What follows belongs to an exercise in optimizing a design on an open flow for small area; a production flow would make more cautious choices. Function was checked by simulation only, so behaviour that the tests miss may differ from the original. Not every run is shown, and edits may drop behaviour that the tests do not exercise. Power and IR drop assume default switching activity.

--- design/flow/config.mk ---
export PLATFORM = sky130hd
export DESIGN_NAME = BNN
export DESIGN_NICKNAME = BNN
export VERILOG_FILES = /design/flow/design.v
export SDC_FILE = /design/flow/constraint.sdc
export NUM_CORES = 8
export LEC_CHECK = 0
export CAP_MARGIN = 20
export CORE_MARGIN = 2
export CORE_UTILIZATION = 45
export PLACE_DENSITY = 0.6
export SLEW_MARGIN = 20
--- design/flow/constraint.sdc ---
create_clock -name core_clock -period 10.0 [get_ports {clk}]
set_input_delay 2.0000 -clock core_clock [delete_from_list [all_inputs] [get_ports {clk}]]
set_output_delay 2.0000 -clock core_clock [all_outputs]
set_load 0.01 [all_outputs]
--- design/flow/design.v ---
`timescale 1ns / 1ps
module XNOR1x7(
    input[6:0] img,
    input[6:0] wgt,
    input[2:0] height,
    output wire[6:0] xnor_out
    );
    wire [6:0] img_cal;
    assign img_cal[6] = height == 7? img[6] : 1'b1;
    assign img_cal[5] = height >= 5? img[5] : 1'b1;
    assign img_cal[4:2] = img[4:2];
    assign img_cal[1] = height >= 5? img[1] : 1'b1;
    assign img_cal[0] = height == 7? img[0] : 1'b1;
    assign xnor_out = img_cal~^wgt;
endmodule
`timescale 1ns / 1ps
module BPU(
    input clk,
    input ce, 
    input rst,
    input sel,
    input [2:0]height, 
    input [4:0]instruction,  
    input wgt_en,
    input [6:0][6:0] img, 
    input [6:0]wgt_input, 
    output reg signed[6:0] popcnt_add 
    );
    wire psum_rst; 
    assign psum_rst = instruction[0];
    wire [2:0]lut_sel; 
    assign lut_sel = instruction[3:1];
    wire psum_add; 
    assign psum_add = instruction[4];
    reg [6:0][6:0]wgt;
    always@(posedge clk)begin
        if(rst)begin
            wgt <= 0;
        end
        else if(ce & wgt_en & sel)begin
            wgt <= {wgt[5:0],wgt_input};
        end
    end
    wire [6:0][6:0] xnor_out;
    XNOR1x7 xnor0(
    .img(img[0]),
    .wgt(wgt[0]),
    .height(height),
    .xnor_out(xnor_out[0]));
    XNOR1x7 xnor1(
    .img(img[1]),
    .wgt(wgt[1]),
    .height(height),
    .xnor_out(xnor_out[1]));
    XNOR1x7 xnor2(
    .img(img[2]),
    .wgt(wgt[2]),
    .height(height),
    .xnor_out(xnor_out[2]));
    XNOR1x7 xnor3(
    .img(img[3]),
    .wgt(wgt[3]),
    .height(height),
    .xnor_out(xnor_out[3]));
    XNOR1x7 xnor4(
    .img(img[4]),
    .wgt(wgt[4]),
    .height(height),
    .xnor_out(xnor_out[4]));
    XNOR1x7 xnor5(
    .img(img[5]),
    .wgt(wgt[5]),
    .height(height),
    .xnor_out(xnor_out[5]));
    XNOR1x7 xnor6(
    .img(img[6]),
    .wgt(wgt[6]),
    .height(height),
    .xnor_out(xnor_out[6]));
    wire [6:0] lut_in_origin;
    assign lut_in_origin = (lut_sel == 3'd7) ? 7'd0 : xnor_out[lut_sel];
    wire [5:0] lut_in;
    assign lut_in = lut_in_origin[5:0];
    wire[63:0][2:0]reg_popcnt;
    genvar gi;
    generate
        for (gi = 0; gi < 64; gi = gi + 1) begin : g_popcnt
            assign reg_popcnt[gi] = ((gi>>5)&1)+((gi>>4)&1)+((gi>>3)&1)+((gi>>2)&1)+((gi>>1)&1)+(gi&1);
        end
    endgenerate
    reg signed[4:0] popcnt;
    wire[3:0] intern;
    assign intern=(reg_popcnt[lut_in]+lut_in_origin[6])<<1;
    always @(*) begin
        popcnt = intern-height;
    end
    always @(posedge clk) begin
        if(rst) begin
            popcnt_add <= 0;
        end
        else if(ce) begin
            if(psum_rst) popcnt_add <= 0;
            else
            if(psum_add) begin
                popcnt_add <= popcnt_add + $signed({{2{popcnt[4]}},popcnt});
            end
        end
    end
endmodule
`timescale 1ns / 1ps
module BPUG(
    input clk,
    input ce, 
    input rst,
    input [2:0]height,
    input sel,
    input [2:0]bpu_enable,
    input [12:0] instruction_in, 
    input [7:0]data_in, 
    output wire signed[7:0][6:0] bpu_out 
    );
    wire[7:0] bpu_ce;
    assign bpu_ce[0] = ce;
    assign bpu_ce[1] = ce & (bpu_enable>=1);
    assign bpu_ce[2] = ce & (bpu_enable>=2);
    assign bpu_ce[3] = ce & (bpu_enable>=3);
    assign bpu_ce[4] = ce & (bpu_enable>=4);
    assign bpu_ce[5] = ce & (bpu_enable>=5);
    assign bpu_ce[6] = ce & (bpu_enable>=6);
    assign bpu_ce[7] = ce & (bpu_enable>=7);
    wire[4:0] instruction; 
    assign instruction =instruction_in[4:0];
    wire data_sel; 
    assign data_sel = instruction_in[5]; 
    wire[1:0]en; 
    assign en = instruction_in[7:6];
    wire img_reg_up; 
    assign img_reg_up = instruction_in[8];
    wire img_reg_sel; 
    assign  img_reg_sel = instruction_in[9];
    wire [2:0] wgt_sel;
    assign wgt_sel = instruction_in[12:10];
    wire [7:0]img_in; 
    assign img_in = data_in;
    wire [6:0]wgt_in; 
    assign wgt_in = data_in[6:0];
    wire img_en; 
    assign img_en = en[1];
    wire wgt_en; 
    assign wgt_en = en[0];
    reg [15:0][7:0]img_reg; 
    always@(posedge clk)begin
        if(rst) begin
            img_reg<=0;
        end
        else if(ce & img_en & sel & (!img_reg_up))begin
            if (!img_reg_sel) begin
                img_reg[0] <= {img_reg[0][6:0],img_in[0]}; 
                img_reg[1] <= {img_reg[1][6:0],img_in[1]};
                img_reg[2] <= {img_reg[2][6:0],img_in[2]};
                img_reg[3] <= {img_reg[3][6:0],img_in[3]};
                img_reg[4] <= {img_reg[4][6:0],img_in[4]};
                img_reg[5] <= {img_reg[5][6:0],img_in[5]};
                img_reg[6] <= {img_reg[6][6:0],img_in[6]};
                img_reg[7] <= {img_reg[7][6:0],img_in[7]};
            end
            else if(img_reg_sel) begin
                img_reg[8] <= {img_reg[8][6:0],img_in[0]}; 
                img_reg[9] <= {img_reg[9][6:0],img_in[1]};
                img_reg[10] <= {img_reg[10][6:0],img_in[2]};
                img_reg[11] <= {img_reg[11][6:0],img_in[3]};
                img_reg[12] <= {img_reg[12][6:0],img_in[4]};
                img_reg[13] <= {img_reg[13][6:0],img_in[5]};
                img_reg[14] <= {img_reg[14][6:0],img_in[6]};
                img_reg[15] <= {img_reg[15][6:0],img_in[7]};
            end
        end
        else if (ce & img_reg_up & (!img_en)) begin
            img_reg[15:1] <= img_reg[14:0];
        end
    end
    wire [6:0][6:0]img;
    assign img[0] = data_sel? img_reg[9][7:1]:img_reg[9][6:0];
    assign img[1] = data_sel? img_reg[10][7:1]:img_reg[10][6:0];
    assign img[2] = data_sel? img_reg[11][7:1]:img_reg[11][6:0];
    assign img[3] = data_sel? img_reg[12][7:1]:img_reg[12][6:0];
    assign img[4] = data_sel? img_reg[13][7:1]:img_reg[13][6:0];
    assign img[5] = data_sel? img_reg[14][7:1]:img_reg[14][6:0];
    assign img[6] = data_sel? img_reg[15][7:1]:img_reg[15][6:0];
    wire[7:0] wgt_en_bpu;
    assign wgt_en_bpu[0] = wgt_sel==0? wgt_en:0;
    assign wgt_en_bpu[1] = wgt_sel==1? wgt_en:0;
    assign wgt_en_bpu[2] = wgt_sel==2? wgt_en:0;
    assign wgt_en_bpu[3] = wgt_sel==3? wgt_en:0;
    assign wgt_en_bpu[4] = wgt_sel==4? wgt_en:0;
    assign wgt_en_bpu[5] = wgt_sel==5? wgt_en:0;
    assign wgt_en_bpu[6] = wgt_sel==6? wgt_en:0;
    assign wgt_en_bpu[7] = wgt_sel==7? wgt_en:0;
    BPU bpu0(.clk(clk),
    .ce(bpu_ce[0]),
    .rst(rst),
    .sel(sel),
    .height(height),
    .wgt_en(wgt_en_bpu[0]),
    .instruction(instruction),
    .img(img),
    .wgt_input(wgt_in),
    .popcnt_add(bpu_out[0]));
    BPU bpu1(.clk(clk),
    .ce(bpu_ce[1]),
    .rst(rst),
    .sel(sel),
    .height(height),
    .wgt_en(wgt_en_bpu[1]),
    .instruction(instruction),
    .img(img),
    .wgt_input(wgt_in),
    .popcnt_add(bpu_out[1]));
    BPU bpu2(.clk(clk),
    .ce(bpu_ce[2]),
    .rst(rst),
    .sel(sel),
    .height(height),
    .wgt_en(wgt_en_bpu[2]),
    .instruction(instruction),
    .img(img),
    .wgt_input(wgt_in),
    .popcnt_add(bpu_out[2]));
    BPU bpu3(.clk(clk),
    .ce(bpu_ce[3]),
    .rst(rst),
    .sel(sel),
    .height(height),
    .wgt_en(wgt_en_bpu[3]),
    .instruction(instruction),
    .img(img),
    .wgt_input(wgt_in),
    .popcnt_add(bpu_out[3]));
    BPU bpu4(.clk(clk),
    .ce(bpu_ce[4]),
    .rst(rst),
    .sel(sel),
    .height(height),
    .wgt_en(wgt_en_bpu[4]),
    .instruction(instruction),
    .img(img),
    .wgt_input(wgt_in),
    .popcnt_add(bpu_out[4]));
    BPU bpu5(.clk(clk),
    .ce(bpu_ce[5]),
    .rst(rst),
    .sel(sel),
    .height(height),
    .wgt_en(wgt_en_bpu[5]),
    .instruction(instruction),
    .img(img),
    .wgt_input(wgt_in),
    .popcnt_add(bpu_out[5]));
    BPU bpu6(.clk(clk),
    .ce(bpu_ce[6]),
    .rst(rst),
    .sel(sel),
    .height(height),
    .wgt_en(wgt_en_bpu[6]),
    .instruction(instruction),
    .img(img),
    .wgt_input(wgt_in),
    .popcnt_add(bpu_out[6]));
    BPU bpu7(.clk(clk),
    .ce(bpu_ce[7]),
    .rst(rst),
    .sel(sel),
    .height(height),
    .wgt_en(wgt_en_bpu[7]),
    .instruction(instruction),
    .img(img),
    .wgt_input(wgt_in),
    .popcnt_add(bpu_out[7]));
endmodule
`timescale 1ns / 1ps
module BNNCore(
    input clk,
    input rst,
    input [3:0][7:0]data_in, 
    input [19:0] instruction, 
    output wire[3:0][7:0]result_bins 
    );
    reg[2:0][7:0]pooling_reg; 
    reg[15:0] bpug_enable;
    reg[2:0] bpu_enable;
    reg[2:0] height;
    always@(posedge clk) begin
        if (rst)begin
            bpug_enable <= 0;
            height <= 0;
            bpu_enable <= 0;
        end
        else if(instruction[15]&instruction[8])begin
            bpug_enable <= {data_in[1],data_in[0]};
            height <= data_in[2][2:0];
            bpu_enable <= data_in[2][5:3];
        end
    end
    wire[15:0] ce_bpug;
    assign ce_bpug = bpug_enable;
    wire[15:0]clkk;
    assign clkk = {16{clk}};
    wire [12:0] instruction_bpug; 
    assign instruction_bpug[3:0] = instruction[3:0];
    assign instruction_bpug[7:4] = instruction[8:5];
    assign instruction_bpug[9:8] = instruction[16:15];
    assign instruction_bpug[12:10] = instruction[19:17];
    wire [3:0] bpug_sel; 
    assign bpug_sel = instruction[4:1];
    wire psum_add;
    assign psum_add = instruction[9];
    wire cal_bin_wr; 
    assign cal_bin_wr = instruction[10];
    wire bias_wr; 
    assign bias_wr = instruction[11];
    wire pooling_en; 
    assign pooling_en = instruction[12];
    wire pooling_sel;
    assign pooling_sel = instruction[13];
    wire store; 
    assign store = instruction[14];
    wire img_reg_up; 
    assign img_reg_up = instruction[15];
    wire img_reg_sel; 
    assign img_reg_sel = instruction[16];
    wire[3:0] chip_sel;
    assign chip_sel[0] = bpug_sel==0? 1:0;
    assign chip_sel[1] = bpug_sel==1? 1:0;
    assign chip_sel[2] = bpug_sel==2? 1:0;
    assign chip_sel[3] = bpug_sel==3? 1:0;
    wire[7:0] cal_bin; 
    wire[1:0] pooling_cnt;
    assign pooling_cnt ={instruction[6],pooling_sel};
    reg[7:0][7:0]reg_bins;
    always@(posedge clk)begin
        if(rst)begin
            reg_bins <= 0;
            pooling_reg <= 0;
        end
        else begin
            if(cal_bin_wr)begin
                if(pooling_en)begin
                    if(pooling_cnt<2'b11) begin
                        pooling_reg[pooling_cnt]<=cal_bin;
                    end
                    else if(pooling_cnt==2'b11)begin
                        reg_bins <= {reg_bins[6:0],pooling_reg[0]|pooling_reg[1]|pooling_reg[2]|cal_bin};
                    end
                end
                else begin
                    reg_bins <= {reg_bins[6:0],cal_bin};
                end
            end
        end
    end
    assign result_bins = store? (instruction[6]?{reg_bins[7][7],reg_bins[6][7],reg_bins[5][7],reg_bins[4][7],reg_bins[3][7],reg_bins[2][7],reg_bins[1][7],reg_bins[0][7],reg_bins[7][6],reg_bins[6][6],reg_bins[5][6],reg_bins[4][6],reg_bins[3][6],reg_bins[2][6],reg_bins[1][6],reg_bins[0][6],reg_bins[7][5],reg_bins[6][5],reg_bins[5][5],reg_bins[4][5],reg_bins[3][5],reg_bins[2][5],reg_bins[1][5],reg_bins[0][5],reg_bins[7][4],reg_bins[6][4],reg_bins[5][4],reg_bins[4][4],reg_bins[3][4],reg_bins[2][4],reg_bins[1][4],reg_bins[0][4]}:
    {reg_bins[7][3],reg_bins[6][3],reg_bins[5][3],reg_bins[4][3],reg_bins[3][3],reg_bins[2][3],reg_bins[1][3],reg_bins[0][3],reg_bins[7][2],reg_bins[6][2],reg_bins[5][2],reg_bins[4][2],reg_bins[3][2],reg_bins[2][2],reg_bins[1][2],reg_bins[0][2],reg_bins[7][1],reg_bins[6][1],reg_bins[5][1],reg_bins[4][1],reg_bins[3][1],reg_bins[2][1],reg_bins[1][1],reg_bins[0][1],reg_bins[7][0],reg_bins[6][0],reg_bins[5][0],reg_bins[4][0],reg_bins[3][0],reg_bins[2][0],reg_bins[1][0],reg_bins[0][0]}) : 32'd0;
    wire [15:0][7:0][6:0] bpu_out; 
    wire[7:0][6:0] bpu_out_add;
    assign bpu_out_add = bpu_out[bpug_sel];
    reg[7:0][7:0] bias;
    always@(posedge clk)begin
        if(rst) bias <=0;
        else begin
            if(bias_wr)begin
                bias<={bias[3:0],data_in};
            end
        end
    end
    BPUG bpug0(.clk(clk),
    .ce(ce_bpug[0]),
    .rst(rst),
    .instruction_in(instruction_bpug),
    .data_in(data_in[0]),
    .height(height),
    .bpu_enable(bpu_enable),
    .sel(chip_sel[0]),
    .bpu_out(bpu_out[0]));
    BPUG bpug1(.clk(clk),
    .ce(ce_bpug[1]),
    .rst(rst),
    .instruction_in(instruction_bpug),
    .data_in(data_in[1]),
    .height(height),
    .bpu_enable(bpu_enable),
    .sel(chip_sel[0]),
    .bpu_out(bpu_out[1]));
    BPUG bpug2(.clk(clk),
    .ce(ce_bpug[2]),
    .rst(rst),
    .instruction_in(instruction_bpug),
    .data_in(data_in[2]),
    .height(height),
    .bpu_enable(bpu_enable),
    .sel(chip_sel[0]),
    .bpu_out(bpu_out[2]));
    BPUG bpug3(.clk(clk),
    .ce(ce_bpug[3]),
    .rst(rst),
    .instruction_in(instruction_bpug),
    .data_in(data_in[3]),
    .height(height),
    .bpu_enable(bpu_enable),
    .sel(chip_sel[0]),
    .bpu_out(bpu_out[3]));
    BPUG bpug4(.clk(clk),
    .ce(ce_bpug[4]),
    .rst(rst),
    .instruction_in(instruction_bpug),
    .data_in(data_in[0]),
    .height(height),
    .bpu_enable(bpu_enable),
    .sel(chip_sel[1]),
    .bpu_out(bpu_out[4]));
    BPUG bpug5(.clk(clk),
    .ce(ce_bpug[5]),
    .rst(rst),
    .instruction_in(instruction_bpug),
    .data_in(data_in[1]),
    .height(height),
    .bpu_enable(bpu_enable),
    .sel(chip_sel[1]),
    .bpu_out(bpu_out[5]));
    BPUG bpug6(.clk(clk),
    .ce(ce_bpug[6]),
    .rst(rst),
    .instruction_in(instruction_bpug),
    .data_in(data_in[2]),
    .height(height),
    .bpu_enable(bpu_enable),
    .sel(chip_sel[1]),
    .bpu_out(bpu_out[6]));
    BPUG bpug7(.clk(clk),
    .ce(ce_bpug[7]),
    .rst(rst),
    .instruction_in(instruction_bpug),
    .data_in(data_in[3]),
    .height(height),
    .bpu_enable(bpu_enable),
    .sel(chip_sel[1]),
    .bpu_out(bpu_out[7]));
    BPUG bpug8(.clk(clk),
    .ce(ce_bpug[8]),
    .rst(rst),
    .instruction_in(instruction_bpug),
    .data_in(data_in[0]),
    .height(height),
    .bpu_enable(bpu_enable),
    .sel(chip_sel[2]),
    .bpu_out(bpu_out[8]));
    BPUG bpug9(.clk(clk),
    .ce(ce_bpug[9]),
    .rst(rst),
    .instruction_in(instruction_bpug),
    .data_in(data_in[1]),
    .height(height),
    .bpu_enable(bpu_enable),
    .sel(chip_sel[2]),
    .bpu_out(bpu_out[9]));
    BPUG bpug10(.clk(clk),
    .ce(ce_bpug[10]),
    .rst(rst),
    .instruction_in(instruction_bpug),
    .data_in(data_in[2]),
    .height(height),
    .bpu_enable(bpu_enable),
    .sel(chip_sel[2]),
    .bpu_out(bpu_out[10]));
    BPUG bpug11(.clk(clk),
    .ce(ce_bpug[11]),
    .rst(rst),
    .instruction_in(instruction_bpug),
    .data_in(data_in[3]),
    .height(height),
    .bpu_enable(bpu_enable),
    .sel(chip_sel[2]),
    .bpu_out(bpu_out[11]));
    BPUG bpug12(.clk(clk),
    .ce(ce_bpug[12]),
    .rst(rst),
    .instruction_in(instruction_bpug),
    .data_in(data_in[0]),
    .height(height),
    .bpu_enable(bpu_enable),
    .sel(chip_sel[3]),
    .bpu_out(bpu_out[12]));
    BPUG bpug13(.clk(clk),
    .ce(ce_bpug[13]),
    .rst(rst),
    .instruction_in(instruction_bpug),
    .data_in(data_in[1]),
    .height(height),
    .bpu_enable(bpu_enable),
    .sel(chip_sel[3]),
    .bpu_out(bpu_out[13]));
    BPUG bpug14(.clk(clk),
    .ce(ce_bpug[14]),
    .rst(rst),
    .instruction_in(instruction_bpug),
    .data_in(data_in[2]),
    .height(height),
    .bpu_enable(bpu_enable),
    .sel(chip_sel[3]),
    .bpu_out(bpu_out[14]));
    BPUG bpug15(.clk(clk),
    .ce(ce_bpug[15]),
    .rst(rst),
    .instruction_in(instruction_bpug),
    .data_in(data_in[3]),
    .height(height),
    .bpu_enable(bpu_enable),
    .sel(chip_sel[3]),
    .bpu_out(bpu_out[15]));
    reg signed[7:0][10:0]cal_intern; 
    always @(posedge clk) begin
        if(rst||instruction[0]) begin
            cal_intern[0] <= $signed({{3{bias[0][7]}},bias[0]});
            cal_intern[1] <= $signed({{3{bias[1][7]}},bias[1]});
            cal_intern[2] <= $signed({{3{bias[2][7]}},bias[2]});
            cal_intern[3] <= $signed({{3{bias[3][7]}},bias[3]});
            cal_intern[4] <= $signed({{3{bias[4][7]}},bias[4]});
            cal_intern[5] <= $signed({{3{bias[5][7]}},bias[5]});
            cal_intern[6] <= $signed({{3{bias[6][7]}},bias[6]});
            cal_intern[7] <= $signed({{3{bias[7][7]}},bias[7]});
        end
        else if(psum_add)begin
            cal_intern[0] <= cal_intern[0]+$signed({{4{bpu_out_add[0][6]}},bpu_out_add[0]});
            cal_intern[1] <= cal_intern[1]+$signed({{4{bpu_out_add[1][6]}},bpu_out_add[1]});
            cal_intern[2] <= cal_intern[2]+$signed({{4{bpu_out_add[2][6]}},bpu_out_add[2]});
            cal_intern[3] <= cal_intern[3]+$signed({{4{bpu_out_add[3][6]}},bpu_out_add[3]});
            cal_intern[4] <= cal_intern[4]+$signed({{4{bpu_out_add[4][6]}},bpu_out_add[4]});
            cal_intern[5] <= cal_intern[5]+$signed({{4{bpu_out_add[5][6]}},bpu_out_add[5]});
            cal_intern[6] <= cal_intern[6]+$signed({{4{bpu_out_add[6][6]}},bpu_out_add[6]});
            cal_intern[7] <= cal_intern[7]+$signed({{4{bpu_out_add[7][6]}},bpu_out_add[7]});
        end
    end
    assign cal_bin[0] = ~cal_intern[0][10];
    assign cal_bin[1] = ~cal_intern[1][10];
    assign cal_bin[2] = ~cal_intern[2][10];
    assign cal_bin[3] = ~cal_intern[3][10];
    assign cal_bin[4] = ~cal_intern[4][10];
    assign cal_bin[5] = ~cal_intern[5][10];
    assign cal_bin[6] = ~cal_intern[6][10];
    assign cal_bin[7] = ~cal_intern[7][10];
endmodule
`timescale 1ns / 1ps
module BNNCtrl(
    input clk,
    input rst,
    input pause,
    input [15:0]inst, 
    output reg[19:0]bnncore_ctrl, 
    output reg[15:0]datasram_ctrl, 
    output wire[12:0]instsram_ctrl 
    );
    reg [15:0]pc1;
    reg [15:0]pc2;
    reg [15:0]pc3;
    reg [15:0]pc4;
    reg [15:0]r1;
    reg [15:0]r2;
    reg [15:0]r3;
    reg [15:0]r4;
    reg [15:0]r5;
    reg [15:0]r6;
    reg [15:0]r7;
    reg [15:0]r8;
    reg [15:0]r9;
    reg [15:0]r10;
    reg [15:0]r11;
    reg [15:0]r12;
    assign instsram_ctrl[10:0] = pc1[10:0];
    assign instsram_ctrl[11] = 1'b0;
    assign instsram_ctrl[12] = 1'b1;
    always @(posedge clk) begin
        if (rst) begin
            datasram_ctrl[15] <= 1;
            datasram_ctrl[14] <= 1;
            datasram_ctrl[13:0] <= 0;
            bnncore_ctrl <= 0;
            pc1 <= 0;
            pc2 <= 0;
            pc3 <= 0;
            pc4 <= 0;
            r1 <= 0;
            r2 <= 0;
            r3 <= 0;
            r4 <= 0;
            r5 <= 0;
            r6 <= 0;
            r7 <= 0;
            r8 <= 0;
            r9 <= 0;
            r10 <= 0;
            r11 <= 0;
            r12 <= 0;
        end
        else if (pause) begin
            bnncore_ctrl <= 0;
            datasram_ctrl[14] <= 1;
        end
        else case(inst[15:11])
        5'b00000: begin
            datasram_ctrl[14] <= 1;
            pc1<=pc1+1;
        end
        5'b00001: begin
                case(inst[10:8])
                    3'b000: ;
                    3'b001: pc2<={pc2[15:8],inst[7:0]};
                    3'b010: pc3<={pc3[15:8],inst[7:0]};
                    3'b011: pc4<={pc4[15:8],inst[7:0]};
                    3'b100: r1<={r1[15:8],inst[7:0]};
                    3'b101: r2<={r2[15:8],inst[7:0]};
                    3'b110: r3<={r3[15:8],inst[7:0]};
                    3'b111: r4<={r4[15:8],inst[7:0]};
                    default:;
                endcase
            pc1<=pc1+1;
            datasram_ctrl[14] <= 1;
            bnncore_ctrl <= 0;
        end
        5'b00010: begin
                case(inst[10:8])
                    3'b000: ;
                    3'b001: pc2<={inst[7:0],pc2[7:0]};
                    3'b010: pc3<={inst[7:0],pc3[7:0]};
                    3'b011: pc4<={inst[15:8],pc4[7:0]};
                    3'b100: r1<={inst[7:0],r1[7:0]};
                    3'b101: r2<={inst[7:0],r2[7:0]};
                    3'b110: r3<={inst[7:0],r3[7:0]};
                    3'b111: r4<={inst[7:0],r4[7:0]};
                    default:;
                endcase
            pc1<=pc1+1;
            datasram_ctrl[14] <= 1;
            bnncore_ctrl <= 0;
        end
        5'b00011: begin
            case(inst[10:9])
                2'b00:begin
                    bnncore_ctrl[7] <= 1; 
                    bnncore_ctrl[2:1] <= inst[8:7]; 
                    bnncore_ctrl[19:17] <= inst[6:4]; 
                    bnncore_ctrl[0] <= 0;
                    bnncore_ctrl[6:3] <= 0;
                    bnncore_ctrl[16:8] <= 0;
                    datasram_ctrl[13:0] <= pc2[13:0]; 
                    datasram_ctrl[14] <=0;
                    datasram_ctrl[15] <=1;
                end
                2'b01:begin
                    bnncore_ctrl[11] <= 1; 
                    bnncore_ctrl[10:0] <= 0;
                    bnncore_ctrl[19:12] <= 0;
                    datasram_ctrl[13:0] <= pc2[13:0];
                    datasram_ctrl[14] <=0;
                    datasram_ctrl[15] <=1;
                end
                2'b10:begin
                    bnncore_ctrl[8] <= 1; 
                    bnncore_ctrl[2:1] <=inst[8:7]; 
                    bnncore_ctrl[16] <= inst[6]; 
                    bnncore_ctrl[0] <= 0;
                    bnncore_ctrl[7:3] <= 0;
                    bnncore_ctrl[15:9] <= 0;
                    datasram_ctrl[13:0] <= pc2[13:0]; 
                    datasram_ctrl[14] <=0;
                    datasram_ctrl[15] <=1;
                end
                2'b11:begin
                    bnncore_ctrl[8] <= 1; 
                    bnncore_ctrl[15] <= 1; 
                    bnncore_ctrl[7:0] <= 0;
                    bnncore_ctrl[14:9] <= 0;
                    datasram_ctrl[13:0] <= pc2[13:0]; 
                    datasram_ctrl[14] <=0;
                    datasram_ctrl[15] <=1;
                end
            endcase
            pc1 <= pc1 + 1;
            if(inst[0])begin
                pc2 <= pc2 + 1;
            end
            else begin
                pc2 <= pc2 - 1;
            end
        end
        5'b00100:begin
            case(inst[10:7])
                4'b0000:;
                4'b0001:begin
                    pc2 <= pc2 + $signed({{9{inst[6]}},inst[6:0]});
                end
                4'b0010:begin
                    pc3 <= pc3 + $signed({{9{inst[6]}},inst[6:0]});
                end
                4'b0011:begin
                    pc4 <= pc4 + $signed({{9{inst[6]}},inst[6:0]});
                end
                4'b0100:begin
                    r1 <= r1 + $signed({{9{inst[6]}},inst[6:0]});
                end
                4'b0101:begin
                    r2 <= r2 + $signed({{9{inst[6]}},inst[6:0]});
                end
                4'b0110:begin
                    r3 <= r3 + $signed({{9{inst[6]}},inst[6:0]});
                end
                4'b0111:begin
                    r4 <= r4 + $signed({{9{inst[6]}},inst[6:0]});
                end
                4'b1000:begin
                    r5 <= r5 + $signed({{9{inst[6]}},inst[6:0]});
                end
                4'b1001:begin
                    r6 <= r6 + $signed({{9{inst[6]}},inst[6:0]});
                end
                4'b1010:begin
                    r7 <= r7 + $signed({{9{inst[6]}},inst[6:0]});
                end
                4'b1011:begin
                    r8 <= r8 + $signed({{9{inst[6]}},inst[6:0]});
                end
                4'b1100:begin
                    r9 <= r9 + $signed({{9{inst[6]}},inst[6:0]});
                end
                4'b1101:begin
                    r10 <= r10 + $signed({{9{inst[6]}},inst[6:0]});
                end
                4'b1110:begin
                    r11 <= r11 + $signed({{9{inst[6]}},inst[6:0]});
                end
                4'b1111:begin
                    r12 <= r12 + $signed({{9{inst[6]}},inst[6:0]});
                end
            endcase
            pc1<=pc1+1;
            datasram_ctrl[14] <= 1;
            bnncore_ctrl <= 0;
        end
        5'b00101:begin
            case(inst[10:7])
                4'b0000:begin
                    r1<= r1>=inst[6:0]?0:1;
                end
                4'b0001:begin
                    r1<= r2>=inst[6:0]?0:1;
                end
                4'b0010:begin
                    r1<= r3>=inst[6:0]?0:1;
                end
                4'b0011:begin
                    r1<= r4>=inst[6:0]?0:1;
                end
                4'b0100:begin
                    r1<= r5>=inst[6:0]?0:1;
                end
                4'b0101:begin
                    r1<= r6>=inst[6:0]?0:1;
                end
                4'b0110:begin
                    r1<= r7>=inst[6:0]?0:1;
                end
                4'b0111:begin
                    r1<= r8>=inst[6:0]?0:1;
                end
                4'b1000:begin
                    r1<= r9>=inst[6:0]?0:1;
                end
                4'b1001:begin
                    r1<= r10>=inst[6:0]?0:1;
                end
                4'b1010:begin
                    r1<= r11>=inst[6:0]?0:1;
                end
                4'b1011:begin
                    r1<= r12>=inst[6:0]?0:1;
                end
                4'b1100:begin
                    r1<= pc1>=inst[6:0]?0:1;
                end
                4'b1101:begin
                    r1<= pc2>=inst[6:0]?0:1;
                end
                4'b1110:begin
                    r1<= pc3>=inst[6:0]?0:1;
                end
                4'b1111:begin
                    r1<= pc4>=inst[6:0]?0:1;
                end
            endcase
            pc1<=pc1+1;
            datasram_ctrl[14] <= 1;
            bnncore_ctrl <= 0;
        end
        5'b00110:begin
            if (r1) begin
                pc1 <= pc1 - inst[10:0];
            end
            else pc1<=pc1+1;
            bnncore_ctrl <= 0;
            datasram_ctrl[14] <= 1;
        end
        5'b00111:begin
            bnncore_ctrl[0] <= 1;
            bnncore_ctrl[16:1] <=0;
            datasram_ctrl[14] <= 1;
            pc1<=pc1+1;
        end
        5'b01000:begin
            bnncore_ctrl[5] <= 1;
            bnncore_ctrl[3:1] <= inst[10:8];
            bnncore_ctrl[6] <= inst[7];
            bnncore_ctrl[0] <= 0;
            bnncore_ctrl[4] <= 0;
            bnncore_ctrl[16:7] <= 0;
            datasram_ctrl[14] <= 1;
            pc1 <= pc1 + 1;
        end
        5'b01001:begin
            bnncore_ctrl[9] <= 1;
            bnncore_ctrl[4:1] <= inst[10:7]; 
            bnncore_ctrl[0] <= 0;
            bnncore_ctrl[8:5] <= 0 ;
            bnncore_ctrl[16:10] <= 0;
            datasram_ctrl[14] <= 1;
            pc1 <= pc1 + 1;
        end
        5'b01010:begin
            bnncore_ctrl[10] <= 1; 
            bnncore_ctrl[12] <= inst[10]; 
            bnncore_ctrl[6] <= inst[9]; 
            bnncore_ctrl[13] <= inst[8]; 
            bnncore_ctrl[5:0] <= 0;
            bnncore_ctrl[9:7] <= 0;
            bnncore_ctrl[16:14] <= 0;
            datasram_ctrl[14] <= 1;
            pc1 <= pc1 + 1;
        end
        5'b01011:begin
            bnncore_ctrl[14] <= 1;
            bnncore_ctrl[6] <= inst[10];
            bnncore_ctrl[5:0] <= 0;
            bnncore_ctrl[13:7] <= 0;
            bnncore_ctrl[16:15] <= 0;
            datasram_ctrl[13:0] <= pc4[13:0];
            datasram_ctrl[14] <= 0;
            datasram_ctrl[15] <= 0;
            if (inst[9]) begin
                pc4 <= pc4 + 1;
            end
            else begin
                pc4 <= pc4 - 1;
            end
            pc1 <= pc1 + 1;
        end
        5'b01100:begin
            bnncore_ctrl[15] <= 1;
            bnncore_ctrl[14:0] <=0;
            bnncore_ctrl[16] <= 0;
            datasram_ctrl[14] <= 1;
            pc1 <= pc1 + 1;
        end
        5'b01101:begin
            pc1<=pc1+1;
            datasram_ctrl[14] <= 1;
            bnncore_ctrl <= 0;
            case (inst[10:8])  
                3'b000: pc1<=inst[7]?(inst[6]?(inst[5]?r4:r3):(inst[5]?r2:r1)):(inst[6]?(inst[5]?pc4:pc3):(inst[5]?pc2:pc1));
                3'b001: pc2<=inst[7]?(inst[6]?(inst[5]?r4:r3):(inst[5]?r2:r1)):(inst[6]?(inst[5]?pc4:pc3):(inst[5]?pc2:pc1));
                3'b010: pc3<=inst[7]?(inst[6]?(inst[5]?r4:r3):(inst[5]?r2:r1)):(inst[6]?(inst[5]?pc4:pc3):(inst[5]?pc2:pc1));
                3'b011: pc4<=inst[7]?(inst[6]?(inst[5]?r4:r3):(inst[5]?r2:r1)):(inst[6]?(inst[5]?pc4:pc3):(inst[5]?pc2:pc1));
                3'b100: r1<=inst[7]?(inst[6]?(inst[5]?r4:r3):(inst[5]?r2:r1)):(inst[6]?(inst[5]?pc4:pc3):(inst[5]?pc2:pc1));
                3'b101: r2<=inst[7]?(inst[6]?(inst[5]?r4:r3):(inst[5]?r2:r1)):(inst[6]?(inst[5]?pc4:pc3):(inst[5]?pc2:pc1));
                3'b110: r3<=inst[7]?(inst[6]?(inst[5]?r4:r3):(inst[5]?r2:r1)):(inst[6]?(inst[5]?pc4:pc3):(inst[5]?pc2:pc1));
                3'b111: r4<=inst[7]?(inst[6]?(inst[5]?r4:r3):(inst[5]?r2:r1)):(inst[6]?(inst[5]?pc4:pc3):(inst[5]?pc2:pc1));
            endcase
        end
        5'b01110: begin
                case(inst[10:8])
                    3'b000: r5<={r5[15:8],inst[7:0]};
                    3'b001: r6<={r6[15:8],inst[7:0]};
                    3'b010: r7<={r7[15:8],inst[7:0]};
                    3'b011: r8<={r8[15:8],inst[7:0]};
                    3'b100: r9<={r9[15:8],inst[7:0]};
                    3'b101: r10<={r10[15:8],inst[7:0]};
                    3'b110: r11<={r11[15:8],inst[7:0]};
                    3'b111: r12<={r12[15:8],inst[7:0]};
                    default:;
                endcase
            pc1<=pc1+1;
            datasram_ctrl[14] <= 1;
            bnncore_ctrl <= 0;
        end
        5'b01111: begin
                case(inst[10:8])
                    3'b000: r5<={inst[7:0],r5[7:0]};
                    3'b001: r6<={inst[7:0],r6[7:0]};
                    3'b010: r7<={inst[7:0],r7[7:0]};
                    3'b011: r8<={inst[7:0],r8[7:0]};
                    3'b100: r9<={inst[7:0],r9[7:0]};
                    3'b101: r10<={inst[7:0],r10[7:0]};
                    3'b110: r11<={inst[7:0],r11[7:0]};
                    3'b111: r12<={inst[7:0],r12[7:0]};
                    default:;
                endcase
            pc1<=pc1+1;
            datasram_ctrl[14] <= 1;
            bnncore_ctrl <= 0;
        end
        default:;
        endcase
    end
endmodule
`timescale 1ns / 1ps
module BNN(
    input         clk,
    input         rst,         
    input         pause,
    output [10:0] inst_addr,   
    input  [15:0] inst,        
    output [13:0] data_addr,   
    output        data_cen,    
    output        data_wen,    
    output [31:0] data_d,      
    input  [31:0] data_q       
    );
    wire [19:0] bnncore_ctrl;
    wire [15:0] datasram_ctrl;
    wire [12:0] instsram_ctrl;
    BNNCtrl BNNCtrl(
        .clk(clk),
        .rst(rst),
        .pause(pause),
        .inst(inst),
        .bnncore_ctrl(bnncore_ctrl),
        .datasram_ctrl(datasram_ctrl),
        .instsram_ctrl(instsram_ctrl));
    BNNCore BNNCore(
        .clk(clk),
        .rst(rst),
        .data_in(data_q),
        .instruction(bnncore_ctrl),
        .result_bins(data_d));
    assign inst_addr = instsram_ctrl[10:0];
    assign data_addr = datasram_ctrl[13:0];
    assign data_cen  = datasram_ctrl[14];
    assign data_wen  = datasram_ctrl[15];
endmodule
--- design/flow/run.sh ---
#!/bin/bash
# synth_recipe.tcl (not shown) runs the flow's synth.tcl, then flattens the netlist and writes it again
# the make line also repeats each setting of config.mk as NAME=value (left out here)
make -C /OpenROAD-flow-scripts/flow DESIGN_CONFIG=/design/flow/config.mk WORK_HOME=/design/flow/orfs CLKGATE_MAP_FILE= SYNTH_SCRIPT=/design/flow/synth_recipe.tcl finish
Run 1, clock network drawn from the DEF:
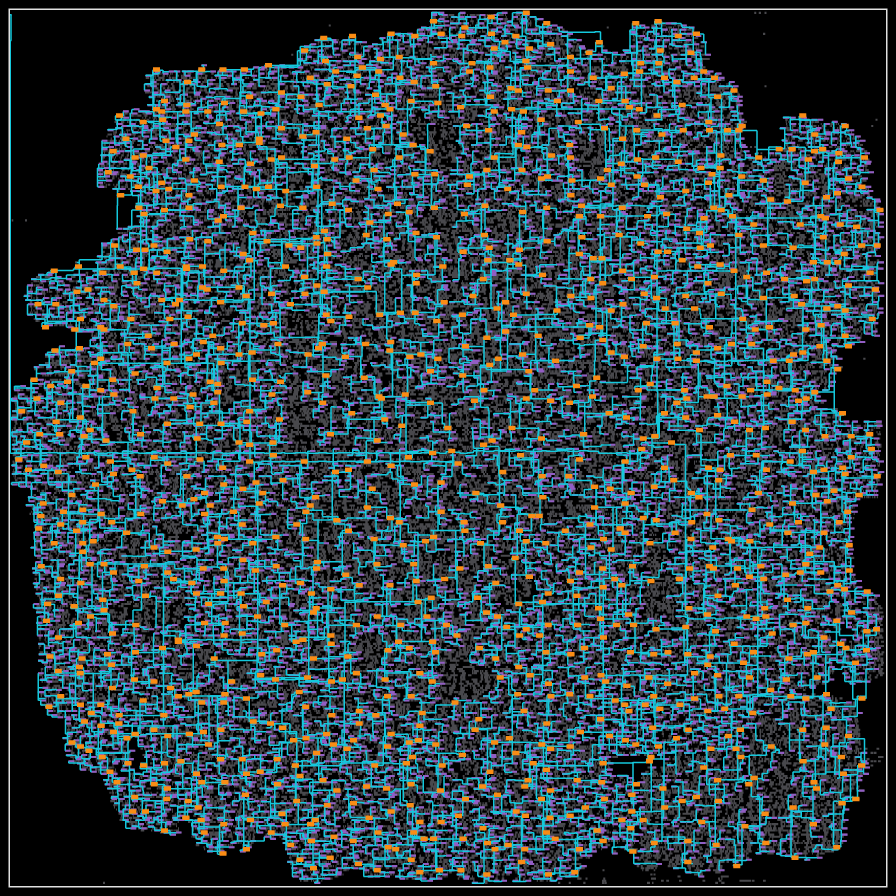
clock wires: drawn in cyan, length 147 mm. flip-flops: drawn in purple, count 9,770. cells driving clock nets: drawn in orange, count 1,231.
Position of the flops: all over the die.

Run 1, cell density map:
28 x 28 tiles, from white (low) to dark blue (high), 0 to 100% covered.
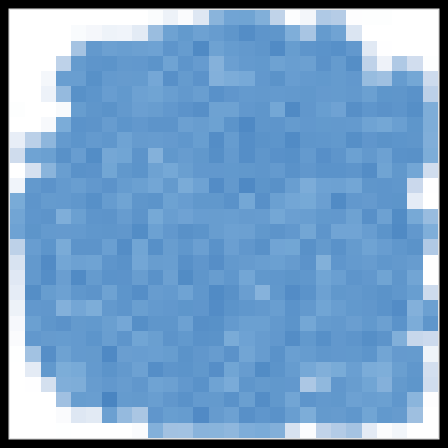
9.6% of the tiles are nearly empty. The emptiest ninth of the die: north-west. The mean over all tiles is 48%.

==> flow_summary.ini, run 1 <==
[cells_and_area]
layout_commonest_cell = nand2_1
final_cell_count_no_fill = 89619
multi_input_area_share_pct = 56.4
fin_util_pct = 49.6
nFillCells = 124876
drive_gt1_share_pct = 6.83
num-nonclk-inverters = 1259
nonClkBufAreaFrac_pct = 2.18
multi_input_area_mm2 = 0.358
seqCellArea_mm2 = 0.197
fin_area_mm2 = 0.635
buffers_excl_clock = 1526
diodes = 149
clkbuf_count = 1778

[sta]
max_freq_mhz = 115
setup_viol = 0
slew_headroom_pct = 10.3
fin_crit_sh_pct = 86.8
finalSetupTns_ns = 0
rsz0062_at_grt = no

[drt]
viasPerCell = 5.88
routed_wl_mm = 2170
met3_length_mm = 197
wirelength_met1_mm = 925
drt_iter0_markers = 58621
drc = 0
vias = 527071
routedWlPerCell_um = 24.2
wl_met2_mm = 921
drtPass1Iterations = 8

[die]
tapCellCount = 17138
die_x_mm = 1.14
row_count = 416
coreArea_mm2 = 1.28
start_util_pct = 45.1

[pwr]
pwr.group.clock_w = 0.0452
pwr-share-comb_pct = 9.1
power.total_w = 0.0927
ir_drop_mv = 0.164
p_seq_share_pct = 42.2
power.leakage_nw = 220
pg_comb_w = 0.00847

[global_route]
grt_busiest_layer = met2
grtUsageMet2_pct = 48.3
globalRouteOverflowTotal = 0
use_met1_pct = 43.6
met3_usage_pct = 5.81

[hold_path]
worst_hold_path_type = flop to flop
worstHoldStart = BNNCore.bpug6.img_reg[4]

[synthesis]
ys_ff_latch = 9770
yosysSeqAreaShare_pct = 34.0
ys_warn_count = 4
syn_area_mm2 = 0.577
yosysUniqueCellTypes = 126
synth_top_area_share_pct = 33.6
yosys.area_share.simple_pct = 20.3
syn_area_per_cell_um2 = 7.81
synth_mux_area_share_pct = 5.49
synthArstFlopShare_pct = 0
synth_top_family_by_area = simple AND/OR/NAND/NOR gates
synthAdderAreaFrac_pct = 6.16

[outcome]
status = timing/DRC/antenna clean

[setup_path]
cp_num_buf_inv = 5
reg2reg_slack_ns = 1.32
crit_type = flop to flop
rr_worst_depth = 26
crit_required_ns = 11.24
rr_startpoint = BNNCtrl.bnncore_ctrl[6]
cp_num_cells = 26
slowest_delay_ns = 0.86
crit_family = compound AO/OA/AOI/OAI gates
cp-startpoint = BNNCtrl.bnncore_ctrl[6]

[cts]
ctsHtreeMaxLevel = 7
cts_resized = 0
clk_pin_slew_worst_paths_ns = 0.06
cts_setup_buffers = 0
cts_tree = yes
clkLatencyLatePin_ns = 1.35

[placed_design]
placed_cell_area_mm2 = 0.594
dp_hpwl_mm = 1460
Run 1, layout detail:
Region (556, 556) to (581, 581) um. Cells in gray, sequential cells in the stronger gray; small squares are vias.
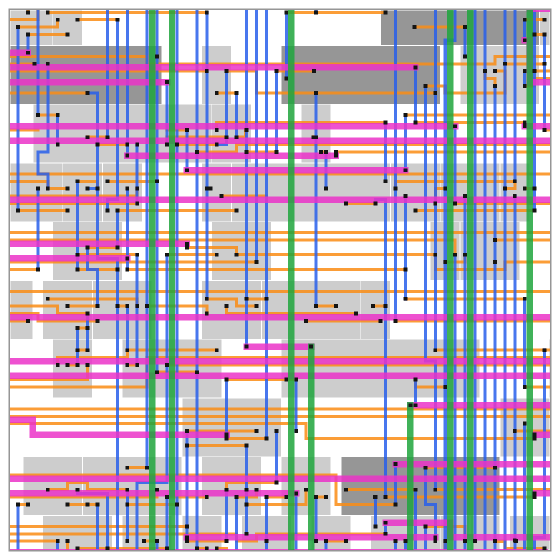
met1: drawn in orange. met3: drawn in magenta. met4: drawn in green. met2: drawn in blue.
45 logic cells have their middle in the window. Sequential cells in the window: 4. Netlist names of flops here include BNNCore.bpug12.bpu4.popcnt_add (2).

--- run 2 (changed files replaced; the others as in run 1) ---
removed: design/flow/run.sh
==> design/flow/design.v <==
`timescale 1ns / 1ps
module XNOR1x7_fa(
    input a,
    input b,
    input c,
    output s,
    output co
    );
    assign s  = a ^ b ^ c;
    assign co = (a & b) | (c & (a ^ b));
endmodule
module XNOR1x7_add #(parameter W = 8) (
    input  [W-1:0] a,
    input  [W-1:0] b,
    input          cin,
    output [W-1:0] s
    );
    wire [W:0] c;
    assign c[0] = cin;
    genvar i;
    generate
        for (i = 0; i < W; i = i + 1) begin : g_bit
            XNOR1x7_fa fa(.a(a[i]), .b(b[i]), .c(c[i]), .s(s[i]), .co(c[i+1]));
        end
    endgenerate
endmodule
module XNOR1x7_pop7(
    input  [6:0] x,
    output [2:0] p
    );
    wire s0, c0, s1, c1, c2;
    XNOR1x7_fa fa0(.a(x[0]), .b(x[1]), .c(x[2]), .s(s0), .co(c0));
    XNOR1x7_fa fa1(.a(x[3]), .b(x[4]), .c(x[5]), .s(s1), .co(c1));
    XNOR1x7_fa fa2(.a(s0), .b(s1), .c(x[6]), .s(p[0]), .co(c2));
    XNOR1x7_fa fa3(.a(c0), .b(c1), .c(c2), .s(p[1]), .co(p[2]));
endmodule
`timescale 1ns / 1ps
module BPU(
    input clk,
    input wld,           
    input whold,         
    input aadd,          
    input ahold,         
    input [6:0] rowsel,  
    input [6:0] m,       
    input [4:0] kneg,    
    input [6:0] wgt_input,
    output reg [6:0] popcnt_add
    );
    reg [6:0][6:0] wgt;
    wire [6:0][6:0] wgt_prev = {wgt[5:0], wgt_input};
    always @(posedge clk)
        wgt <= ({49{wld}} & wgt_prev) | ({49{whold}} & wgt);
    wire [6:0][6:0] wsel;
    genvar r;
    generate
        for (r = 0; r < 7; r = r + 1) begin : g_row
            assign wsel[r] = {7{rowsel[r]}} & wgt[r];
        end
    endgenerate
    wire [6:0] w = wsel[0] | wsel[1] | wsel[2] | wsel[3] | wsel[4] | wsel[5] | wsel[6];
    wire [6:0] x = ~(m ^ w);
    wire [2:0] pop;
    XNOR1x7_pop7 pc(.x(x), .p(pop));
    wire [4:0] t;
    XNOR1x7_add #(.W(4)) at(.a({1'b0, pop}), .b(kneg[4:1]), .cin(1'b0), .s(t[4:1]));
    assign t[0] = kneg[0];
    wire [6:0] sum;
    XNOR1x7_add #(.W(7)) aa(.a(popcnt_add), .b({t[4], t[4], t}), .cin(1'b0), .s(sum));
    always @(posedge clk)
        popcnt_add <= ({7{aadd}} & sum) | ({7{ahold}} & popcnt_add);
endmodule
`timescale 1ns / 1ps
module BPUG(
    input clk,
    input rst,
    input ce,                
    input sel,               
    input img_ld,            
    input img_hi,            
    input img_up,            
    input [7:0] bpu_en,      
    input [7:0] wsel,        
    input empt,              
    input padd,              
    input [6:0] rowsel,      
    input row7,              
    input [6:0] keep1,       
    input data_sel,
    input [4:0] kneg,
    input [7:0] data_in,
    output [7:0][6:0] bpu_out
    );
    wire load  = ~rst & ce & sel & img_ld;
    wire ld_lo = load & ~img_hi;
    wire ld_hi = load & img_hi;
    wire up    = ~rst & ce & img_up;
    wire h0    = ~rst & ~ld_lo;
    wire h_lo  = ~rst & ~ld_lo & ~up;
    wire h_hi  = ~rst & ~ld_hi & ~up;
    reg [15:0][7:0] img_reg;
    always @(posedge clk)
        img_reg[0] <= ({8{ld_lo}} & {img_reg[0][6:0], data_in[0]}) | ({8{h0}} & img_reg[0]);
    genvar r;
    generate
        for (r = 1; r < 16; r = r + 1) begin : g_img
            always @(posedge clk)
                img_reg[r] <= ({8{r < 8 ? ld_lo : ld_hi}} & {img_reg[r][6:0], data_in[r % 8]})
                            | ({8{up}} & img_reg[r-1])
                            | ({8{r < 8 ? h_lo : h_hi}} & img_reg[r]);
        end
    endgenerate
    wire [6:0][7:0] rowm;
    generate
        for (r = 0; r < 7; r = r + 1) begin : g_rowm
            assign rowm[r] = {8{rowsel[r]}} & img_reg[9 + r];
        end
    endgenerate
    wire [7:0] row = rowm[0] | rowm[1] | rowm[2] | rowm[3] | rowm[4] | rowm[5] | rowm[6];
    wire [6:0] rs = data_sel ? row[7:1] : row[6:0];
    wire [6:0] m  = rs | keep1 | {7{row7}};
    genvar k;
    generate
        for (k = 0; k < 8; k = k + 1) begin : g_bpu
            wire cek   = ce & bpu_en[k];
            wire wld   = ~rst & cek & sel & wsel[k];
            wire clr   = rst | (cek & empt);
            wire aadd  = ~clr & cek & padd;
            BPU bpu(
                .clk(clk),
                .wld(wld),
                .whold(~rst & ~wld),
                .aadd(aadd),
                .ahold(~clr & ~aadd),
                .rowsel(rowsel),
                .m(m),
                .kneg(kneg),
                .wgt_input(data_in[6:0]),
                .popcnt_add(bpu_out[k]));
        end
    endgenerate
endmodule
`timescale 1ns / 1ps
module BNNCore(
    input clk,
    input rst,
    input [31:0] data_in,        
    input [19:0] instruction,    
    output [31:0] result_bins    
    );
    wire empt        = instruction[0];
    wire [3:0] bpug_sel = instruction[4:1];
    wire [2:0] lut_sel  = instruction[3:1];
    wire bpu_add     = instruction[5];
    wire data_sel    = instruction[6];
    wire wgt_en      = instruction[7];
    wire img_en      = instruction[8];
    wire psum_add    = instruction[9];
    wire cal_bin_wr  = instruction[10];
    wire bias_wr     = instruction[11];
    wire pooling_en  = instruction[12];
    wire pooling_sel = instruction[13];
    wire img_reg_up  = instruction[15];
    wire img_reg_sel = instruction[16];
    wire [2:0] wgt_sel  = instruction[19:17];
    reg [15:0] bpug_enable;
    reg [2:0] bpu_enable;
    reg [2:0] height;
    wire cfg = img_reg_up & img_en;
    always @(posedge clk) begin
        if (rst) begin
            bpug_enable <= 0;
            height <= 0;
            bpu_enable <= 0;
        end else if (cfg) begin
            bpug_enable <= data_in[15:0];
            height <= data_in[18:16];
            bpu_enable <= data_in[21:19];
        end
    end
    wire [7:0] bpu_en;
    wire [7:0] wsel;
    wire [6:0] rowsel;
    genvar k;
    generate
        for (k = 0; k < 8; k = k + 1) begin : g_dec
            assign bpu_en[k] = bpu_enable >= k;
            assign wsel[k] = wgt_en & (wgt_sel == k);
            if (k < 7) begin : g_row
                assign rowsel[k] = lut_sel == k;
            end
        end
    endgenerate
    wire row7 = lut_sel == 3'd7;
    wire h7 = height == 3'd7;
    wire h5 = height >= 3'd5;
    wire [6:0] keep1 = {~h7, ~h5, 3'b000, ~h5, ~h7};
    wire [4:0] kneg = 5'd0 - {2'b00, height};
    wire [15:0][7:0][6:0] bpu_out;
    generate
        for (k = 0; k < 16; k = k + 1) begin : g_bpug
            BPUG bpug(
                .clk(clk),
                .rst(rst),
                .ce(bpug_enable[k]),
                .sel(bpug_sel == (k / 4)),
                .img_ld(img_en & ~img_reg_up),
                .img_hi(img_reg_sel),
                .img_up(img_reg_up & ~img_en),
                .bpu_en(bpu_en),
                .wsel(wsel),
                .empt(empt),
                .padd(bpu_add),
                .rowsel(rowsel),
                .row7(row7),
                .keep1(keep1),
                .data_sel(data_sel),
                .kneg(kneg),
                .data_in(data_in[8 * (k % 4) +: 8]),
                .bpu_out(bpu_out[k]));
        end
    endgenerate
    reg [63:0] bias;
    always @(posedge clk) begin
        if (rst) bias <= 0;
        else if (bias_wr) bias <= {bias[31:0], data_in};
    end
    wire [15:0][55:0] bpu_out_m;
    generate
        for (k = 0; k < 16; k = k + 1) begin : g_sel
            assign bpu_out_m[k] = {56{bpug_sel == k}} & bpu_out[k];
        end
    endgenerate
    reg [55:0] bpu_out_or;
    integer j;
    always @(*) begin
        bpu_out_or = 56'd0;
        for (j = 0; j < 16; j = j + 1)
            bpu_out_or = bpu_out_or | bpu_out_m[j];
    end
    wire [7:0][6:0] bpu_out_add = bpu_out_or;
    reg [7:0][10:0] cal_intern;
    generate
        for (k = 0; k < 8; k = k + 1) begin : g_acc
            wire [10:0] sum;
            XNOR1x7_add #(.W(11)) add(.a(cal_intern[k]),
                .b({{4{bpu_out_add[k][6]}}, bpu_out_add[k]}), .cin(1'b0), .s(sum));
            always @(posedge clk) begin
                if (rst | empt) cal_intern[k] <= {{3{bias[8*k+7]}}, bias[8*k +: 8]};
                else if (psum_add) cal_intern[k] <= sum;
            end
        end
    endgenerate
    wire [7:0] cal_bin;
    generate
        for (k = 0; k < 8; k = k + 1) begin : g_bin
            assign cal_bin[k] = ~cal_intern[k][10];
        end
    endgenerate
    reg [2:0][7:0] pooling_reg;
    reg [7:0][7:0] reg_bins;
    wire [1:0] pooling_cnt = {data_sel, pooling_sel};
    always @(posedge clk) begin
        if (rst) begin
            reg_bins <= 0;
            pooling_reg <= 0;
        end else if (cal_bin_wr) begin
            if (pooling_en) begin
                if (pooling_cnt != 2'b11)
                    pooling_reg[pooling_cnt] <= cal_bin;
                else
                    reg_bins <= {reg_bins[6:0], pooling_reg[0] | pooling_reg[1] | pooling_reg[2] | cal_bin};
            end else begin
                reg_bins <= {reg_bins[6:0], cal_bin};
            end
        end
    end
    generate
        for (k = 0; k < 32; k = k + 1) begin : g_res
            assign result_bins[k] = data_sel ? reg_bins[k % 8][k / 8 + 4] : reg_bins[k % 8][k / 8];
        end
    endgenerate
endmodule
`timescale 1ns / 1ps
module BNNCtrl(
    input clk,
    input rst,
    input pause,
    input [15:0] inst,
    output reg [19:0] bnncore_ctrl,
    output reg [13:0] data_addr,
    output reg data_cen,
    output reg data_wen,
    output [10:0] inst_addr
    );
    reg [15:0] pc1;
    reg [15:1][15:0] rf;       
    assign inst_addr = pc1[10:0];
    wire [4:0] op = inst[15:11];
    wire halt  = op[4];
    wire run   = ~rst & ~pause & ~halt;
    wire o_nul = op == 5'd0;
    wire o_l1l = op == 5'd1;
    wire o_l1h = op == 5'd2;
    wire o_ld2 = op == 5'd3;
    wire o_add = op == 5'd4;
    wire o_cmp = op == 5'd5;
    wire o_jmp = op == 5'd6;
    wire o_st  = op == 5'd11;
    wire o_mov = op == 5'd13;
    wire o_l3l = op == 5'd14;
    wire o_l3h = op == 5'd15;
    reg [3:0] osel;
    always @(*) begin
        if (o_mov) osel = {1'b0, inst[7:5]};
        else if (o_cmp) osel = inst[10:7] + 4'd4;
        else if (o_ld2) osel = 4'd1;
        else if (o_st) osel = 4'd3;
        else osel = inst[10:7];
    end
    wire [15:0][15:0] regs = {rf, pc1};
    wire [15:0] opnd = regs[osel];
    wire step = o_st ? inst[9] : inst[0];
    wire [6:0] imm = o_add ? inst[6:0] : (step ? 7'd1 : 7'h7f);
    wire [15:0] sum = opnd + {{9{imm[6]}}, imm};
    wire lt = ~(|opnd[15:7] | (opnd[6:0] >= inst[6:0]));
    reg [3:0] widx;
    reg wlo, whi;
    reg [15:0] wv;
    always @(*) begin
        widx = 4'd0; wlo = 1'b0; whi = 1'b0; wv = sum;
        if (o_l1l | o_l1h | o_l3l | o_l3h) begin
            widx = {o_l3l | o_l3h, inst[10:8]};
            wlo = o_l1l | o_l3l;
            whi = o_l1h | o_l3h;
            wv = {(o_l1h & inst[10:8] == 3'b011) ? inst[15:8] : inst[7:0], inst[7:0]};
        end else if (o_add) begin
            widx = inst[10:7]; wlo = 1'b1; whi = 1'b1; wv = sum;
        end else if (o_cmp) begin
            widx = 4'd4; wlo = 1'b1; whi = 1'b1; wv = {15'd0, lt};
        end else if (o_mov) begin
            widx = {1'b0, inst[10:8]}; wlo = 1'b1; whi = 1'b1; wv = opnd;
        end else if (o_ld2) begin
            widx = 4'd1; wlo = 1'b1; whi = 1'b1; wv = sum;
        end else if (o_st) begin
            widx = 4'd3; wlo = 1'b1; whi = 1'b1; wv = sum;
        end
    end
    genvar i;
    generate
        for (i = 1; i < 16; i = i + 1) begin : g_rf
            wire wl = run & wlo & (widx == i);
            wire wh = run & whi & (widx == i);
            always @(posedge clk) begin
                if (rst) rf[i] <= 16'd0;
                else begin
                    if (wl) rf[i][7:0] <= wv[7:0];
                    if (wh) rf[i][15:8] <= wv[15:8];
                end
            end
        end
    endgenerate
    wire jump = o_jmp & (|rf[4]);
    wire [15:0] pc1_next;
    XNOR1x7_add #(.W(16)) apc(.a(pc1), .b(jump ? {5'h1f, ~inst[10:0]} : 16'd0), .cin(1'b1), .s(pc1_next));
    always @(posedge clk) begin
        if (rst) pc1 <= 16'd0;
        else if (run) begin
            if (o_mov & inst[10:8] == 3'd0) pc1 <= opnd;
            else pc1 <= pc1_next;
        end
    end
    always @(posedge clk) begin
        if (rst) begin
            data_cen <= 1'b1;
            data_wen <= 1'b1;
            data_addr <= 14'd0;
        end else if (pause) begin
            data_cen <= 1'b1;
        end else if (~halt) begin
            data_cen <= ~(o_ld2 | o_st);
            if (o_ld2 | o_st) begin
                data_wen <= o_ld2;
                data_addr <= opnd[13:0];
            end
        end
    end
    always @(posedge clk) begin
        if (rst | pause) bnncore_ctrl <= 20'd0;
        else if (~halt) begin
            case (op)
            5'd0: ;
            5'd3: case (inst[10:9])
                2'b00: bnncore_ctrl <= {inst[6:4], 9'd0, 1'b1, 4'd0, inst[8:7], 1'b0};
                2'b01: bnncore_ctrl <= 20'h00800;
                2'b10: bnncore_ctrl <= {bnncore_ctrl[19:17], inst[6], 7'd0, 1'b1, 5'd0, inst[8:7], 1'b0};
                2'b11: bnncore_ctrl <= {bnncore_ctrl[19:16], 1'b1, 6'd0, 1'b1, 8'd0};
                endcase
            5'd7: bnncore_ctrl <= {bnncore_ctrl[19:17], 16'd0, 1'b1};
            5'd8: bnncore_ctrl <= {bnncore_ctrl[19:17], 10'd0, inst[7], 1'b1, 1'b0, inst[10:8], 1'b0};
            5'd9: bnncore_ctrl <= {bnncore_ctrl[19:17], 7'd0, 1'b1, 4'd0, inst[10:7], 1'b0};
            5'd10: bnncore_ctrl <= {bnncore_ctrl[19:17], 3'd0, inst[8], inst[10], bnncore_ctrl[11], 1'b1, 3'd0, inst[9], 6'd0};
            5'd11: bnncore_ctrl <= {bnncore_ctrl[19:17], 2'd0, 1'b1, 7'd0, inst[10], 6'd0};
            5'd12: bnncore_ctrl <= {bnncore_ctrl[19:17], 1'b0, 1'b1, 15'd0};
            default: bnncore_ctrl <= 20'd0;
            endcase
        end
    end
endmodule
`timescale 1ns / 1ps
module BNN(
    input         clk,
    input         rst,         
    input         pause,
    output [10:0] inst_addr,   
    input  [15:0] inst,        
    output [13:0] data_addr,   
    output        data_cen,    
    output        data_wen,    
    output [31:0] data_d,      
    input  [31:0] data_q       
    );
    wire [19:0] bnncore_ctrl;
    BNNCtrl BNNCtrl(
        .clk(clk),
        .rst(rst),
        .pause(pause),
        .inst(inst),
        .bnncore_ctrl(bnncore_ctrl),
        .data_addr(data_addr),
        .data_cen(data_cen),
        .data_wen(data_wen),
        .inst_addr(inst_addr));
    BNNCore BNNCore(
        .clk(clk),
        .rst(rst),
        .data_in(data_q),
        .instruction(bnncore_ctrl),
        .result_bins(data_d));
endmodule
==> design/flow/flow/run.sh <==
#!/bin/bash
# Layout flow: the standard layout, with two changes.
#  1. Synthesis is the standard synthesis script (synth_recipe.tcl) with the
#     combinational mapping done by an area-oriented ABC script
#     (flow/abc_area.script). Registers are mapped by Yosys before ABC runs,
#     so they keep the standard synthesis's names and cell types.
#  2. Clock tree synthesis runs without dummy loads, with clkbuf_4 buffers.
# Each tool's output goes to a log file in this folder.
set -euo pipefail
W=$(pwd)
ABC_SCRIPT=$W/flow/abc_area.script

# synthesis script: synth_recipe.tcl with the ABC script replaced
{
  head -n 1 synth_recipe.tcl
  cat <<EOF
proc abc {args} {
  set i [lsearch -exact \$args -script]
  if {\$i >= 0} { lset args [expr {\$i + 1}] {$ABC_SCRIPT} }
  yosys abc {*}\$args
}
EOF
  tail -n +2 synth_recipe.tcl
} > own_synth.tcl
sed "s#SYNTH_SCRIPT=[^ ]*synth_recipe.tcl#SYNTH_SCRIPT=$W/own_synth.tcl#" standard.sh > own_standard.sh
grep -q "SYNTH_SCRIPT=$W/own_synth.tcl" own_standard.sh

bash own_standard.sh synth > synth.log 2>&1

export CTS_ARGS="-sink_clustering_enable -repair_clock_nets -dont_use_dummy_load -buf_list sky130_fd_sc_hd__clkbuf_4"
bash standard.sh finish > layout.log 2>&1
test -f out/final.def
==> design/flow/flow/abc_area.script <==
&get -n
&st
&dch
&nf -R 1000 -p -F 8 -A 8
&put
topo
stime -c
==> design/flow/standard.sh <==
#!/bin/bash
# synth_recipe.tcl (not shown) runs the flow's synth.tcl, then flattens the netlist and writes it again
# the make line also repeats each setting of config.mk as NAME=value (left out here)
make -C /OpenROAD-flow-scripts/flow DESIGN_CONFIG=/design/flow/config.mk WORK_HOME=/design/flow/orfs CLKGATE_MAP_FILE= SYNTH_SCRIPT=/design/flow/synth_recipe.tcl "${@:-finish}"
==> design/flow/config.mk <==
export PLATFORM = sky130hd
export DESIGN_NAME = BNN
export DESIGN_NICKNAME = BNN
export VERILOG_FILES = /design/flow/design.v
export SDC_FILE = /design/flow/constraint.sdc
export NUM_CORES = 8
export LEC_CHECK = 0
export ABC_CLOCK_PERIOD_IN_PS = 10000
export CAP_MARGIN = 20
export CORE_MARGIN = 2
export CORE_UTILIZATION = 60
export PLACE_DENSITY = 0.7
export SLEW_MARGIN = 20
Run 2, where the registers sit:
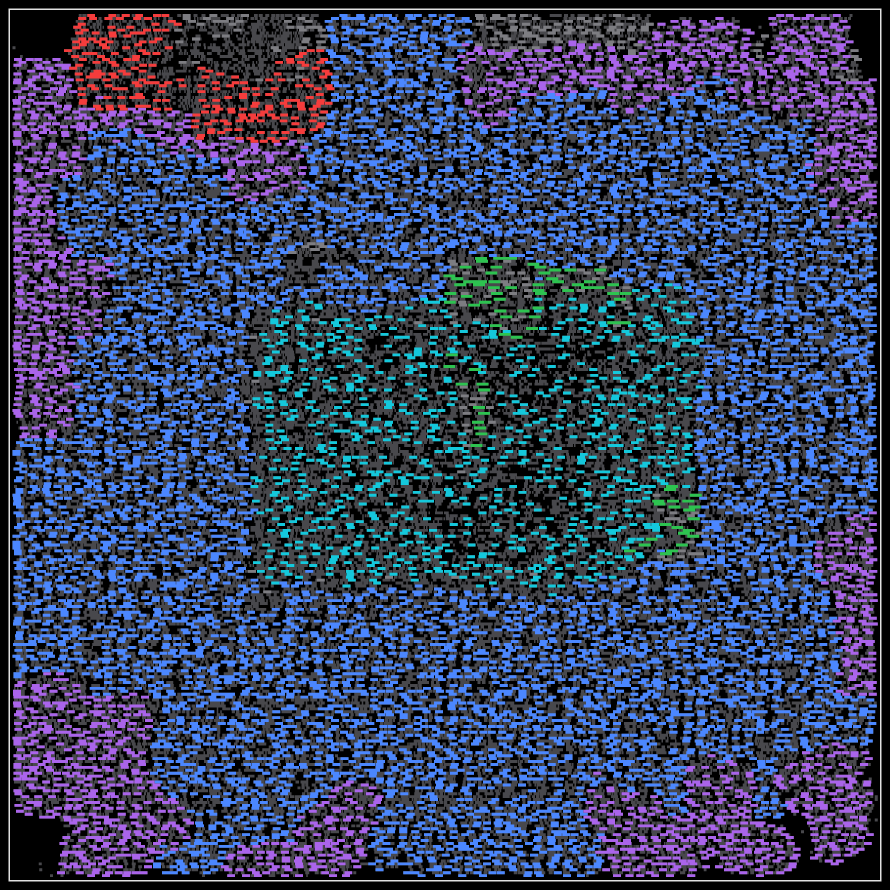
BNNCtrl.rf: drawn in red, sequential cells 240, where north-west. BNNCore.g_bpug.bpug.g_bpu.bpu.wgt: drawn in blue, sequential cells 6,272, where all over the die. BNNCore.cal_intern: drawn in green, sequential cells 88. BNNCore.g_bpug.bpug.img_reg: drawn in purple, sequential cells 2,048, where all over the die. BNNCore.g_bpug.bpug.g_bpu.bpu.popcnt_add: drawn in cyan, sequential cells 896, where center.
Another 225 sequential cells are not colored.

Run 2, cell density map:
20 x 20 tiles, from white (low) to dark blue (high), 0 to 100% covered.
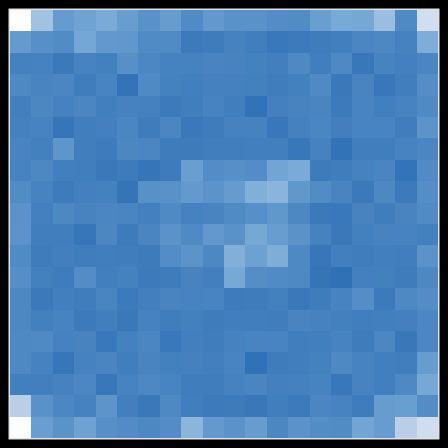
The mean over all tiles is 64%. The fullest tile reaches 74%. 0.50% of the tiles are nearly empty.

Run 2, signal wires by layer:
Only two layers are drawn.
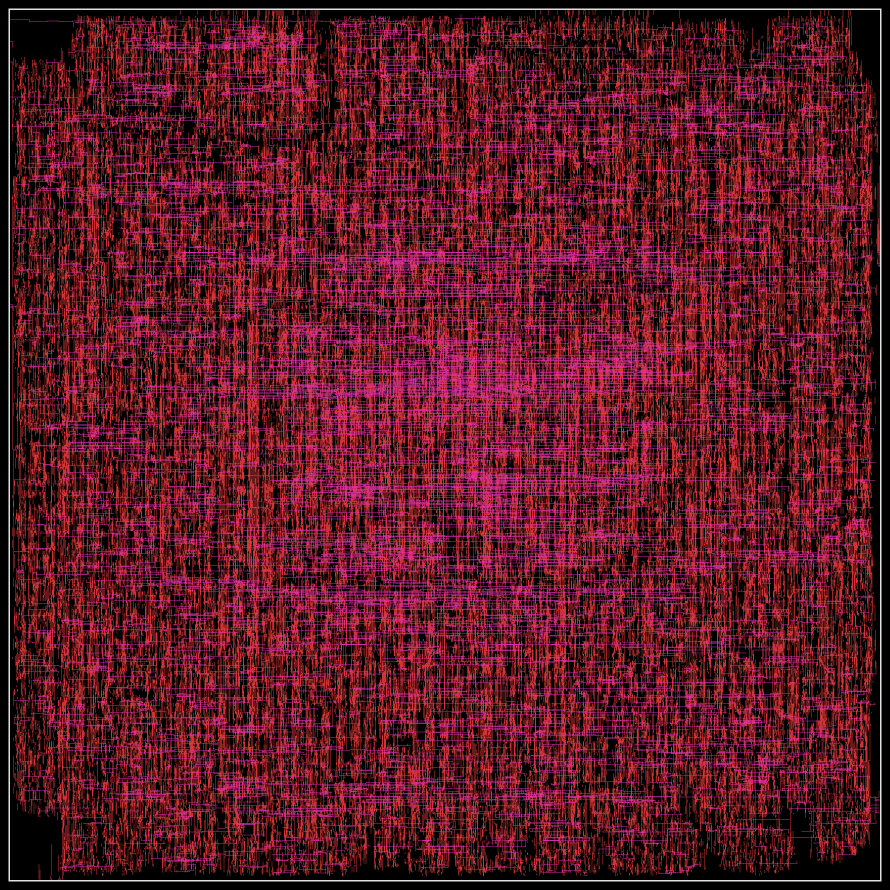
met3: drawn in magenta, wire length 145 mm. met2: drawn in red, wire length 544 mm.

Run 2, layout detail:
Region (392, 392) to (417, 417) um. Cells in gray, sequential cells in the stronger gray; small squares are vias.
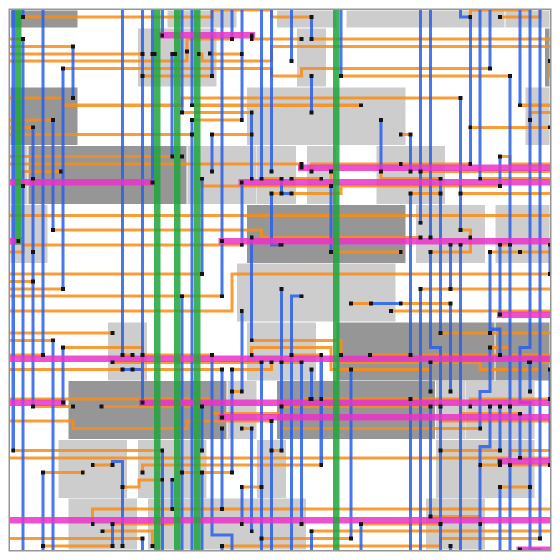
met3: drawn in magenta. met1: drawn in orange. met4: drawn in green. met2: drawn in blue.
Most frequent: dfxtp_1 (5), a22o_1 (4), clkinv_1 (4). 28 logic cells have their middle in the window. Netlist names of flops here include BNNCore.g_bpug.bpug.g_bpu.bpu.popcnt_add (5). Sequential cells in the window: 5.

==> run 2 against run 1 <==
Net effect: still clean; cell count down 49%; clock-buffer cell count grew 773; die area decreased by 49%; clock skew grew 0.052 ns; first-iteration DRC count fell by 14%; hold slack worse by 0.037 ns; setup slack got worse by 0.099 ns; fmax is 1.1% lower; sequential share of layout area increased by 15 points; largest power group is now registers.
==> flow_summary.ini, run 2 <==
[outcome]
status = timing/DRC/antenna clean

[synthesis]
syn_area_mm2 = 0.389
synthArstFlopShare_pct = 0
syn_area_per_cell_um2 = 11.5
ys_ff_latch = 9769
synthAdderAreaFrac_pct = 8.66
synth_top_family_by_area = compound AO/OA/AOI/OAI gates
synth_mux_area_share_pct = 0.296
yosysUniqueCellTypes = 53
synth_top_area_share_pct = 49.9

[cts]
cts_resized = 0
cts_buffer_depth = 5
clkLatencyLatePin_ns = 2.06
ctsHtreeMaxLevel = 8
cts_setup_buffers = 0
cts_tree = yes

[cells_and_area]
nFillCells = 50692
buffers_excl_clock = 1112
nonClkBufAreaFrac_pct = 2.38
dominant_cells = registers
multi_input_area_share_pct = 42.0
final_cell_count_no_fill = 45989
fin_area_mm2 = 0.432
num-nonclk-inverters = 3585
clkbuf_count = 2551
fin_util_pct = 66.9
diodes = 60
multi_input_cells = 20299
multi_input_area_mm2 = 0.181

[drt]
wl_met2_mm = 544
met3_length_mm = 145
drc = 0
viasPerCell = 6.96
drtPass1Iterations = 22
drt_iter0_markers = 50612
wirelength_met1_mm = 513
routed_wl_mm = 1280
vias = 320290

[sta]
fin_crit_sh_pct = 87.8
max_freq_mhz = 114
finalSetupTns_ns = 0

[global_route]
grt_use_total_pct = 37.6
met3_usage_pct = 10.3
use_met1_pct = 50.6
grtUsageMet2_pct = 54.1
grt_busiest_layer = met2
globalRouteOverflowTotal = 0

[setup_path]
crit_fanout = 26
cp-startpoint = BNNCtrl.bnncore_ctrl[1]
rr_startpoint = BNNCtrl.bnncore_ctrl[1]
reg2reg_slack_ns = 1.22
rr_worst_depth = 24
crit_type = flop to flop
cp_num_buf_inv = 5
crit_required_ns = 11.67

[die]
coreArea_mm2 = 0.646
tapCellCount = 8613
start_util_pct = 60.2
die_x_um = 809
row_count = 295

[pwr]
pg_comb_w = 0.00188
p_seq_share_pct = 58.1
pwr.group.clock_w = 0.0263
pwr-share-comb_pct = 2.8
power.leakage_nw = 161
ir_drop_mv = 0.145
power.total_w = 0.0672

[placed_design]
dp_hpwl_mm = 800
placed_cell_area_mm2 = 0.412

[hold_path]
worstHoldStart = BNNCore.g_bpug[2].bpug.g_bpu[4].bpu.wgt[0]
## Run 3: what changed since run 2
--- a/design/flow/design.v
+++ b/design/flow/design.v
@@ -240,15 +240,18 @@
     end
     wire [7:0][6:0] bpu_out_add = bpu_out_or;
     reg [7:0][10:0] cal_intern;
+    wire cal_ld   = rst | empt;
+    wire cal_add  = ~cal_ld & psum_add;
+    wire cal_hold = ~cal_ld & ~psum_add;
     generate
         for (k = 0; k < 8; k = k + 1) begin : g_acc
             wire [10:0] sum;
             XNOR1x7_add #(.W(11)) add(.a(cal_intern[k]),
                 .b({{4{bpu_out_add[k][6]}}, bpu_out_add[k]}), .cin(1'b0), .s(sum));
-            always @(posedge clk) begin
-                if (rst | empt) cal_intern[k] <= {{3{bias[8*k+7]}}, bias[8*k +: 8]};
-                else if (psum_add) cal_intern[k] <= sum;
-            end
+            always @(posedge clk)
+                cal_intern[k] <= ({11{cal_ld}} & {{3{bias[8*k+7]}}, bias[8*k +: 8]})
+                               | ({11{cal_add}} & sum)
+                               | ({11{cal_hold}} & cal_intern[k]);
         end
     endgenerate
     wire [7:0] cal_bin;
@@ -319,7 +322,20 @@
         else osel = inst[10:7];
     end
     wire [15:0][15:0] regs = {rf, pc1};
-    wire [15:0] opnd = regs[osel];
+    wire [15:0][15:0] regs_m;
+    genvar j;
+    generate
+        for (j = 0; j < 16; j = j + 1) begin : g_opnd
+            assign regs_m[j] = {16{osel == j}} & regs[j];
+        end
+    endgenerate
+    reg [15:0] opnd;
+    integer n;
+    always @(*) begin
+        opnd = 16'd0;
+        for (n = 0; n < 16; n = n + 1)
+            opnd = opnd | regs_m[n];
+    end
     wire step = o_st ? inst[9] : inst[0];
     wire [6:0] imm = o_add ? inst[6:0] : (step ? 7'd1 : 7'h7f);
     wire [15:0] sum = opnd + {{9{imm[6]}}, imm};
--- a/design/flow/flow/run.sh
+++ b/design/flow/flow/run.sh
@@ -4,7 +4,8 @@
 #     combinational mapping done by an area-oriented ABC script
 #     (flow/abc_area.script). Registers are mapped by Yosys before ABC runs,
 #     so they keep the standard synthesis's names and cell types.
-#  2. Clock tree synthesis runs without dummy loads, with clkbuf_4 buffers.
+#  2. Clock tree synthesis runs without dummy loads, with clkbuf_8 buffers
+#     and clusters of at most 14 sinks within 50 um.
 # Each tool's output goes to a log file in this folder.
 set -euo pipefail
 W=$(pwd)
@@ -27,6 +28,6 @@
 
 bash own_standard.sh synth > synth.log 2>&1
 
-export CTS_ARGS="-sink_clustering_enable -repair_clock_nets -dont_use_dummy_load -buf_list sky130_fd_sc_hd__clkbuf_4"
+export CTS_ARGS="-sink_clustering_enable -repair_clock_nets -dont_use_dummy_load -buf_list sky130_fd_sc_hd__clkbuf_8 -sink_clustering_size 14 -sink_clustering_max_diameter 50"
 bash standard.sh finish > layout.log 2>&1
 test -f out/final.def
--- a/design/flow/config.mk
+++ b/design/flow/config.mk
@@ -8,6 +8,6 @@
 export ABC_CLOCK_PERIOD_IN_PS = 10000
 export CAP_MARGIN = 20
 export CORE_MARGIN = 2
-export CORE_UTILIZATION = 60
-export PLACE_DENSITY = 0.7
+export CORE_UTILIZATION = 55
+export PLACE_DENSITY = 0.65
 export SLEW_MARGIN = 20
Run 3, where the registers sit:
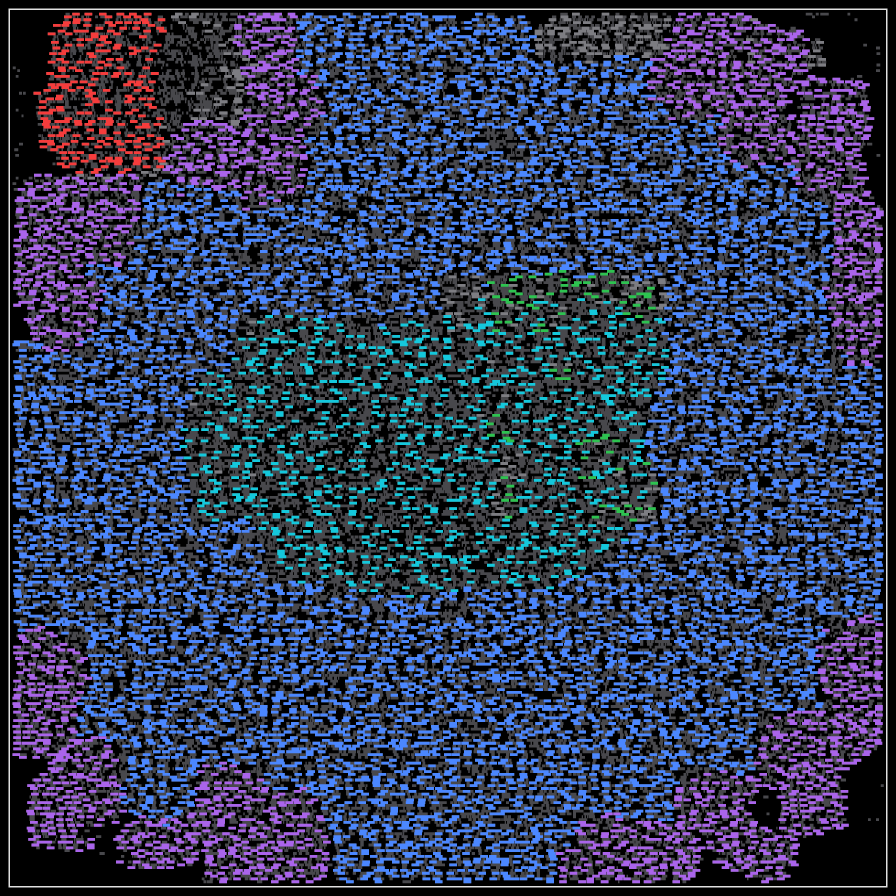
BNNCore.g_bpug.bpug.g_bpu.bpu.popcnt_add: drawn in cyan, sequential cells 896, where center. BNNCtrl.rf: drawn in red, sequential cells 240, where north-west. BNNCore.cal_intern: drawn in green, sequential cells 88. BNNCore.g_bpug.bpug.img_reg: drawn in purple, sequential cells 2,048, where all over the die. BNNCore.g_bpug.bpug.g_bpu.bpu.wgt: drawn in blue, sequential cells 6,272, where all over the die.
Another 225 sequential cells are not colored.

Run 3, the clock network:
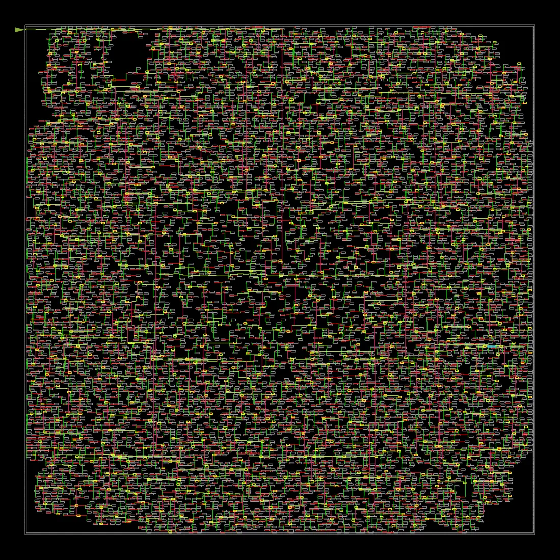
clock buf count: 880
total CTS buffers: 880

Run 3, cell density map:
21 x 21 tiles, from white (low) to dark blue (high), 0 to 100% covered.
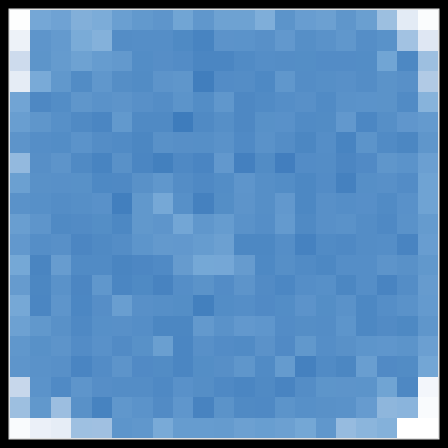
0.70% of the tiles are nearly empty. The fullest tile reaches 69%. The mean over all tiles is 58%.

Run 3, layout detail:
Region (409, 409) to (434, 434) um. Cells in gray, sequential cells in the stronger gray; small squares are vias.
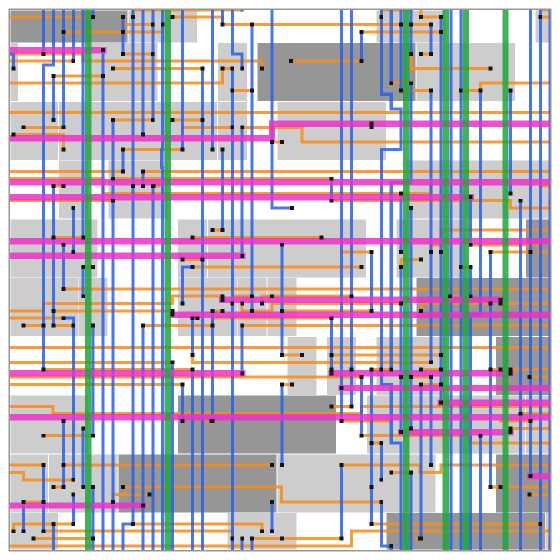
met1: drawn in orange. met3: drawn in magenta. met2: drawn in blue. met4: drawn in green.
35 logic cells have their middle in the window. Sequential cells in the window: 6. Netlist names of flops here include BNNCore.g_bpug.bpug.g_bpu.bpu.popcnt_add (6).

==> run 3 against run 2 <==
Net effect: now fails the layout checks on max-slew violations; critical path depth decreased by 2; design area is 1.9% lower; non-clock buffer count decreased by 51; die area increased by 8.6%; synthesized cell count is 1.1% lower; cell count is 3.1% lower; clock power shrank 21%; register-to-register slack got worse by 0.06 ns; combinational power is 22% lower; setup slack worse by 0.056 ns; critical endpoint is now BNNCore.cal_intern[76].
==> flow_summary.ini, run 3 <==
[synthesis]
synth_top_family_by_area = compound AO/OA/AOI/OAI gates
syn_area_per_cell_um2 = 11.6
syn_area_mm2 = 0.387
ys_ff_latch = 9769
yosysSeqAreaShare_pct = 50.5
synthArstFlopShare_pct = 0
yosys.area_share.simple_pct = 3.97
synth_mux_area_share_pct = 0.258
yosysUniqueCellTypes = 53

[die]
coreArea_mm2 = 0.703
tapCellCount = 9300
start_util_pct = 55.1
die_x_um = 843

[cells_and_area]
multi_input_area_mm2 = 0.181
multi_input_area_share_pct = 42.7
seqCellArea_mm2 = 0.196
fin_area_mm2 = 0.424
buffers_excl_clock = 1061
final_cell_count_no_fill = 44562
multi_input_cells = 19938
drive_gt1_share_pct = 6.70
layout_commonest_cell = dfxtp_1
fin_util_pct = 60.3
nFillCells = 57839
dominant_cells = registers
diodes = 34
nonClkBufAreaFrac_pct = 2.34

[cts]
cts_tree = yes
clk_pin_slew_worst_paths_ns = 0.09
clkLatencyLatePin_ns = 1.46
cts_setup_buffers = 0
ctsHtreeMaxLevel = 6

[setup_path]
crit_type = flop to flop
cp_num_buf_inv = 2
crit_required_ns = 11.28
reg2reg_slack_ns = 1.17
cp-startpoint = BNNCtrl.bnncore_ctrl[4]
crit_fanout = 23
cp_num_cells = 22
crit_family = adder cells
rr_startpoint = BNNCtrl.bnncore_ctrl[4]

[hold_path]
worstHoldStart = BNNCore.g_bpug[11].bpug.img_reg[47]
worst_hold_path_type = flop to flop
holdPathStages = 2

[pwr]
pg_comb_w = 0.00146
pwr.group.clock_w = 0.0207
ir_drop_mv = 0.155
power.leakage_nw = 155
p_seq_share_pct = 63.7
power.total_w = 0.0610
pwr-share-comb_pct = 2.4

[global_route]
globalRouteOverflowTotal = 0
use_met1_pct = 47.3
grt_busiest_layer = met2
grt_use_total_pct = 33.9

[drt]
viasPerCell = 6.92
met3_length_mm = 122
wirelength_met1_mm = 529
drt_iter0_markers = 47969
routedWlPerCell_um = 28.5
drc = 0
wl_met2_mm = 546

[sta]
fin_crit_sh_pct = 88.3
setup_viol = 0
max_freq_mhz = 113
slew_viol_final = 1
finalSetupTns_ns = 0
rsz0062_at_grt = no
slew_headroom_pct = -1.62

[placed_design]
placed_cell_area_mm2 = 0.410

[outcome]
status = finished with violations
so_faults = max-slew violations
## Run 4: what changed since run 3
--- a/design/flow/design.v
+++ b/design/flow/design.v
@@ -278,9 +278,10 @@
             end
         end
     end
+    wire store = instruction[14];
     generate
         for (k = 0; k < 32; k = k + 1) begin : g_res
-            assign result_bins[k] = data_sel ? reg_bins[k % 8][k / 8 + 4] : reg_bins[k % 8][k / 8];
+            assign result_bins[k] = store & (data_sel ? reg_bins[k % 8][k / 8 + 4] : reg_bins[k % 8][k / 8]);
         end
     endgenerate
 endmodule
==> design/flow/flow/run.sh (replaced) <==
#!/bin/bash
# Layout flow: the standard layout (standard.sh), unchanged except for
# clock tree synthesis, which runs without dummy loads, with clkbuf_8
# buffers and clusters of at most 14 sinks within 50 um.
# Each tool's output goes to a log file in this folder.
set -euo pipefail
export CTS_ARGS="-sink_clustering_enable -repair_clock_nets -dont_use_dummy_load -buf_list sky130_fd_sc_hd__clkbuf_8 -sink_clustering_size 14 -sink_clustering_max_diameter 50"
bash standard.sh synth > synth.log 2>&1
bash standard.sh finish > layout.log 2>&1
test -f out/final.def
==> design/flow/config.mk (replaced) <==
export PLATFORM = sky130hd
export DESIGN_NAME = BNN
export DESIGN_NICKNAME = BNN
export VERILOG_FILES = /design/flow/design.v
export SDC_FILE = /design/flow/constraint.sdc
export NUM_CORES = 8
export LEC_CHECK = 0
export ABC_AREA = 1
export ABC_CLOCK_PERIOD_IN_PS = 10000
export CAP_MARGIN = 30
export CORE_MARGIN = 2
export CORE_UTILIZATION = 55
export PLACE_DENSITY = 0.65
export SLEW_MARGIN = 40
removed: design/flow/flow/abc_area.script
Run 4, signal wires by layer:
Only two layers are drawn.
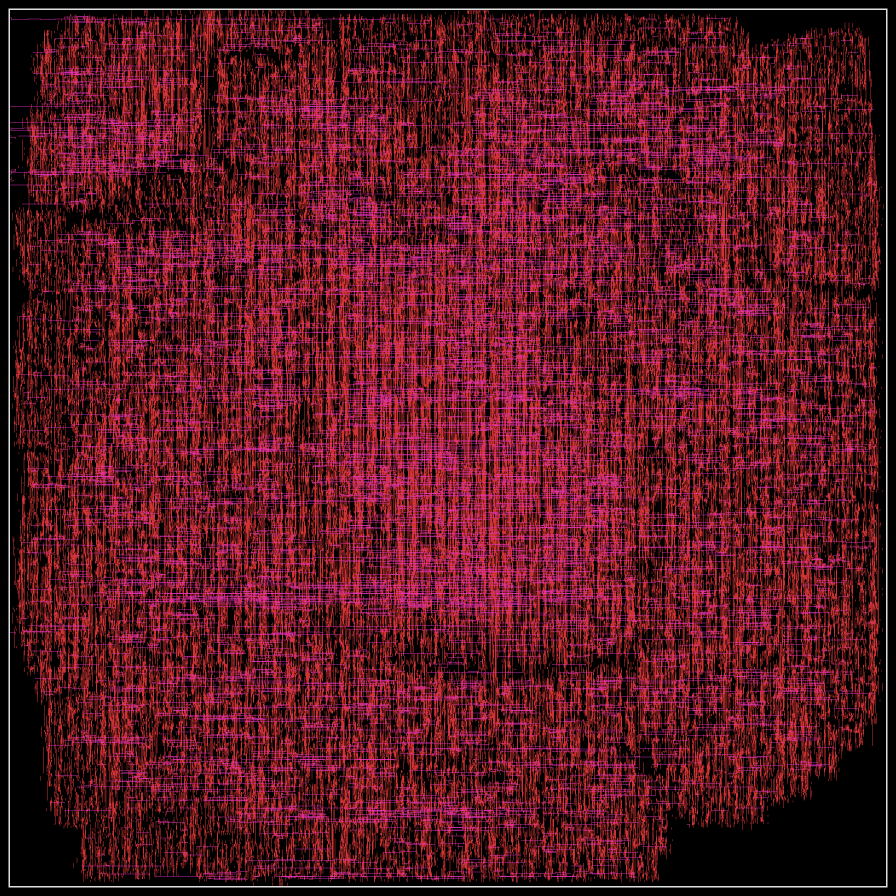
met3: drawn in magenta, wire length 137 mm. met2: drawn in red, wire length 620 mm.

Run 4, where the registers sit:
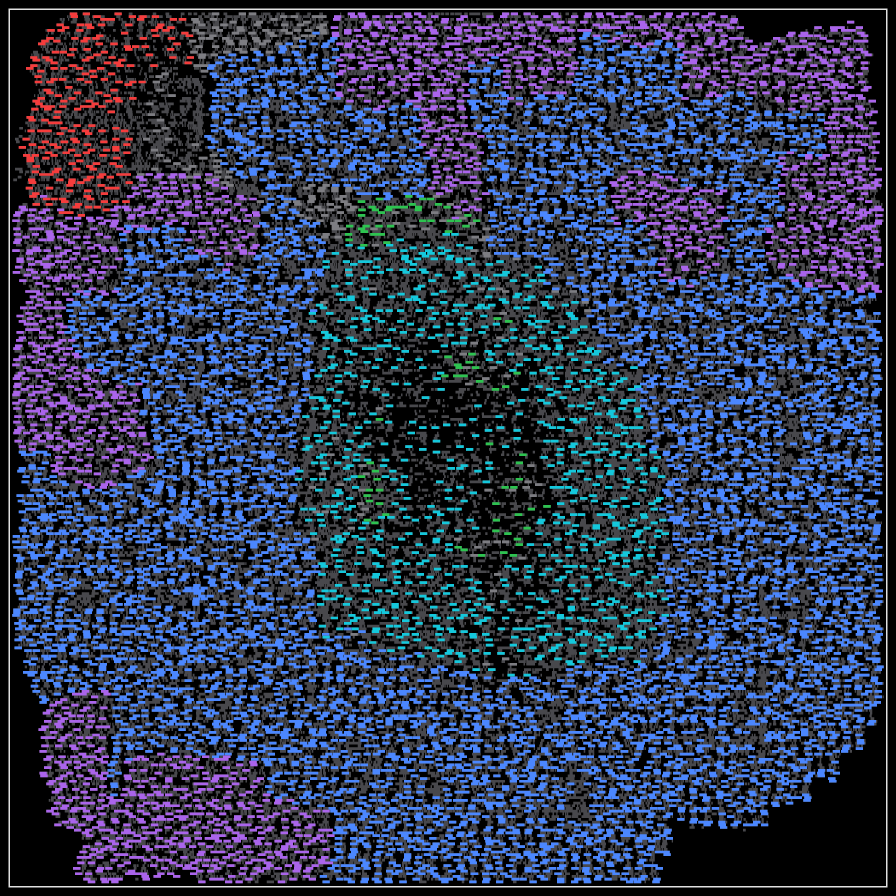
BNNCore.g_bpug.bpug.g_bpu.bpu.wgt: drawn in blue, sequential cells 6,272, where all over the die. BNNCore.g_bpug.bpug.img_reg: drawn in purple, sequential cells 2,048, where all over the die. BNNCore.g_bpug.bpug.g_bpu.bpu.popcnt_add: drawn in cyan, sequential cells 896, where center. BNNCore.cal_intern: drawn in green, sequential cells 88. BNNCtrl.rf: drawn in red, sequential cells 240, where north-west.
Another 226 sequential cells are not colored.

Run 4, the clock network:
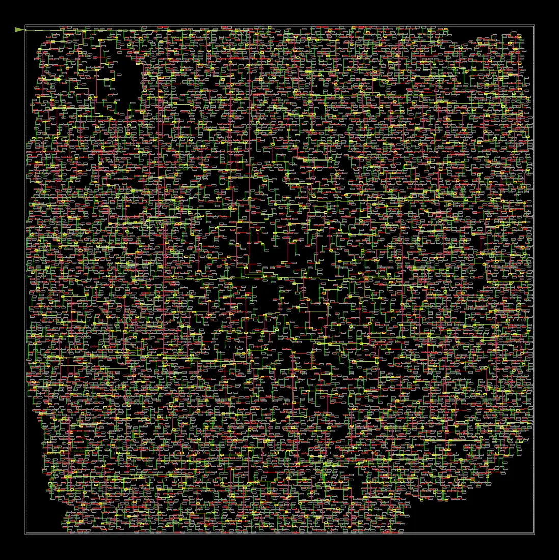
Clock Sinks: 9,770
clock buf count: 910
clock latency (worst-skew pair): 1.54 ns
sequential cells: 9,770
clk pwr: 0.0212 W

Run 4, cell density map:
22 x 22 tiles, from white (low) to dark blue (high), 0 to 100% covered.
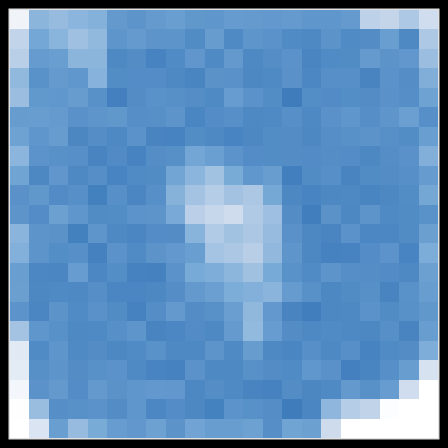
The mean over all tiles is 56%. The fullest tile reaches 69%. 2.3% of the tiles are nearly empty.

==> run 4 against run 3 <==
Net effect: the run now finishes clean; design area up 4.1%; clock skew up 0.0052 ns; synthesized cell count up 44%; sequential power about the same; global-route usage up 1.8 points; power up 1.3%; cell count up 28%; wire length up 13%; setup slack worse by 0.026 ns; combinational power up 21%; largest power group unchanged.
==> flow_summary.ini, run 4 <==
[setup_path]
reg2reg_slack_ns = 1.14
cp-startpoint = BNNCtrl.bnncore_ctrl[3]
cp_num_buf_inv = 8
r2r-end = BNNCore.g_bpug[1].bpug.g_bpu[6].bpu.popcnt_add[6]
crit_type = flop to flop
rr_worst_depth = 26
slowest_delay_ns = 0.93
crit_family = adder cells
crit_fanout = 38
crit_required_ns = 11.32
cp_num_cells = 26

[synthesis]
yosysSeqAreaShare_pct = 46.8
synth_top_family_by_area = compound AO/OA/AOI/OAI gates
synthAdderAreaFrac_pct = 8.06
synthArstFlopShare_pct = 0
ys_warn_count = 4
synth_top_area_share_pct = 46.8
syn_inst = 48002
yosys.area_share.simple_pct = 6.56
yosysUniqueCellTypes = 53
ys_ff_latch = 9770
synth-main-ff-cell = dfxtp_1
syn_area_mm2 = 0.418
syn_area_per_cell_um2 = 8.71
synth_mux_area_share_pct = 0

[hold_path]
worstHoldStart = BNNCore.g_bpug[14].bpug.img_reg[31]
worst_hold_path_type = flop to flop
holdPathStages = 2

[drt]
drc = 0
vias = 351018
routedWlPerCell_um = 25.2
viasPerCell = 6.18
wirelength_met1_mm = 582
routed_wl_mm = 1430
met3_length_mm = 137
drtPass1Iterations = 10
wl_met2_mm = 620
drt_iter0_markers = 39420

[die]
die_x_um = 876
tapCellCount = 10143
start_util_pct = 55.1
row_count = 320
coreArea_mm2 = 0.758
boundaryPins = 110

[global_route]
globalRouteOverflowTotal = 0
grt_busiest_layer = met2
met3_usage_pct = 6.60
grt_use_total_pct = 35.7
use_met1_pct = 48.1
grtUsageMet2_pct = 54.6
grt_max_degree = 119

[cells_and_area]
num-nonclk-inverters = 10487
drive_gt1_share_pct = 4.83
multi_input_cells = 24469
fin_util_pct = 58.2
dominant_cells = registers
final_cell_count_no_fill = 56821
fin_area_mm2 = 0.441
layout_commonest_cell = inv_1
seqCellArea_mm2 = 0.196
multi_input_area_mm2 = 0.172
clk_share_pct = 2.84
diodes = 40
multi_input_area_share_pct = 38.9
nFillCells = 67924
nonClkBufAreaFrac_pct = 2.08
buffers_excl_clock = 1002
nets = 48485

[pwr]
p_seq_share_pct = 62.9
pwr-share-comb_pct = 2.8
power.leakage_nw = 153
pwr-share-clk_pct = 34.2
ir_drop_mv = 0.162
pg_comb_w = 0.00176
power.total_w = 0.0618

[sta]
rsz0062_at_grt = no
slew_viol_final = 0
max_freq_mhz = 113
finalSetupTns_ns = 0
setup_viol = 0
fin_crit_sh_pct = 88.6
slew_headroom_pct = 25.7

[cts]
cts_buffers = 910
cts_tree = yes
cts_setup_buffers = 0
ctsHtreeMaxLevel = 6
clk_pin_slew_worst_paths_ns = 0.09
cts_resized = 0
cts_buffer_depth = 4

[placed_design]
globalplace.congestion = 1.07
dp_hpwl_mm = 940
placed_cell_area_mm2 = 0.429

[outcome]
status = timing/DRC/antenna clean
==> run 5: too many edits to list; what changed since run 4 <==
design/flow/design.v: 457 -> 518 lines; modules unchanged: 1
  XNOR1x7_hold: new, 9 lines
  XNOR1x7_hold2: new, 11 lines
  BPU: edited, 35 -> 74 lines
  BPUG: edited, 69 -> 73 lines
  BNNCore: edited, 144 -> 166 lines
  BNNCtrl: edited, 138 -> 149 lines
  removed: XNOR1x7_fa, XNOR1x7_add, XNOR1x7_pop7
==> module BPU as of run 5 <==
module BPU(
    input clk,
    input wld,           
    input whold,         
    input aadd,          
    input ahold,         
    input [6:0] rowsel,  
    input [6:0] m,       
    input [4:0] kneg,    
    input [6:0] wgt_input,
    output reg [6:0] popcnt_add
    );
    reg [6:0][6:0] wgt;
    wire [6:0][6:0] wgt_prev = {wgt[5:0], wgt_input};
    wire [48:0] wgt_d;
    genvar b;
    generate
        for (b = 0; b < 49; b = b + 1) begin : g_wh
            XNOR1x7_hold h(.ld(wld), .d(wgt_prev[b / 7][b % 7]), .hold(whold), .q(wgt[b / 7][b % 7]), .y(wgt_d[b]));
        end
    endgenerate
    always @(posedge clk)
        wgt <= wgt_d;
    wire [6:0][6:0] wsel;
    genvar r;
    generate
        for (r = 0; r < 7; r = r + 1) begin : g_row
            assign wsel[r] = {7{rowsel[r]}} & wgt[r];
        end
    endgenerate
    wire [6:0] w = wsel[0] | wsel[1] | wsel[2] | wsel[3] | wsel[4] | wsel[5] | wsel[6];
    wire [6:0] x = ~(m ^ w);
    wire s0 = x[0] ^ x[1] ^ x[2];
    wire c0 = (x[0] & x[1]) | (x[2] & (x[0] ^ x[1]));
    wire s1 = x[3] ^ x[4] ^ x[5];
    wire c1 = (x[3] & x[4]) | (x[5] & (x[3] ^ x[4]));
    wire [2:0] pop;
    assign pop[0] = s0 ^ s1 ^ x[6];
    wire c2 = (s0 & s1) | (x[6] & (s0 ^ s1));
    assign pop[1] = c0 ^ c1 ^ c2;
    assign pop[2] = (c0 & c1) | (c2 & (c0 ^ c1));
    wire [4:0] t;
    wire [4:1] tc;
    assign t[0] = kneg[0];
    assign t[1] = pop[0] ^ kneg[1];
    assign tc[2] = pop[0] & kneg[1];
    genvar i;
    generate
        for (i = 2; i < 4; i = i + 1) begin : g_t
            assign t[i] = pop[i-1] ^ kneg[i] ^ tc[i];
            assign tc[i+1] = (pop[i-1] & kneg[i]) | (tc[i] & (pop[i-1] ^ kneg[i]));
        end
    endgenerate
    assign t[4] = kneg[4] ^ tc[4];
    wire [6:0] b7 = {t[4], t[4], t};
    wire [6:0] sum;
    wire [7:1] sc;
    assign sum[0] = popcnt_add[0] ^ b7[0];
    assign sc[1] = popcnt_add[0] & b7[0];
    generate
        for (i = 1; i < 7; i = i + 1) begin : g_s
            assign sum[i] = popcnt_add[i] ^ b7[i] ^ sc[i];
            assign sc[i+1] = (popcnt_add[i] & b7[i]) | (sc[i] & (popcnt_add[i] ^ b7[i]));
        end
    endgenerate
    wire [6:0] acc_d;
    generate
        for (b = 0; b < 7; b = b + 1) begin : g_ah
            XNOR1x7_hold h(.ld(aadd), .d(sum[b]), .hold(ahold), .q(popcnt_add[b]), .y(acc_d[b]));
        end
    endgenerate
    always @(posedge clk)
        popcnt_add <= acc_d;
endmodule
==> module XNOR1x7_hold2 as of run 5 <==
module XNOR1x7_hold2(
    input ld,
    input d,
    input ld2,
    input d2,
    input hold,
    input q,
    output y
    );
    assign y = (ld & d) | (ld2 & d2) | (hold & q);
endmodule
==> module BPUG as of run 5 <==
module BPUG(
    input clk,
    input rst,
    input ce,                
    input sel,               
    input img_ld,            
    input img_hi,            
    input img_up,            
    input [7:0] bpu_en,      
    input [7:0] wsel,        
    input empt,              
    input padd,              
    input [6:0] rowsel,      
    input row7,              
    input [6:0] keep1,       
    input data_sel,
    input [4:0] kneg,
    input [7:0] data_in,
    output [7:0][6:0] bpu_out
    );
    wire load  = ~rst & ce & sel & img_ld;
    wire ld_lo = load & ~img_hi;
    wire ld_hi = load & img_hi;
    wire up    = ~rst & ce & img_up;
    wire h0    = ~rst & ~ld_lo;
    wire h_lo  = ~rst & ~ld_lo & ~up;
    wire h_hi  = ~rst & ~ld_hi & ~up;
    reg [15:0][7:0] img_reg;
    wire [15:0][7:0] img_d;
    genvar r, b;
    generate
        for (b = 0; b < 8; b = b + 1) begin : g_img0
            XNOR1x7_hold h(.ld(ld_lo), .d(b == 0 ? data_in[0] : img_reg[0][b - 1]), .hold(h0), .q(img_reg[0][b]), .y(img_d[0][b]));
        end
        for (r = 1; r < 16; r = r + 1) begin : g_img
            for (b = 0; b < 8; b = b + 1) begin : g_bit
                XNOR1x7_hold2 h(.ld(r < 8 ? ld_lo : ld_hi), .d(b == 0 ? data_in[r % 8] : img_reg[r][b - 1]),
                    .ld2(up), .d2(img_reg[r-1][b]), .hold(r < 8 ? h_lo : h_hi), .q(img_reg[r][b]), .y(img_d[r][b]));
            end
        end
    endgenerate
    always @(posedge clk)
        img_reg <= img_d;
    wire [6:0][7:0] rowm;
    generate
        for (r = 0; r < 7; r = r + 1) begin : g_rowm
            assign rowm[r] = {8{rowsel[r]}} & img_reg[9 + r];
        end
    endgenerate
    wire [7:0] row = rowm[0] | rowm[1] | rowm[2] | rowm[3] | rowm[4] | rowm[5] | rowm[6];
    wire [6:0] rs = data_sel ? row[7:1] : row[6:0];
    wire [6:0] m  = rs | keep1 | {7{row7}};
    genvar k;
    generate
        for (k = 0; k < 8; k = k + 1) begin : g_bpu
            wire cek   = ce & bpu_en[k];
            wire wld   = ~rst & cek & sel & wsel[k];
            wire clr   = rst | (cek & empt);
            wire aadd  = ~clr & cek & padd;
            BPU bpu(
                .clk(clk),
                .wld(wld),
                .whold(~rst & ~wld),
                .aadd(aadd),
                .ahold(~clr & ~aadd),
                .rowsel(rowsel),
                .m(m),
                .kneg(kneg),
                .wgt_input(data_in[6:0]),
                .popcnt_add(bpu_out[k]));
        end
    endgenerate
endmodule
==> module XNOR1x7_hold as of run 5 <==
module XNOR1x7_hold(
    input ld,
    input d,
    input hold,
    input q,
    output y
    );
    assign y = (ld & d) | (hold & q);
endmodule
--- a/design/flow/config.mk
+++ b/design/flow/config.mk
@@ -6,9 +6,10 @@
 export NUM_CORES = 8
 export LEC_CHECK = 0
-export ABC_AREA = 1
 export ABC_CLOCK_PERIOD_IN_PS = 10000
-export CAP_MARGIN = 30
+export CAP_MARGIN = 25
 export CORE_MARGIN = 2
 export CORE_UTILIZATION = 55
 export PLACE_DENSITY = 0.65
-export SLEW_MARGIN = 40
+export SLEW_MARGIN = 35
+export SYNTH_HIERARCHICAL = 1
+export SYNTH_MINIMUM_KEEP_SIZE = 0
Run 5, signal wires by layer:
Only two layers are drawn.
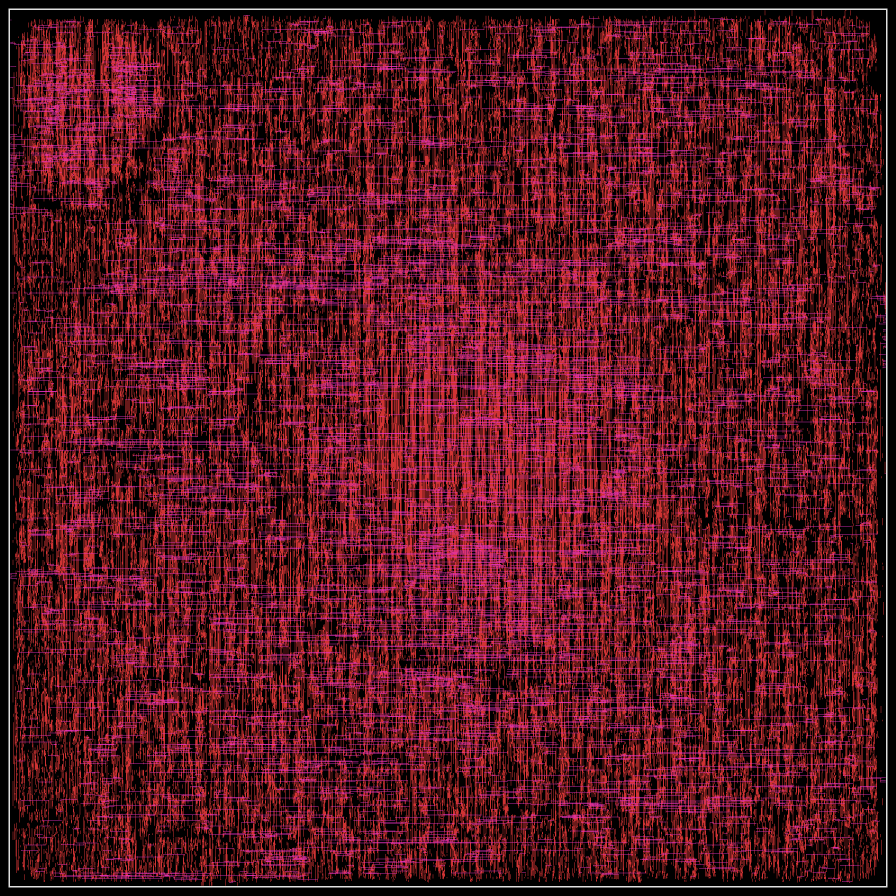
met3: drawn in magenta, wire length 130 mm. met2: drawn in red, wire length 587 mm.

Run 5, cell density map:
21 x 21 tiles, from white (low) to dark blue (high), 0 to 100% covered.
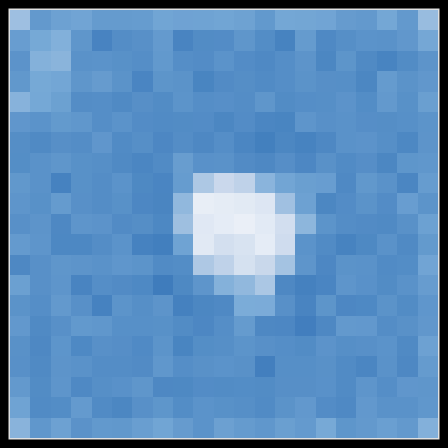
The emptiest ninth of the die: center. The fullest tile reaches 69%. The mean over all tiles is 58%.

Run 5, the clock network:
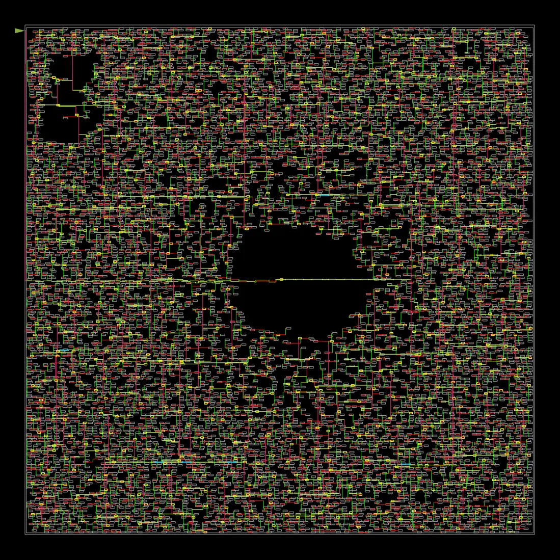
clk pwr: 0.0205 W
clock buf count: 867
Layout Skew: 0.148 ns
total CTS buffers: 867
clock latency (worst-skew pair): 1.51 ns

Run 5, where the registers sit:
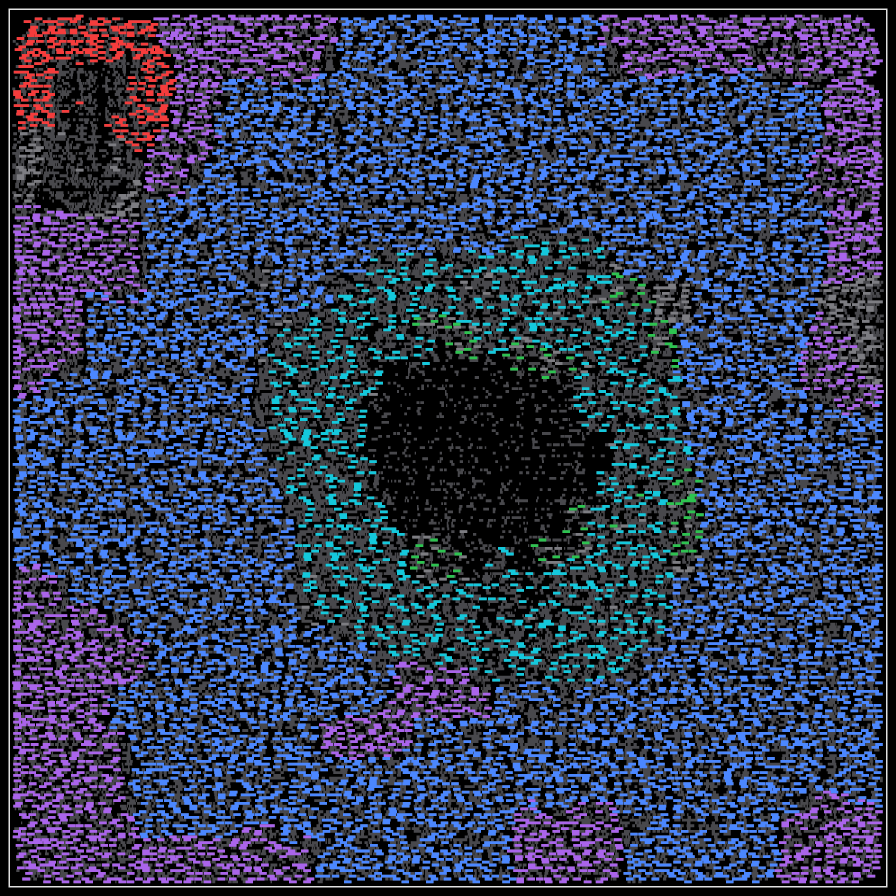
BNNCore.g_bpug.bpug.g_bpu.bpu.wgt: drawn in blue, sequential cells 6,272, where all over the die. BNNCore.g_bpug.bpug.img_reg: drawn in purple, sequential cells 2,048, where all over the die. BNNCore.g_bpug.bpug.g_bpu.bpu.popcnt_add: drawn in cyan, sequential cells 896, where center. BNNCore.cal_intern: drawn in green, sequential cells 88. BNNCtrl.rf: drawn in red, sequential cells 240, where north-west.
Another 226 sequential cells are not colored.

==> run 5 against run 4 <==
Net effect: highest routed layer unchanged; largest cell class unchanged; first-iteration DRC count grew 31%; combinational power grew 64%; design area shrank 2.8%.
==> flow_summary.ini, run 5 <==
[outcome]
status = timing/DRC/antenna clean

[setup_path]
rr_startpoint = BNNCtrl.bnncore_ctrl[2]
reg2reg_slack_ns = 1.35
crit_required_ns = 11.30

[global_route]
met3_usage_pct = 6.51
grtUsageMet2_pct = 52.8
globalRouteOverflowTotal = 0

[hold_path]
worstHoldStart = BNNCore.bias[25]
holdPathStages = 1

[drt]
drc = 0
met3_length_mm = 130
drt_iter0_markers = 51535
drtPass1Iterations = 15
routed_wl_mm = 1360
viasPerCell = 6.95
routedWlPerCell_um = 30.2
vias = 313660

[synthesis]
synth-main-ff-cell = dfxtp_1
synth_mux_area_share_pct = 0.515
yosysUniqueCellTypes = 108

[cells_and_area]
fin_area_mm2 = 0.429
nonClkBufAreaFrac_pct = 2.20
nFillCells = 59011
nets = 37374
multi_input_cells = 19879
drive_gt1_share_pct = 7.87
clk_share_pct = 2.78

[pwr]
p_seq_share_pct = 62.4
pwr-share-clk_pct = 33.0
power.total_w = 0.0623
ir_drop_mv = 0.161

[sta]
max_freq_mhz = 116
slew_viol_final = 0
slew_headroom_pct = 25.9

[cts]
cts_buffer_depth = 4
ctsHtreeMaxLevel = 6
cts_setup_buffers = 0

[die]
start_util_pct = 55.2
boundaryPins = 110
coreArea_mm2 = 0.713

[placed_design]
placed_cell_area_mm2 = 0.417
## Run 6: what changed since run 5
--- a/design/flow/design.v
+++ b/design/flow/design.v
@@ -19,6 +19,25 @@
     );
     assign y = (ld & d) | (ld2 & d2) | (hold & q);
 endmodule
+module XNOR1x7_fa(
+    input a,
+    input b,
+    input c,
+    output s,
+    output co
+    );
+    assign s  = a ^ b ^ c;
+    assign co = (a & b) | (c & (a ^ b));
+endmodule
+module XNOR1x7_ha(
+    input a,
+    input b,
+    output s,
+    output co
+    );
+    assign s  = a ^ b;
+    assign co = a & b;
+endmodule
 `timescale 1ns / 1ps
 module BPU(
     input clk,
@@ -52,39 +71,30 @@
     endgenerate
     wire [6:0] w = wsel[0] | wsel[1] | wsel[2] | wsel[3] | wsel[4] | wsel[5] | wsel[6];
     wire [6:0] x = ~(m ^ w);
-    wire s0 = x[0] ^ x[1] ^ x[2];
-    wire c0 = (x[0] & x[1]) | (x[2] & (x[0] ^ x[1]));
-    wire s1 = x[3] ^ x[4] ^ x[5];
-    wire c1 = (x[3] & x[4]) | (x[5] & (x[3] ^ x[4]));
+    wire s0, c0, s1, c1, c2;
     wire [2:0] pop;
-    assign pop[0] = s0 ^ s1 ^ x[6];
-    wire c2 = (s0 & s1) | (x[6] & (s0 ^ s1));
-    assign pop[1] = c0 ^ c1 ^ c2;
-    assign pop[2] = (c0 & c1) | (c2 & (c0 ^ c1));
+    XNOR1x7_fa f0(.a(x[0]), .b(x[1]), .c(x[2]), .s(s0), .co(c0));
+    XNOR1x7_fa f1(.a(x[3]), .b(x[4]), .c(x[5]), .s(s1), .co(c1));
+    XNOR1x7_fa f2(.a(s0), .b(s1), .c(x[6]), .s(pop[0]), .co(c2));
+    XNOR1x7_fa f3(.a(c0), .b(c1), .c(c2), .s(pop[1]), .co(pop[2]));
     wire [4:0] t;
-    wire [4:1] tc;
+    wire [4:2] tc;
     assign t[0] = kneg[0];
-    assign t[1] = pop[0] ^ kneg[1];
-    assign tc[2] = pop[0] & kneg[1];
-    genvar i;
-    generate
-        for (i = 2; i < 4; i = i + 1) begin : g_t
-            assign t[i] = pop[i-1] ^ kneg[i] ^ tc[i];
-            assign tc[i+1] = (pop[i-1] & kneg[i]) | (tc[i] & (pop[i-1] ^ kneg[i]));
-        end
-    endgenerate
+    XNOR1x7_ha t1(.a(pop[0]), .b(kneg[1]), .s(t[1]), .co(tc[2]));
+    XNOR1x7_fa t2(.a(pop[1]), .b(kneg[2]), .c(tc[2]), .s(t[2]), .co(tc[3]));
+    XNOR1x7_fa t3(.a(pop[2]), .b(kneg[3]), .c(tc[3]), .s(t[3]), .co(tc[4]));
     assign t[4] = kneg[4] ^ tc[4];
     wire [6:0] b7 = {t[4], t[4], t};
     wire [6:0] sum;
-    wire [7:1] sc;
-    assign sum[0] = popcnt_add[0] ^ b7[0];
-    assign sc[1] = popcnt_add[0] & b7[0];
-    generate
-        for (i = 1; i < 7; i = i + 1) begin : g_s
-            assign sum[i] = popcnt_add[i] ^ b7[i] ^ sc[i];
-            assign sc[i+1] = (popcnt_add[i] & b7[i]) | (sc[i] & (popcnt_add[i] ^ b7[i]));
+    wire [6:1] sc;
+    XNOR1x7_ha a0(.a(popcnt_add[0]), .b(b7[0]), .s(sum[0]), .co(sc[1]));
+    genvar i;
+    generate
+        for (i = 1; i < 6; i = i + 1) begin : g_s
+            XNOR1x7_fa a(.a(popcnt_add[i]), .b(b7[i]), .c(sc[i]), .s(sum[i]), .co(sc[i+1]));
         end
     endgenerate
+    assign sum[6] = popcnt_add[6] ^ b7[6] ^ sc[6];
     wire [6:0] acc_d;
     generate
         for (b = 0; b < 7; b = b + 1) begin : g_ah
@@ -284,13 +294,12 @@
             wire [10:0] bx = {{3{bias[8*k+7]}}, bias[8*k +: 8]};
             wire [10:0] sum;
             wire [11:1] c;
-            assign sum[0] = cal_intern[k][0] ^ b[0];
-            assign c[1] = cal_intern[k][0] & b[0];
+            XNOR1x7_ha h0(.a(cal_intern[k][0]), .b(b[0]), .s(sum[0]), .co(c[1]));
             wire [10:0] cal_d;
-            for (i = 1; i < 11; i = i + 1) begin : g_add
-                assign sum[i] = cal_intern[k][i] ^ b[i] ^ c[i];
-                assign c[i+1] = (cal_intern[k][i] & b[i]) | (c[i] & (cal_intern[k][i] ^ b[i]));
+            for (i = 1; i < 10; i = i + 1) begin : g_add
+                XNOR1x7_fa f(.a(cal_intern[k][i]), .b(b[i]), .c(c[i]), .s(sum[i]), .co(c[i+1]));
             end
+            assign sum[10] = cal_intern[k][10] ^ b[10] ^ c[10];
             for (i = 0; i < 11; i = i + 1) begin : g_h
                 XNOR1x7_hold2 h(.ld(cal_ld), .d(bx[i]), .ld2(cal_add), .d2(sum[i]), .hold(cal_hold), .q(cal_intern[k][i]), .y(cal_d[i]));
             end
@@ -430,13 +439,14 @@
     wire [15:0] pb = jump ? {5'h1f, ~inst[10:0]} : 16'd0;
     wire [15:0] pc1_next;
     wire [16:0] pcc;
-    assign pcc[0] = 1'b1;
+    assign pc1_next[0] = ~(pc1[0] ^ pb[0]);
+    assign pcc[1] = pc1[0] | pb[0];
     generate
-        for (b = 0; b < 16; b = b + 1) begin : g_pc
-            assign pc1_next[b] = pc1[b] ^ pb[b] ^ pcc[b];
-            assign pcc[b+1] = (pc1[b] & pb[b]) | (pcc[b] & (pc1[b] ^ pb[b]));
+        for (b = 1; b < 15; b = b + 1) begin : g_pc
+            XNOR1x7_fa f(.a(pc1[b]), .b(pb[b]), .c(pcc[b]), .s(pc1_next[b]), .co(pcc[b+1]));
         end
     endgenerate
+    assign pc1_next[15] = pc1[15] ^ pb[15] ^ pcc[15];
     wire pc_ld = ~rst & run;
     wire pc_hold = ~rst & ~run;
     wire [15:0] pc_in = (o_mov & inst[10:8] == 3'd0) ? opnd : pc1_next;
Run 6, signal wires by layer:
Only two layers are drawn.
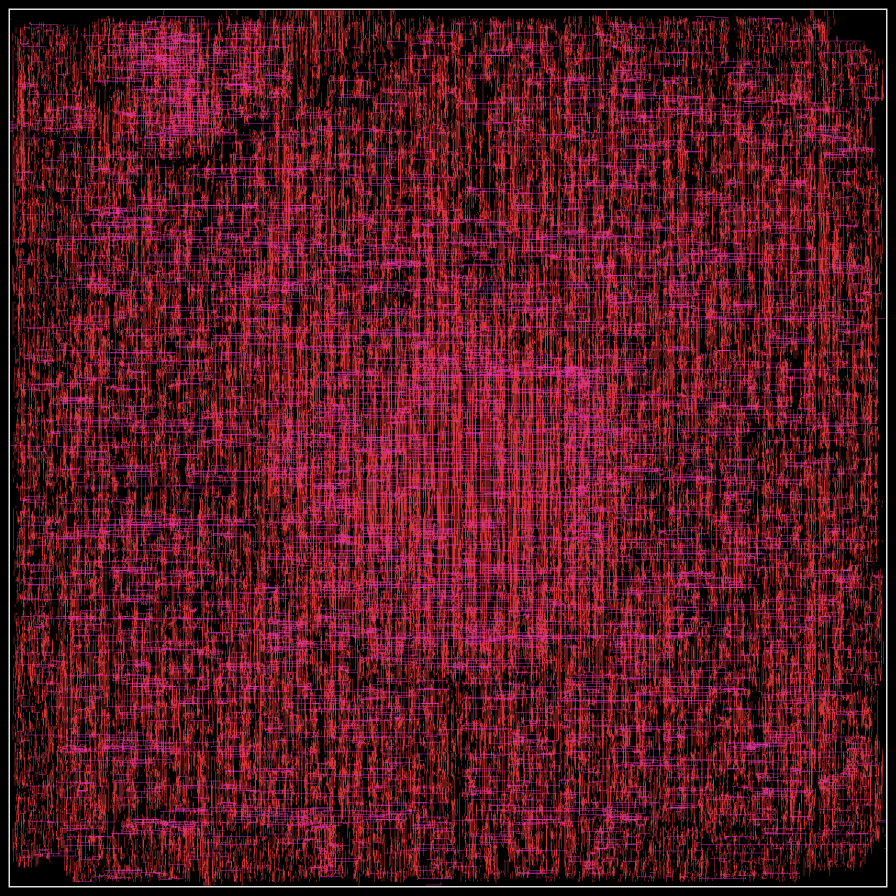
met3: drawn in magenta, wire length 120 mm. met2: drawn in red, wire length 571 mm.

Run 6, the clock network:
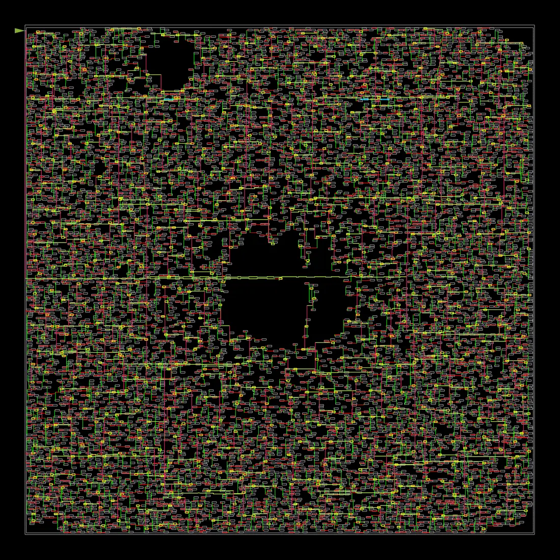
clock latency (worst-skew pair): 1.49 ns
clock buf count: 869
total CTS buffers: 869

Run 6, where the registers sit:
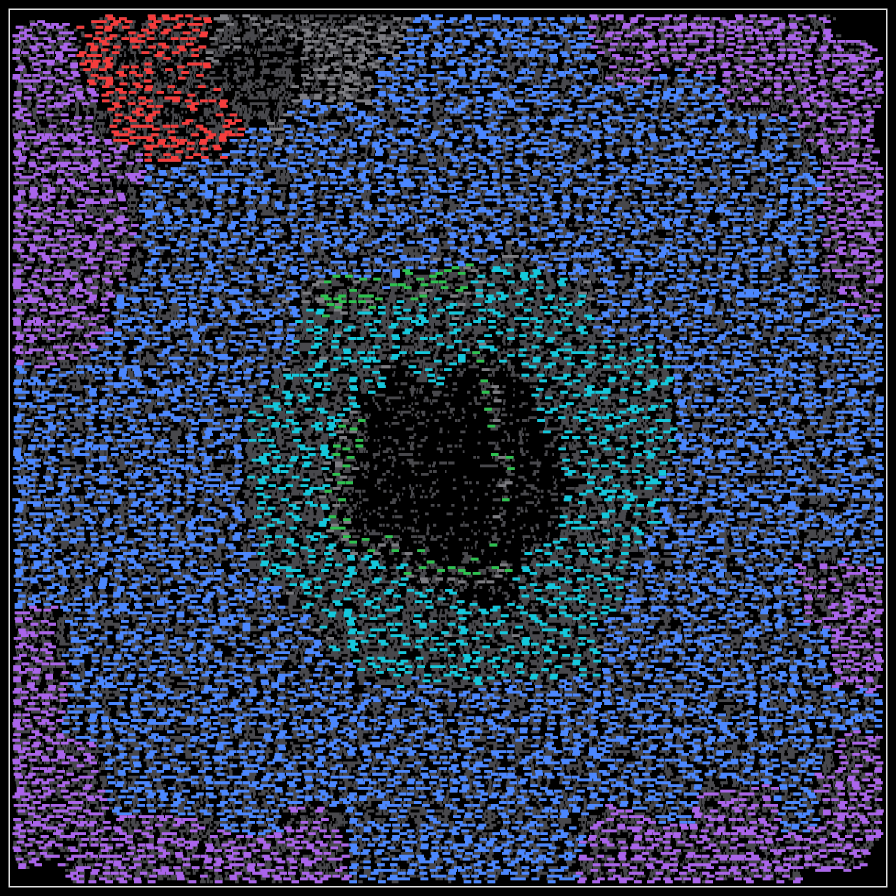
BNNCore.cal_intern: drawn in green, sequential cells 88, where center. BNNCore.g_bpug.bpug.img_reg: drawn in purple, sequential cells 2,048, where all over the die. BNNCtrl.rf: drawn in red, sequential cells 240, where north-west. BNNCore.g_bpug.bpug.g_bpu.bpu.popcnt_add: drawn in cyan, sequential cells 896, where center. BNNCore.g_bpug.bpug.g_bpu.bpu.wgt: drawn in blue, sequential cells 6,272, where all over the die.
Another 226 sequential cells are not colored.

Run 6, layout detail:
Region (409, 409) to (434, 434) um. Cells in gray, sequential cells in the stronger gray; small squares are vias.
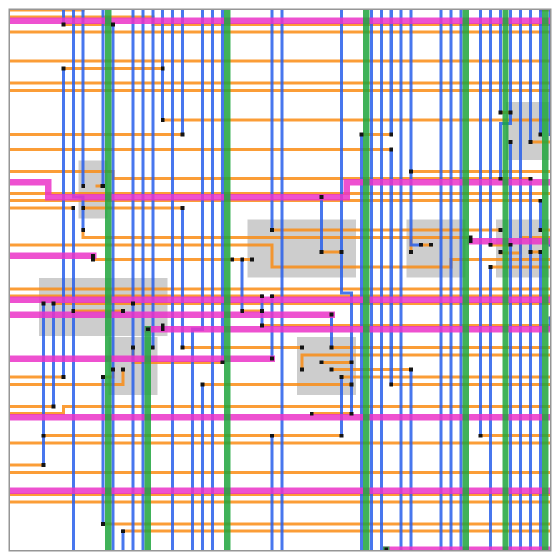
met2: drawn in blue. met1: drawn in orange. met3: drawn in magenta. met4: drawn in green.
8 logic cells have their middle in the window. Most frequent: or4_1 (2). Sequential cells in the window: 0.

==> run 6 against run 5 <==
Net effect: largest power group unchanged; via count shrank 2.9%; register-to-register slack lost 0.05 ns; power is essentially flat; still clean; global-route usage shrank 0.81 points; setup slack lost 0.050 ns; clock power is essentially flat; sequential power is essentially flat; clock skew shrank 0.013 ns; synthesized cell count shrank 5.8%.
==> flow_summary.ini, run 6 <==
[global_route]
use_met1_pct = 49.6
met3_usage_pct = 6.21
grt_max_degree = 108
grt_use_total_pct = 34.9
grt_busiest_layer = met2
grtUsageMet2_pct = 52.1
globalRouteOverflowTotal = 0

[setup_path]
slowest_delay_ns = 0.91
r2r-end = BNNCore.g_bpug[5].bpug.g_bpu[6].bpu.popcnt_add[6]
rr_worst_depth = 21
slowest_stage = fa_1
end_kind = flop
crit_type = flop to flop
crit_fanout = 35
reg2reg_slack_ns = 1.30
cp_num_buf_inv = 3
cp-startpoint = BNNCtrl.bnncore_ctrl[3]
crit_family = adder cells
crit_required_ns = 11.31

[synthesis]
synth_mux_area_share_pct = 0.586
synth_top_area_share_pct = 50.6
yosys.area_share.simple_pct = 3.33
syn_inst = 31994
syn_area_per_cell_um2 = 12.1
yosysSeqAreaShare_pct = 50.6
ys_ff_latch = 9770
synth-xor-area-share_pct = 2.97
synth_top_family_by_area = compound AO/OA/AOI/OAI gates
synth-main-ff-cell = dfxtp_1
synthAdderAreaFrac_pct = 8.70

[die]
coreArea_mm2 = 0.699
die_x_um = 842
tapCellCount = 9270
row_count = 307
start_util_pct = 55.2

[placed_design]
dp_hpwl_mm = 836
portBuffers = 109
placed_cell_area_mm2 = 0.409

[cells_and_area]
nets = 35411
dominant_cells = registers
buffers_excl_clock = 994
largest_reg_flops = 6272
layout_commonest_cell = dfxtp_1
seq_cells = 9770
nonClkBufAreaFrac_pct = 2.22
seqCellArea_mm2 = 0.196
multi_input_cells = 19869
drive_gt1_share_pct = 7.80
multi_input_area_mm2 = 0.185
final_cell_count_no_fill = 42933
fin_area_mm2 = 0.421
multi_input_area_share_pct = 43.9
clk_share_pct = 2.84
fin_util_pct = 60.2
num-nonclk-inverters = 2066

[outcome]
status = timing/DRC/antenna clean

[pwr]
pwr.group.clock_w = 0.0206
pwr-share-comb_pct = 4.6
pg_comb_w = 0.00287
ir_drop_mv = 0.181
power.total_w = 0.0623
power.leakage_nw = 174
pwr-share-clk_pct = 33.0
p_seq_share_pct = 62.4

[drt]
drc = 0
wl_met2_mm = 571
vias = 304444
drt_iter0_markers = 47799
drtPass1Iterations = 15
viasPerCell = 7.09
met3_length_mm = 120
wirelength_met1_mm = 551
routedWlPerCell_um = 30.5

[sta]
slew_viol_final = 0
slew_headroom_pct = 23.0
rsz0062_at_grt = no
finalSetupTns_ns = 0
hold_violations = 0
fin_crit_sh_pct = 87.0
hold_ws_ns = 0.429
setup_viol = 0
fin_skew_ns = 0.135
max_freq_mhz = 115

[cts]
cts_setup_buffers = 0
cts_resized = 0
cts_tree = yes
clkSinkCount = 9770
clk_pin_slew_worst_paths_ns = 0.10
ctsHtreeMaxLevel = 6

[hold_path]
worstHoldStart = BNNCore.g_bpug[5].bpug.g_bpu[7].bpu.wgt[6]
holdPathStages = 1
worst_hold_path_type = flop to flop

[separate check: timing with driven ports]
The results above use ideal ports. As a check the final layouts listed here were re-extracted and re-timed, cells and wires unchanged.
Step 1, drivers: a clkbuf_16 drives clk and a buf_2 each remaining input, both assumed.
Step 2 adds t to the input delays and takes it off the output delays; t is the mean of the earliest and latest rising clock arrival at the registers after step 1. Input paths then give back, and output paths get back, about the clock's delay inside the block.
a / b / c = no drivers / after step 1 / after step 2; a / b = the first two.
run	shift t [ns]	setup slack, ns	hold WS [ns]	pins driven straight from the clock port
run 1	1.454	1.321 / 1.321 / 1.321	0.413 / 0.413 / 0.413	1
run 2	2.125	1.222 / 1.222 / 0.547	0.376 / 0.259 / 0.376	1
run 3	1.572	1.167 / 1.167 / 0.434	0.350 / 0.350 / 0.350	1
run 4	1.626	1.140 / 1.140 / 0.382	0.403 / 0.403 / 0.403	1
run 5	1.582	1.353 / 1.353 / -0.005	0.422 / 0.422 / 0.422	1
run 6	1.570	1.303 / 1.303 / 0.419	0.429 / 0.429 / 0.429	1
With both steps, setup timing fails in run 5, where it was met with ideal ports. For run 5, which loses most, drivers alone change the setup slack by 0.000 ns; drivers and shift together by -1.358 ns.
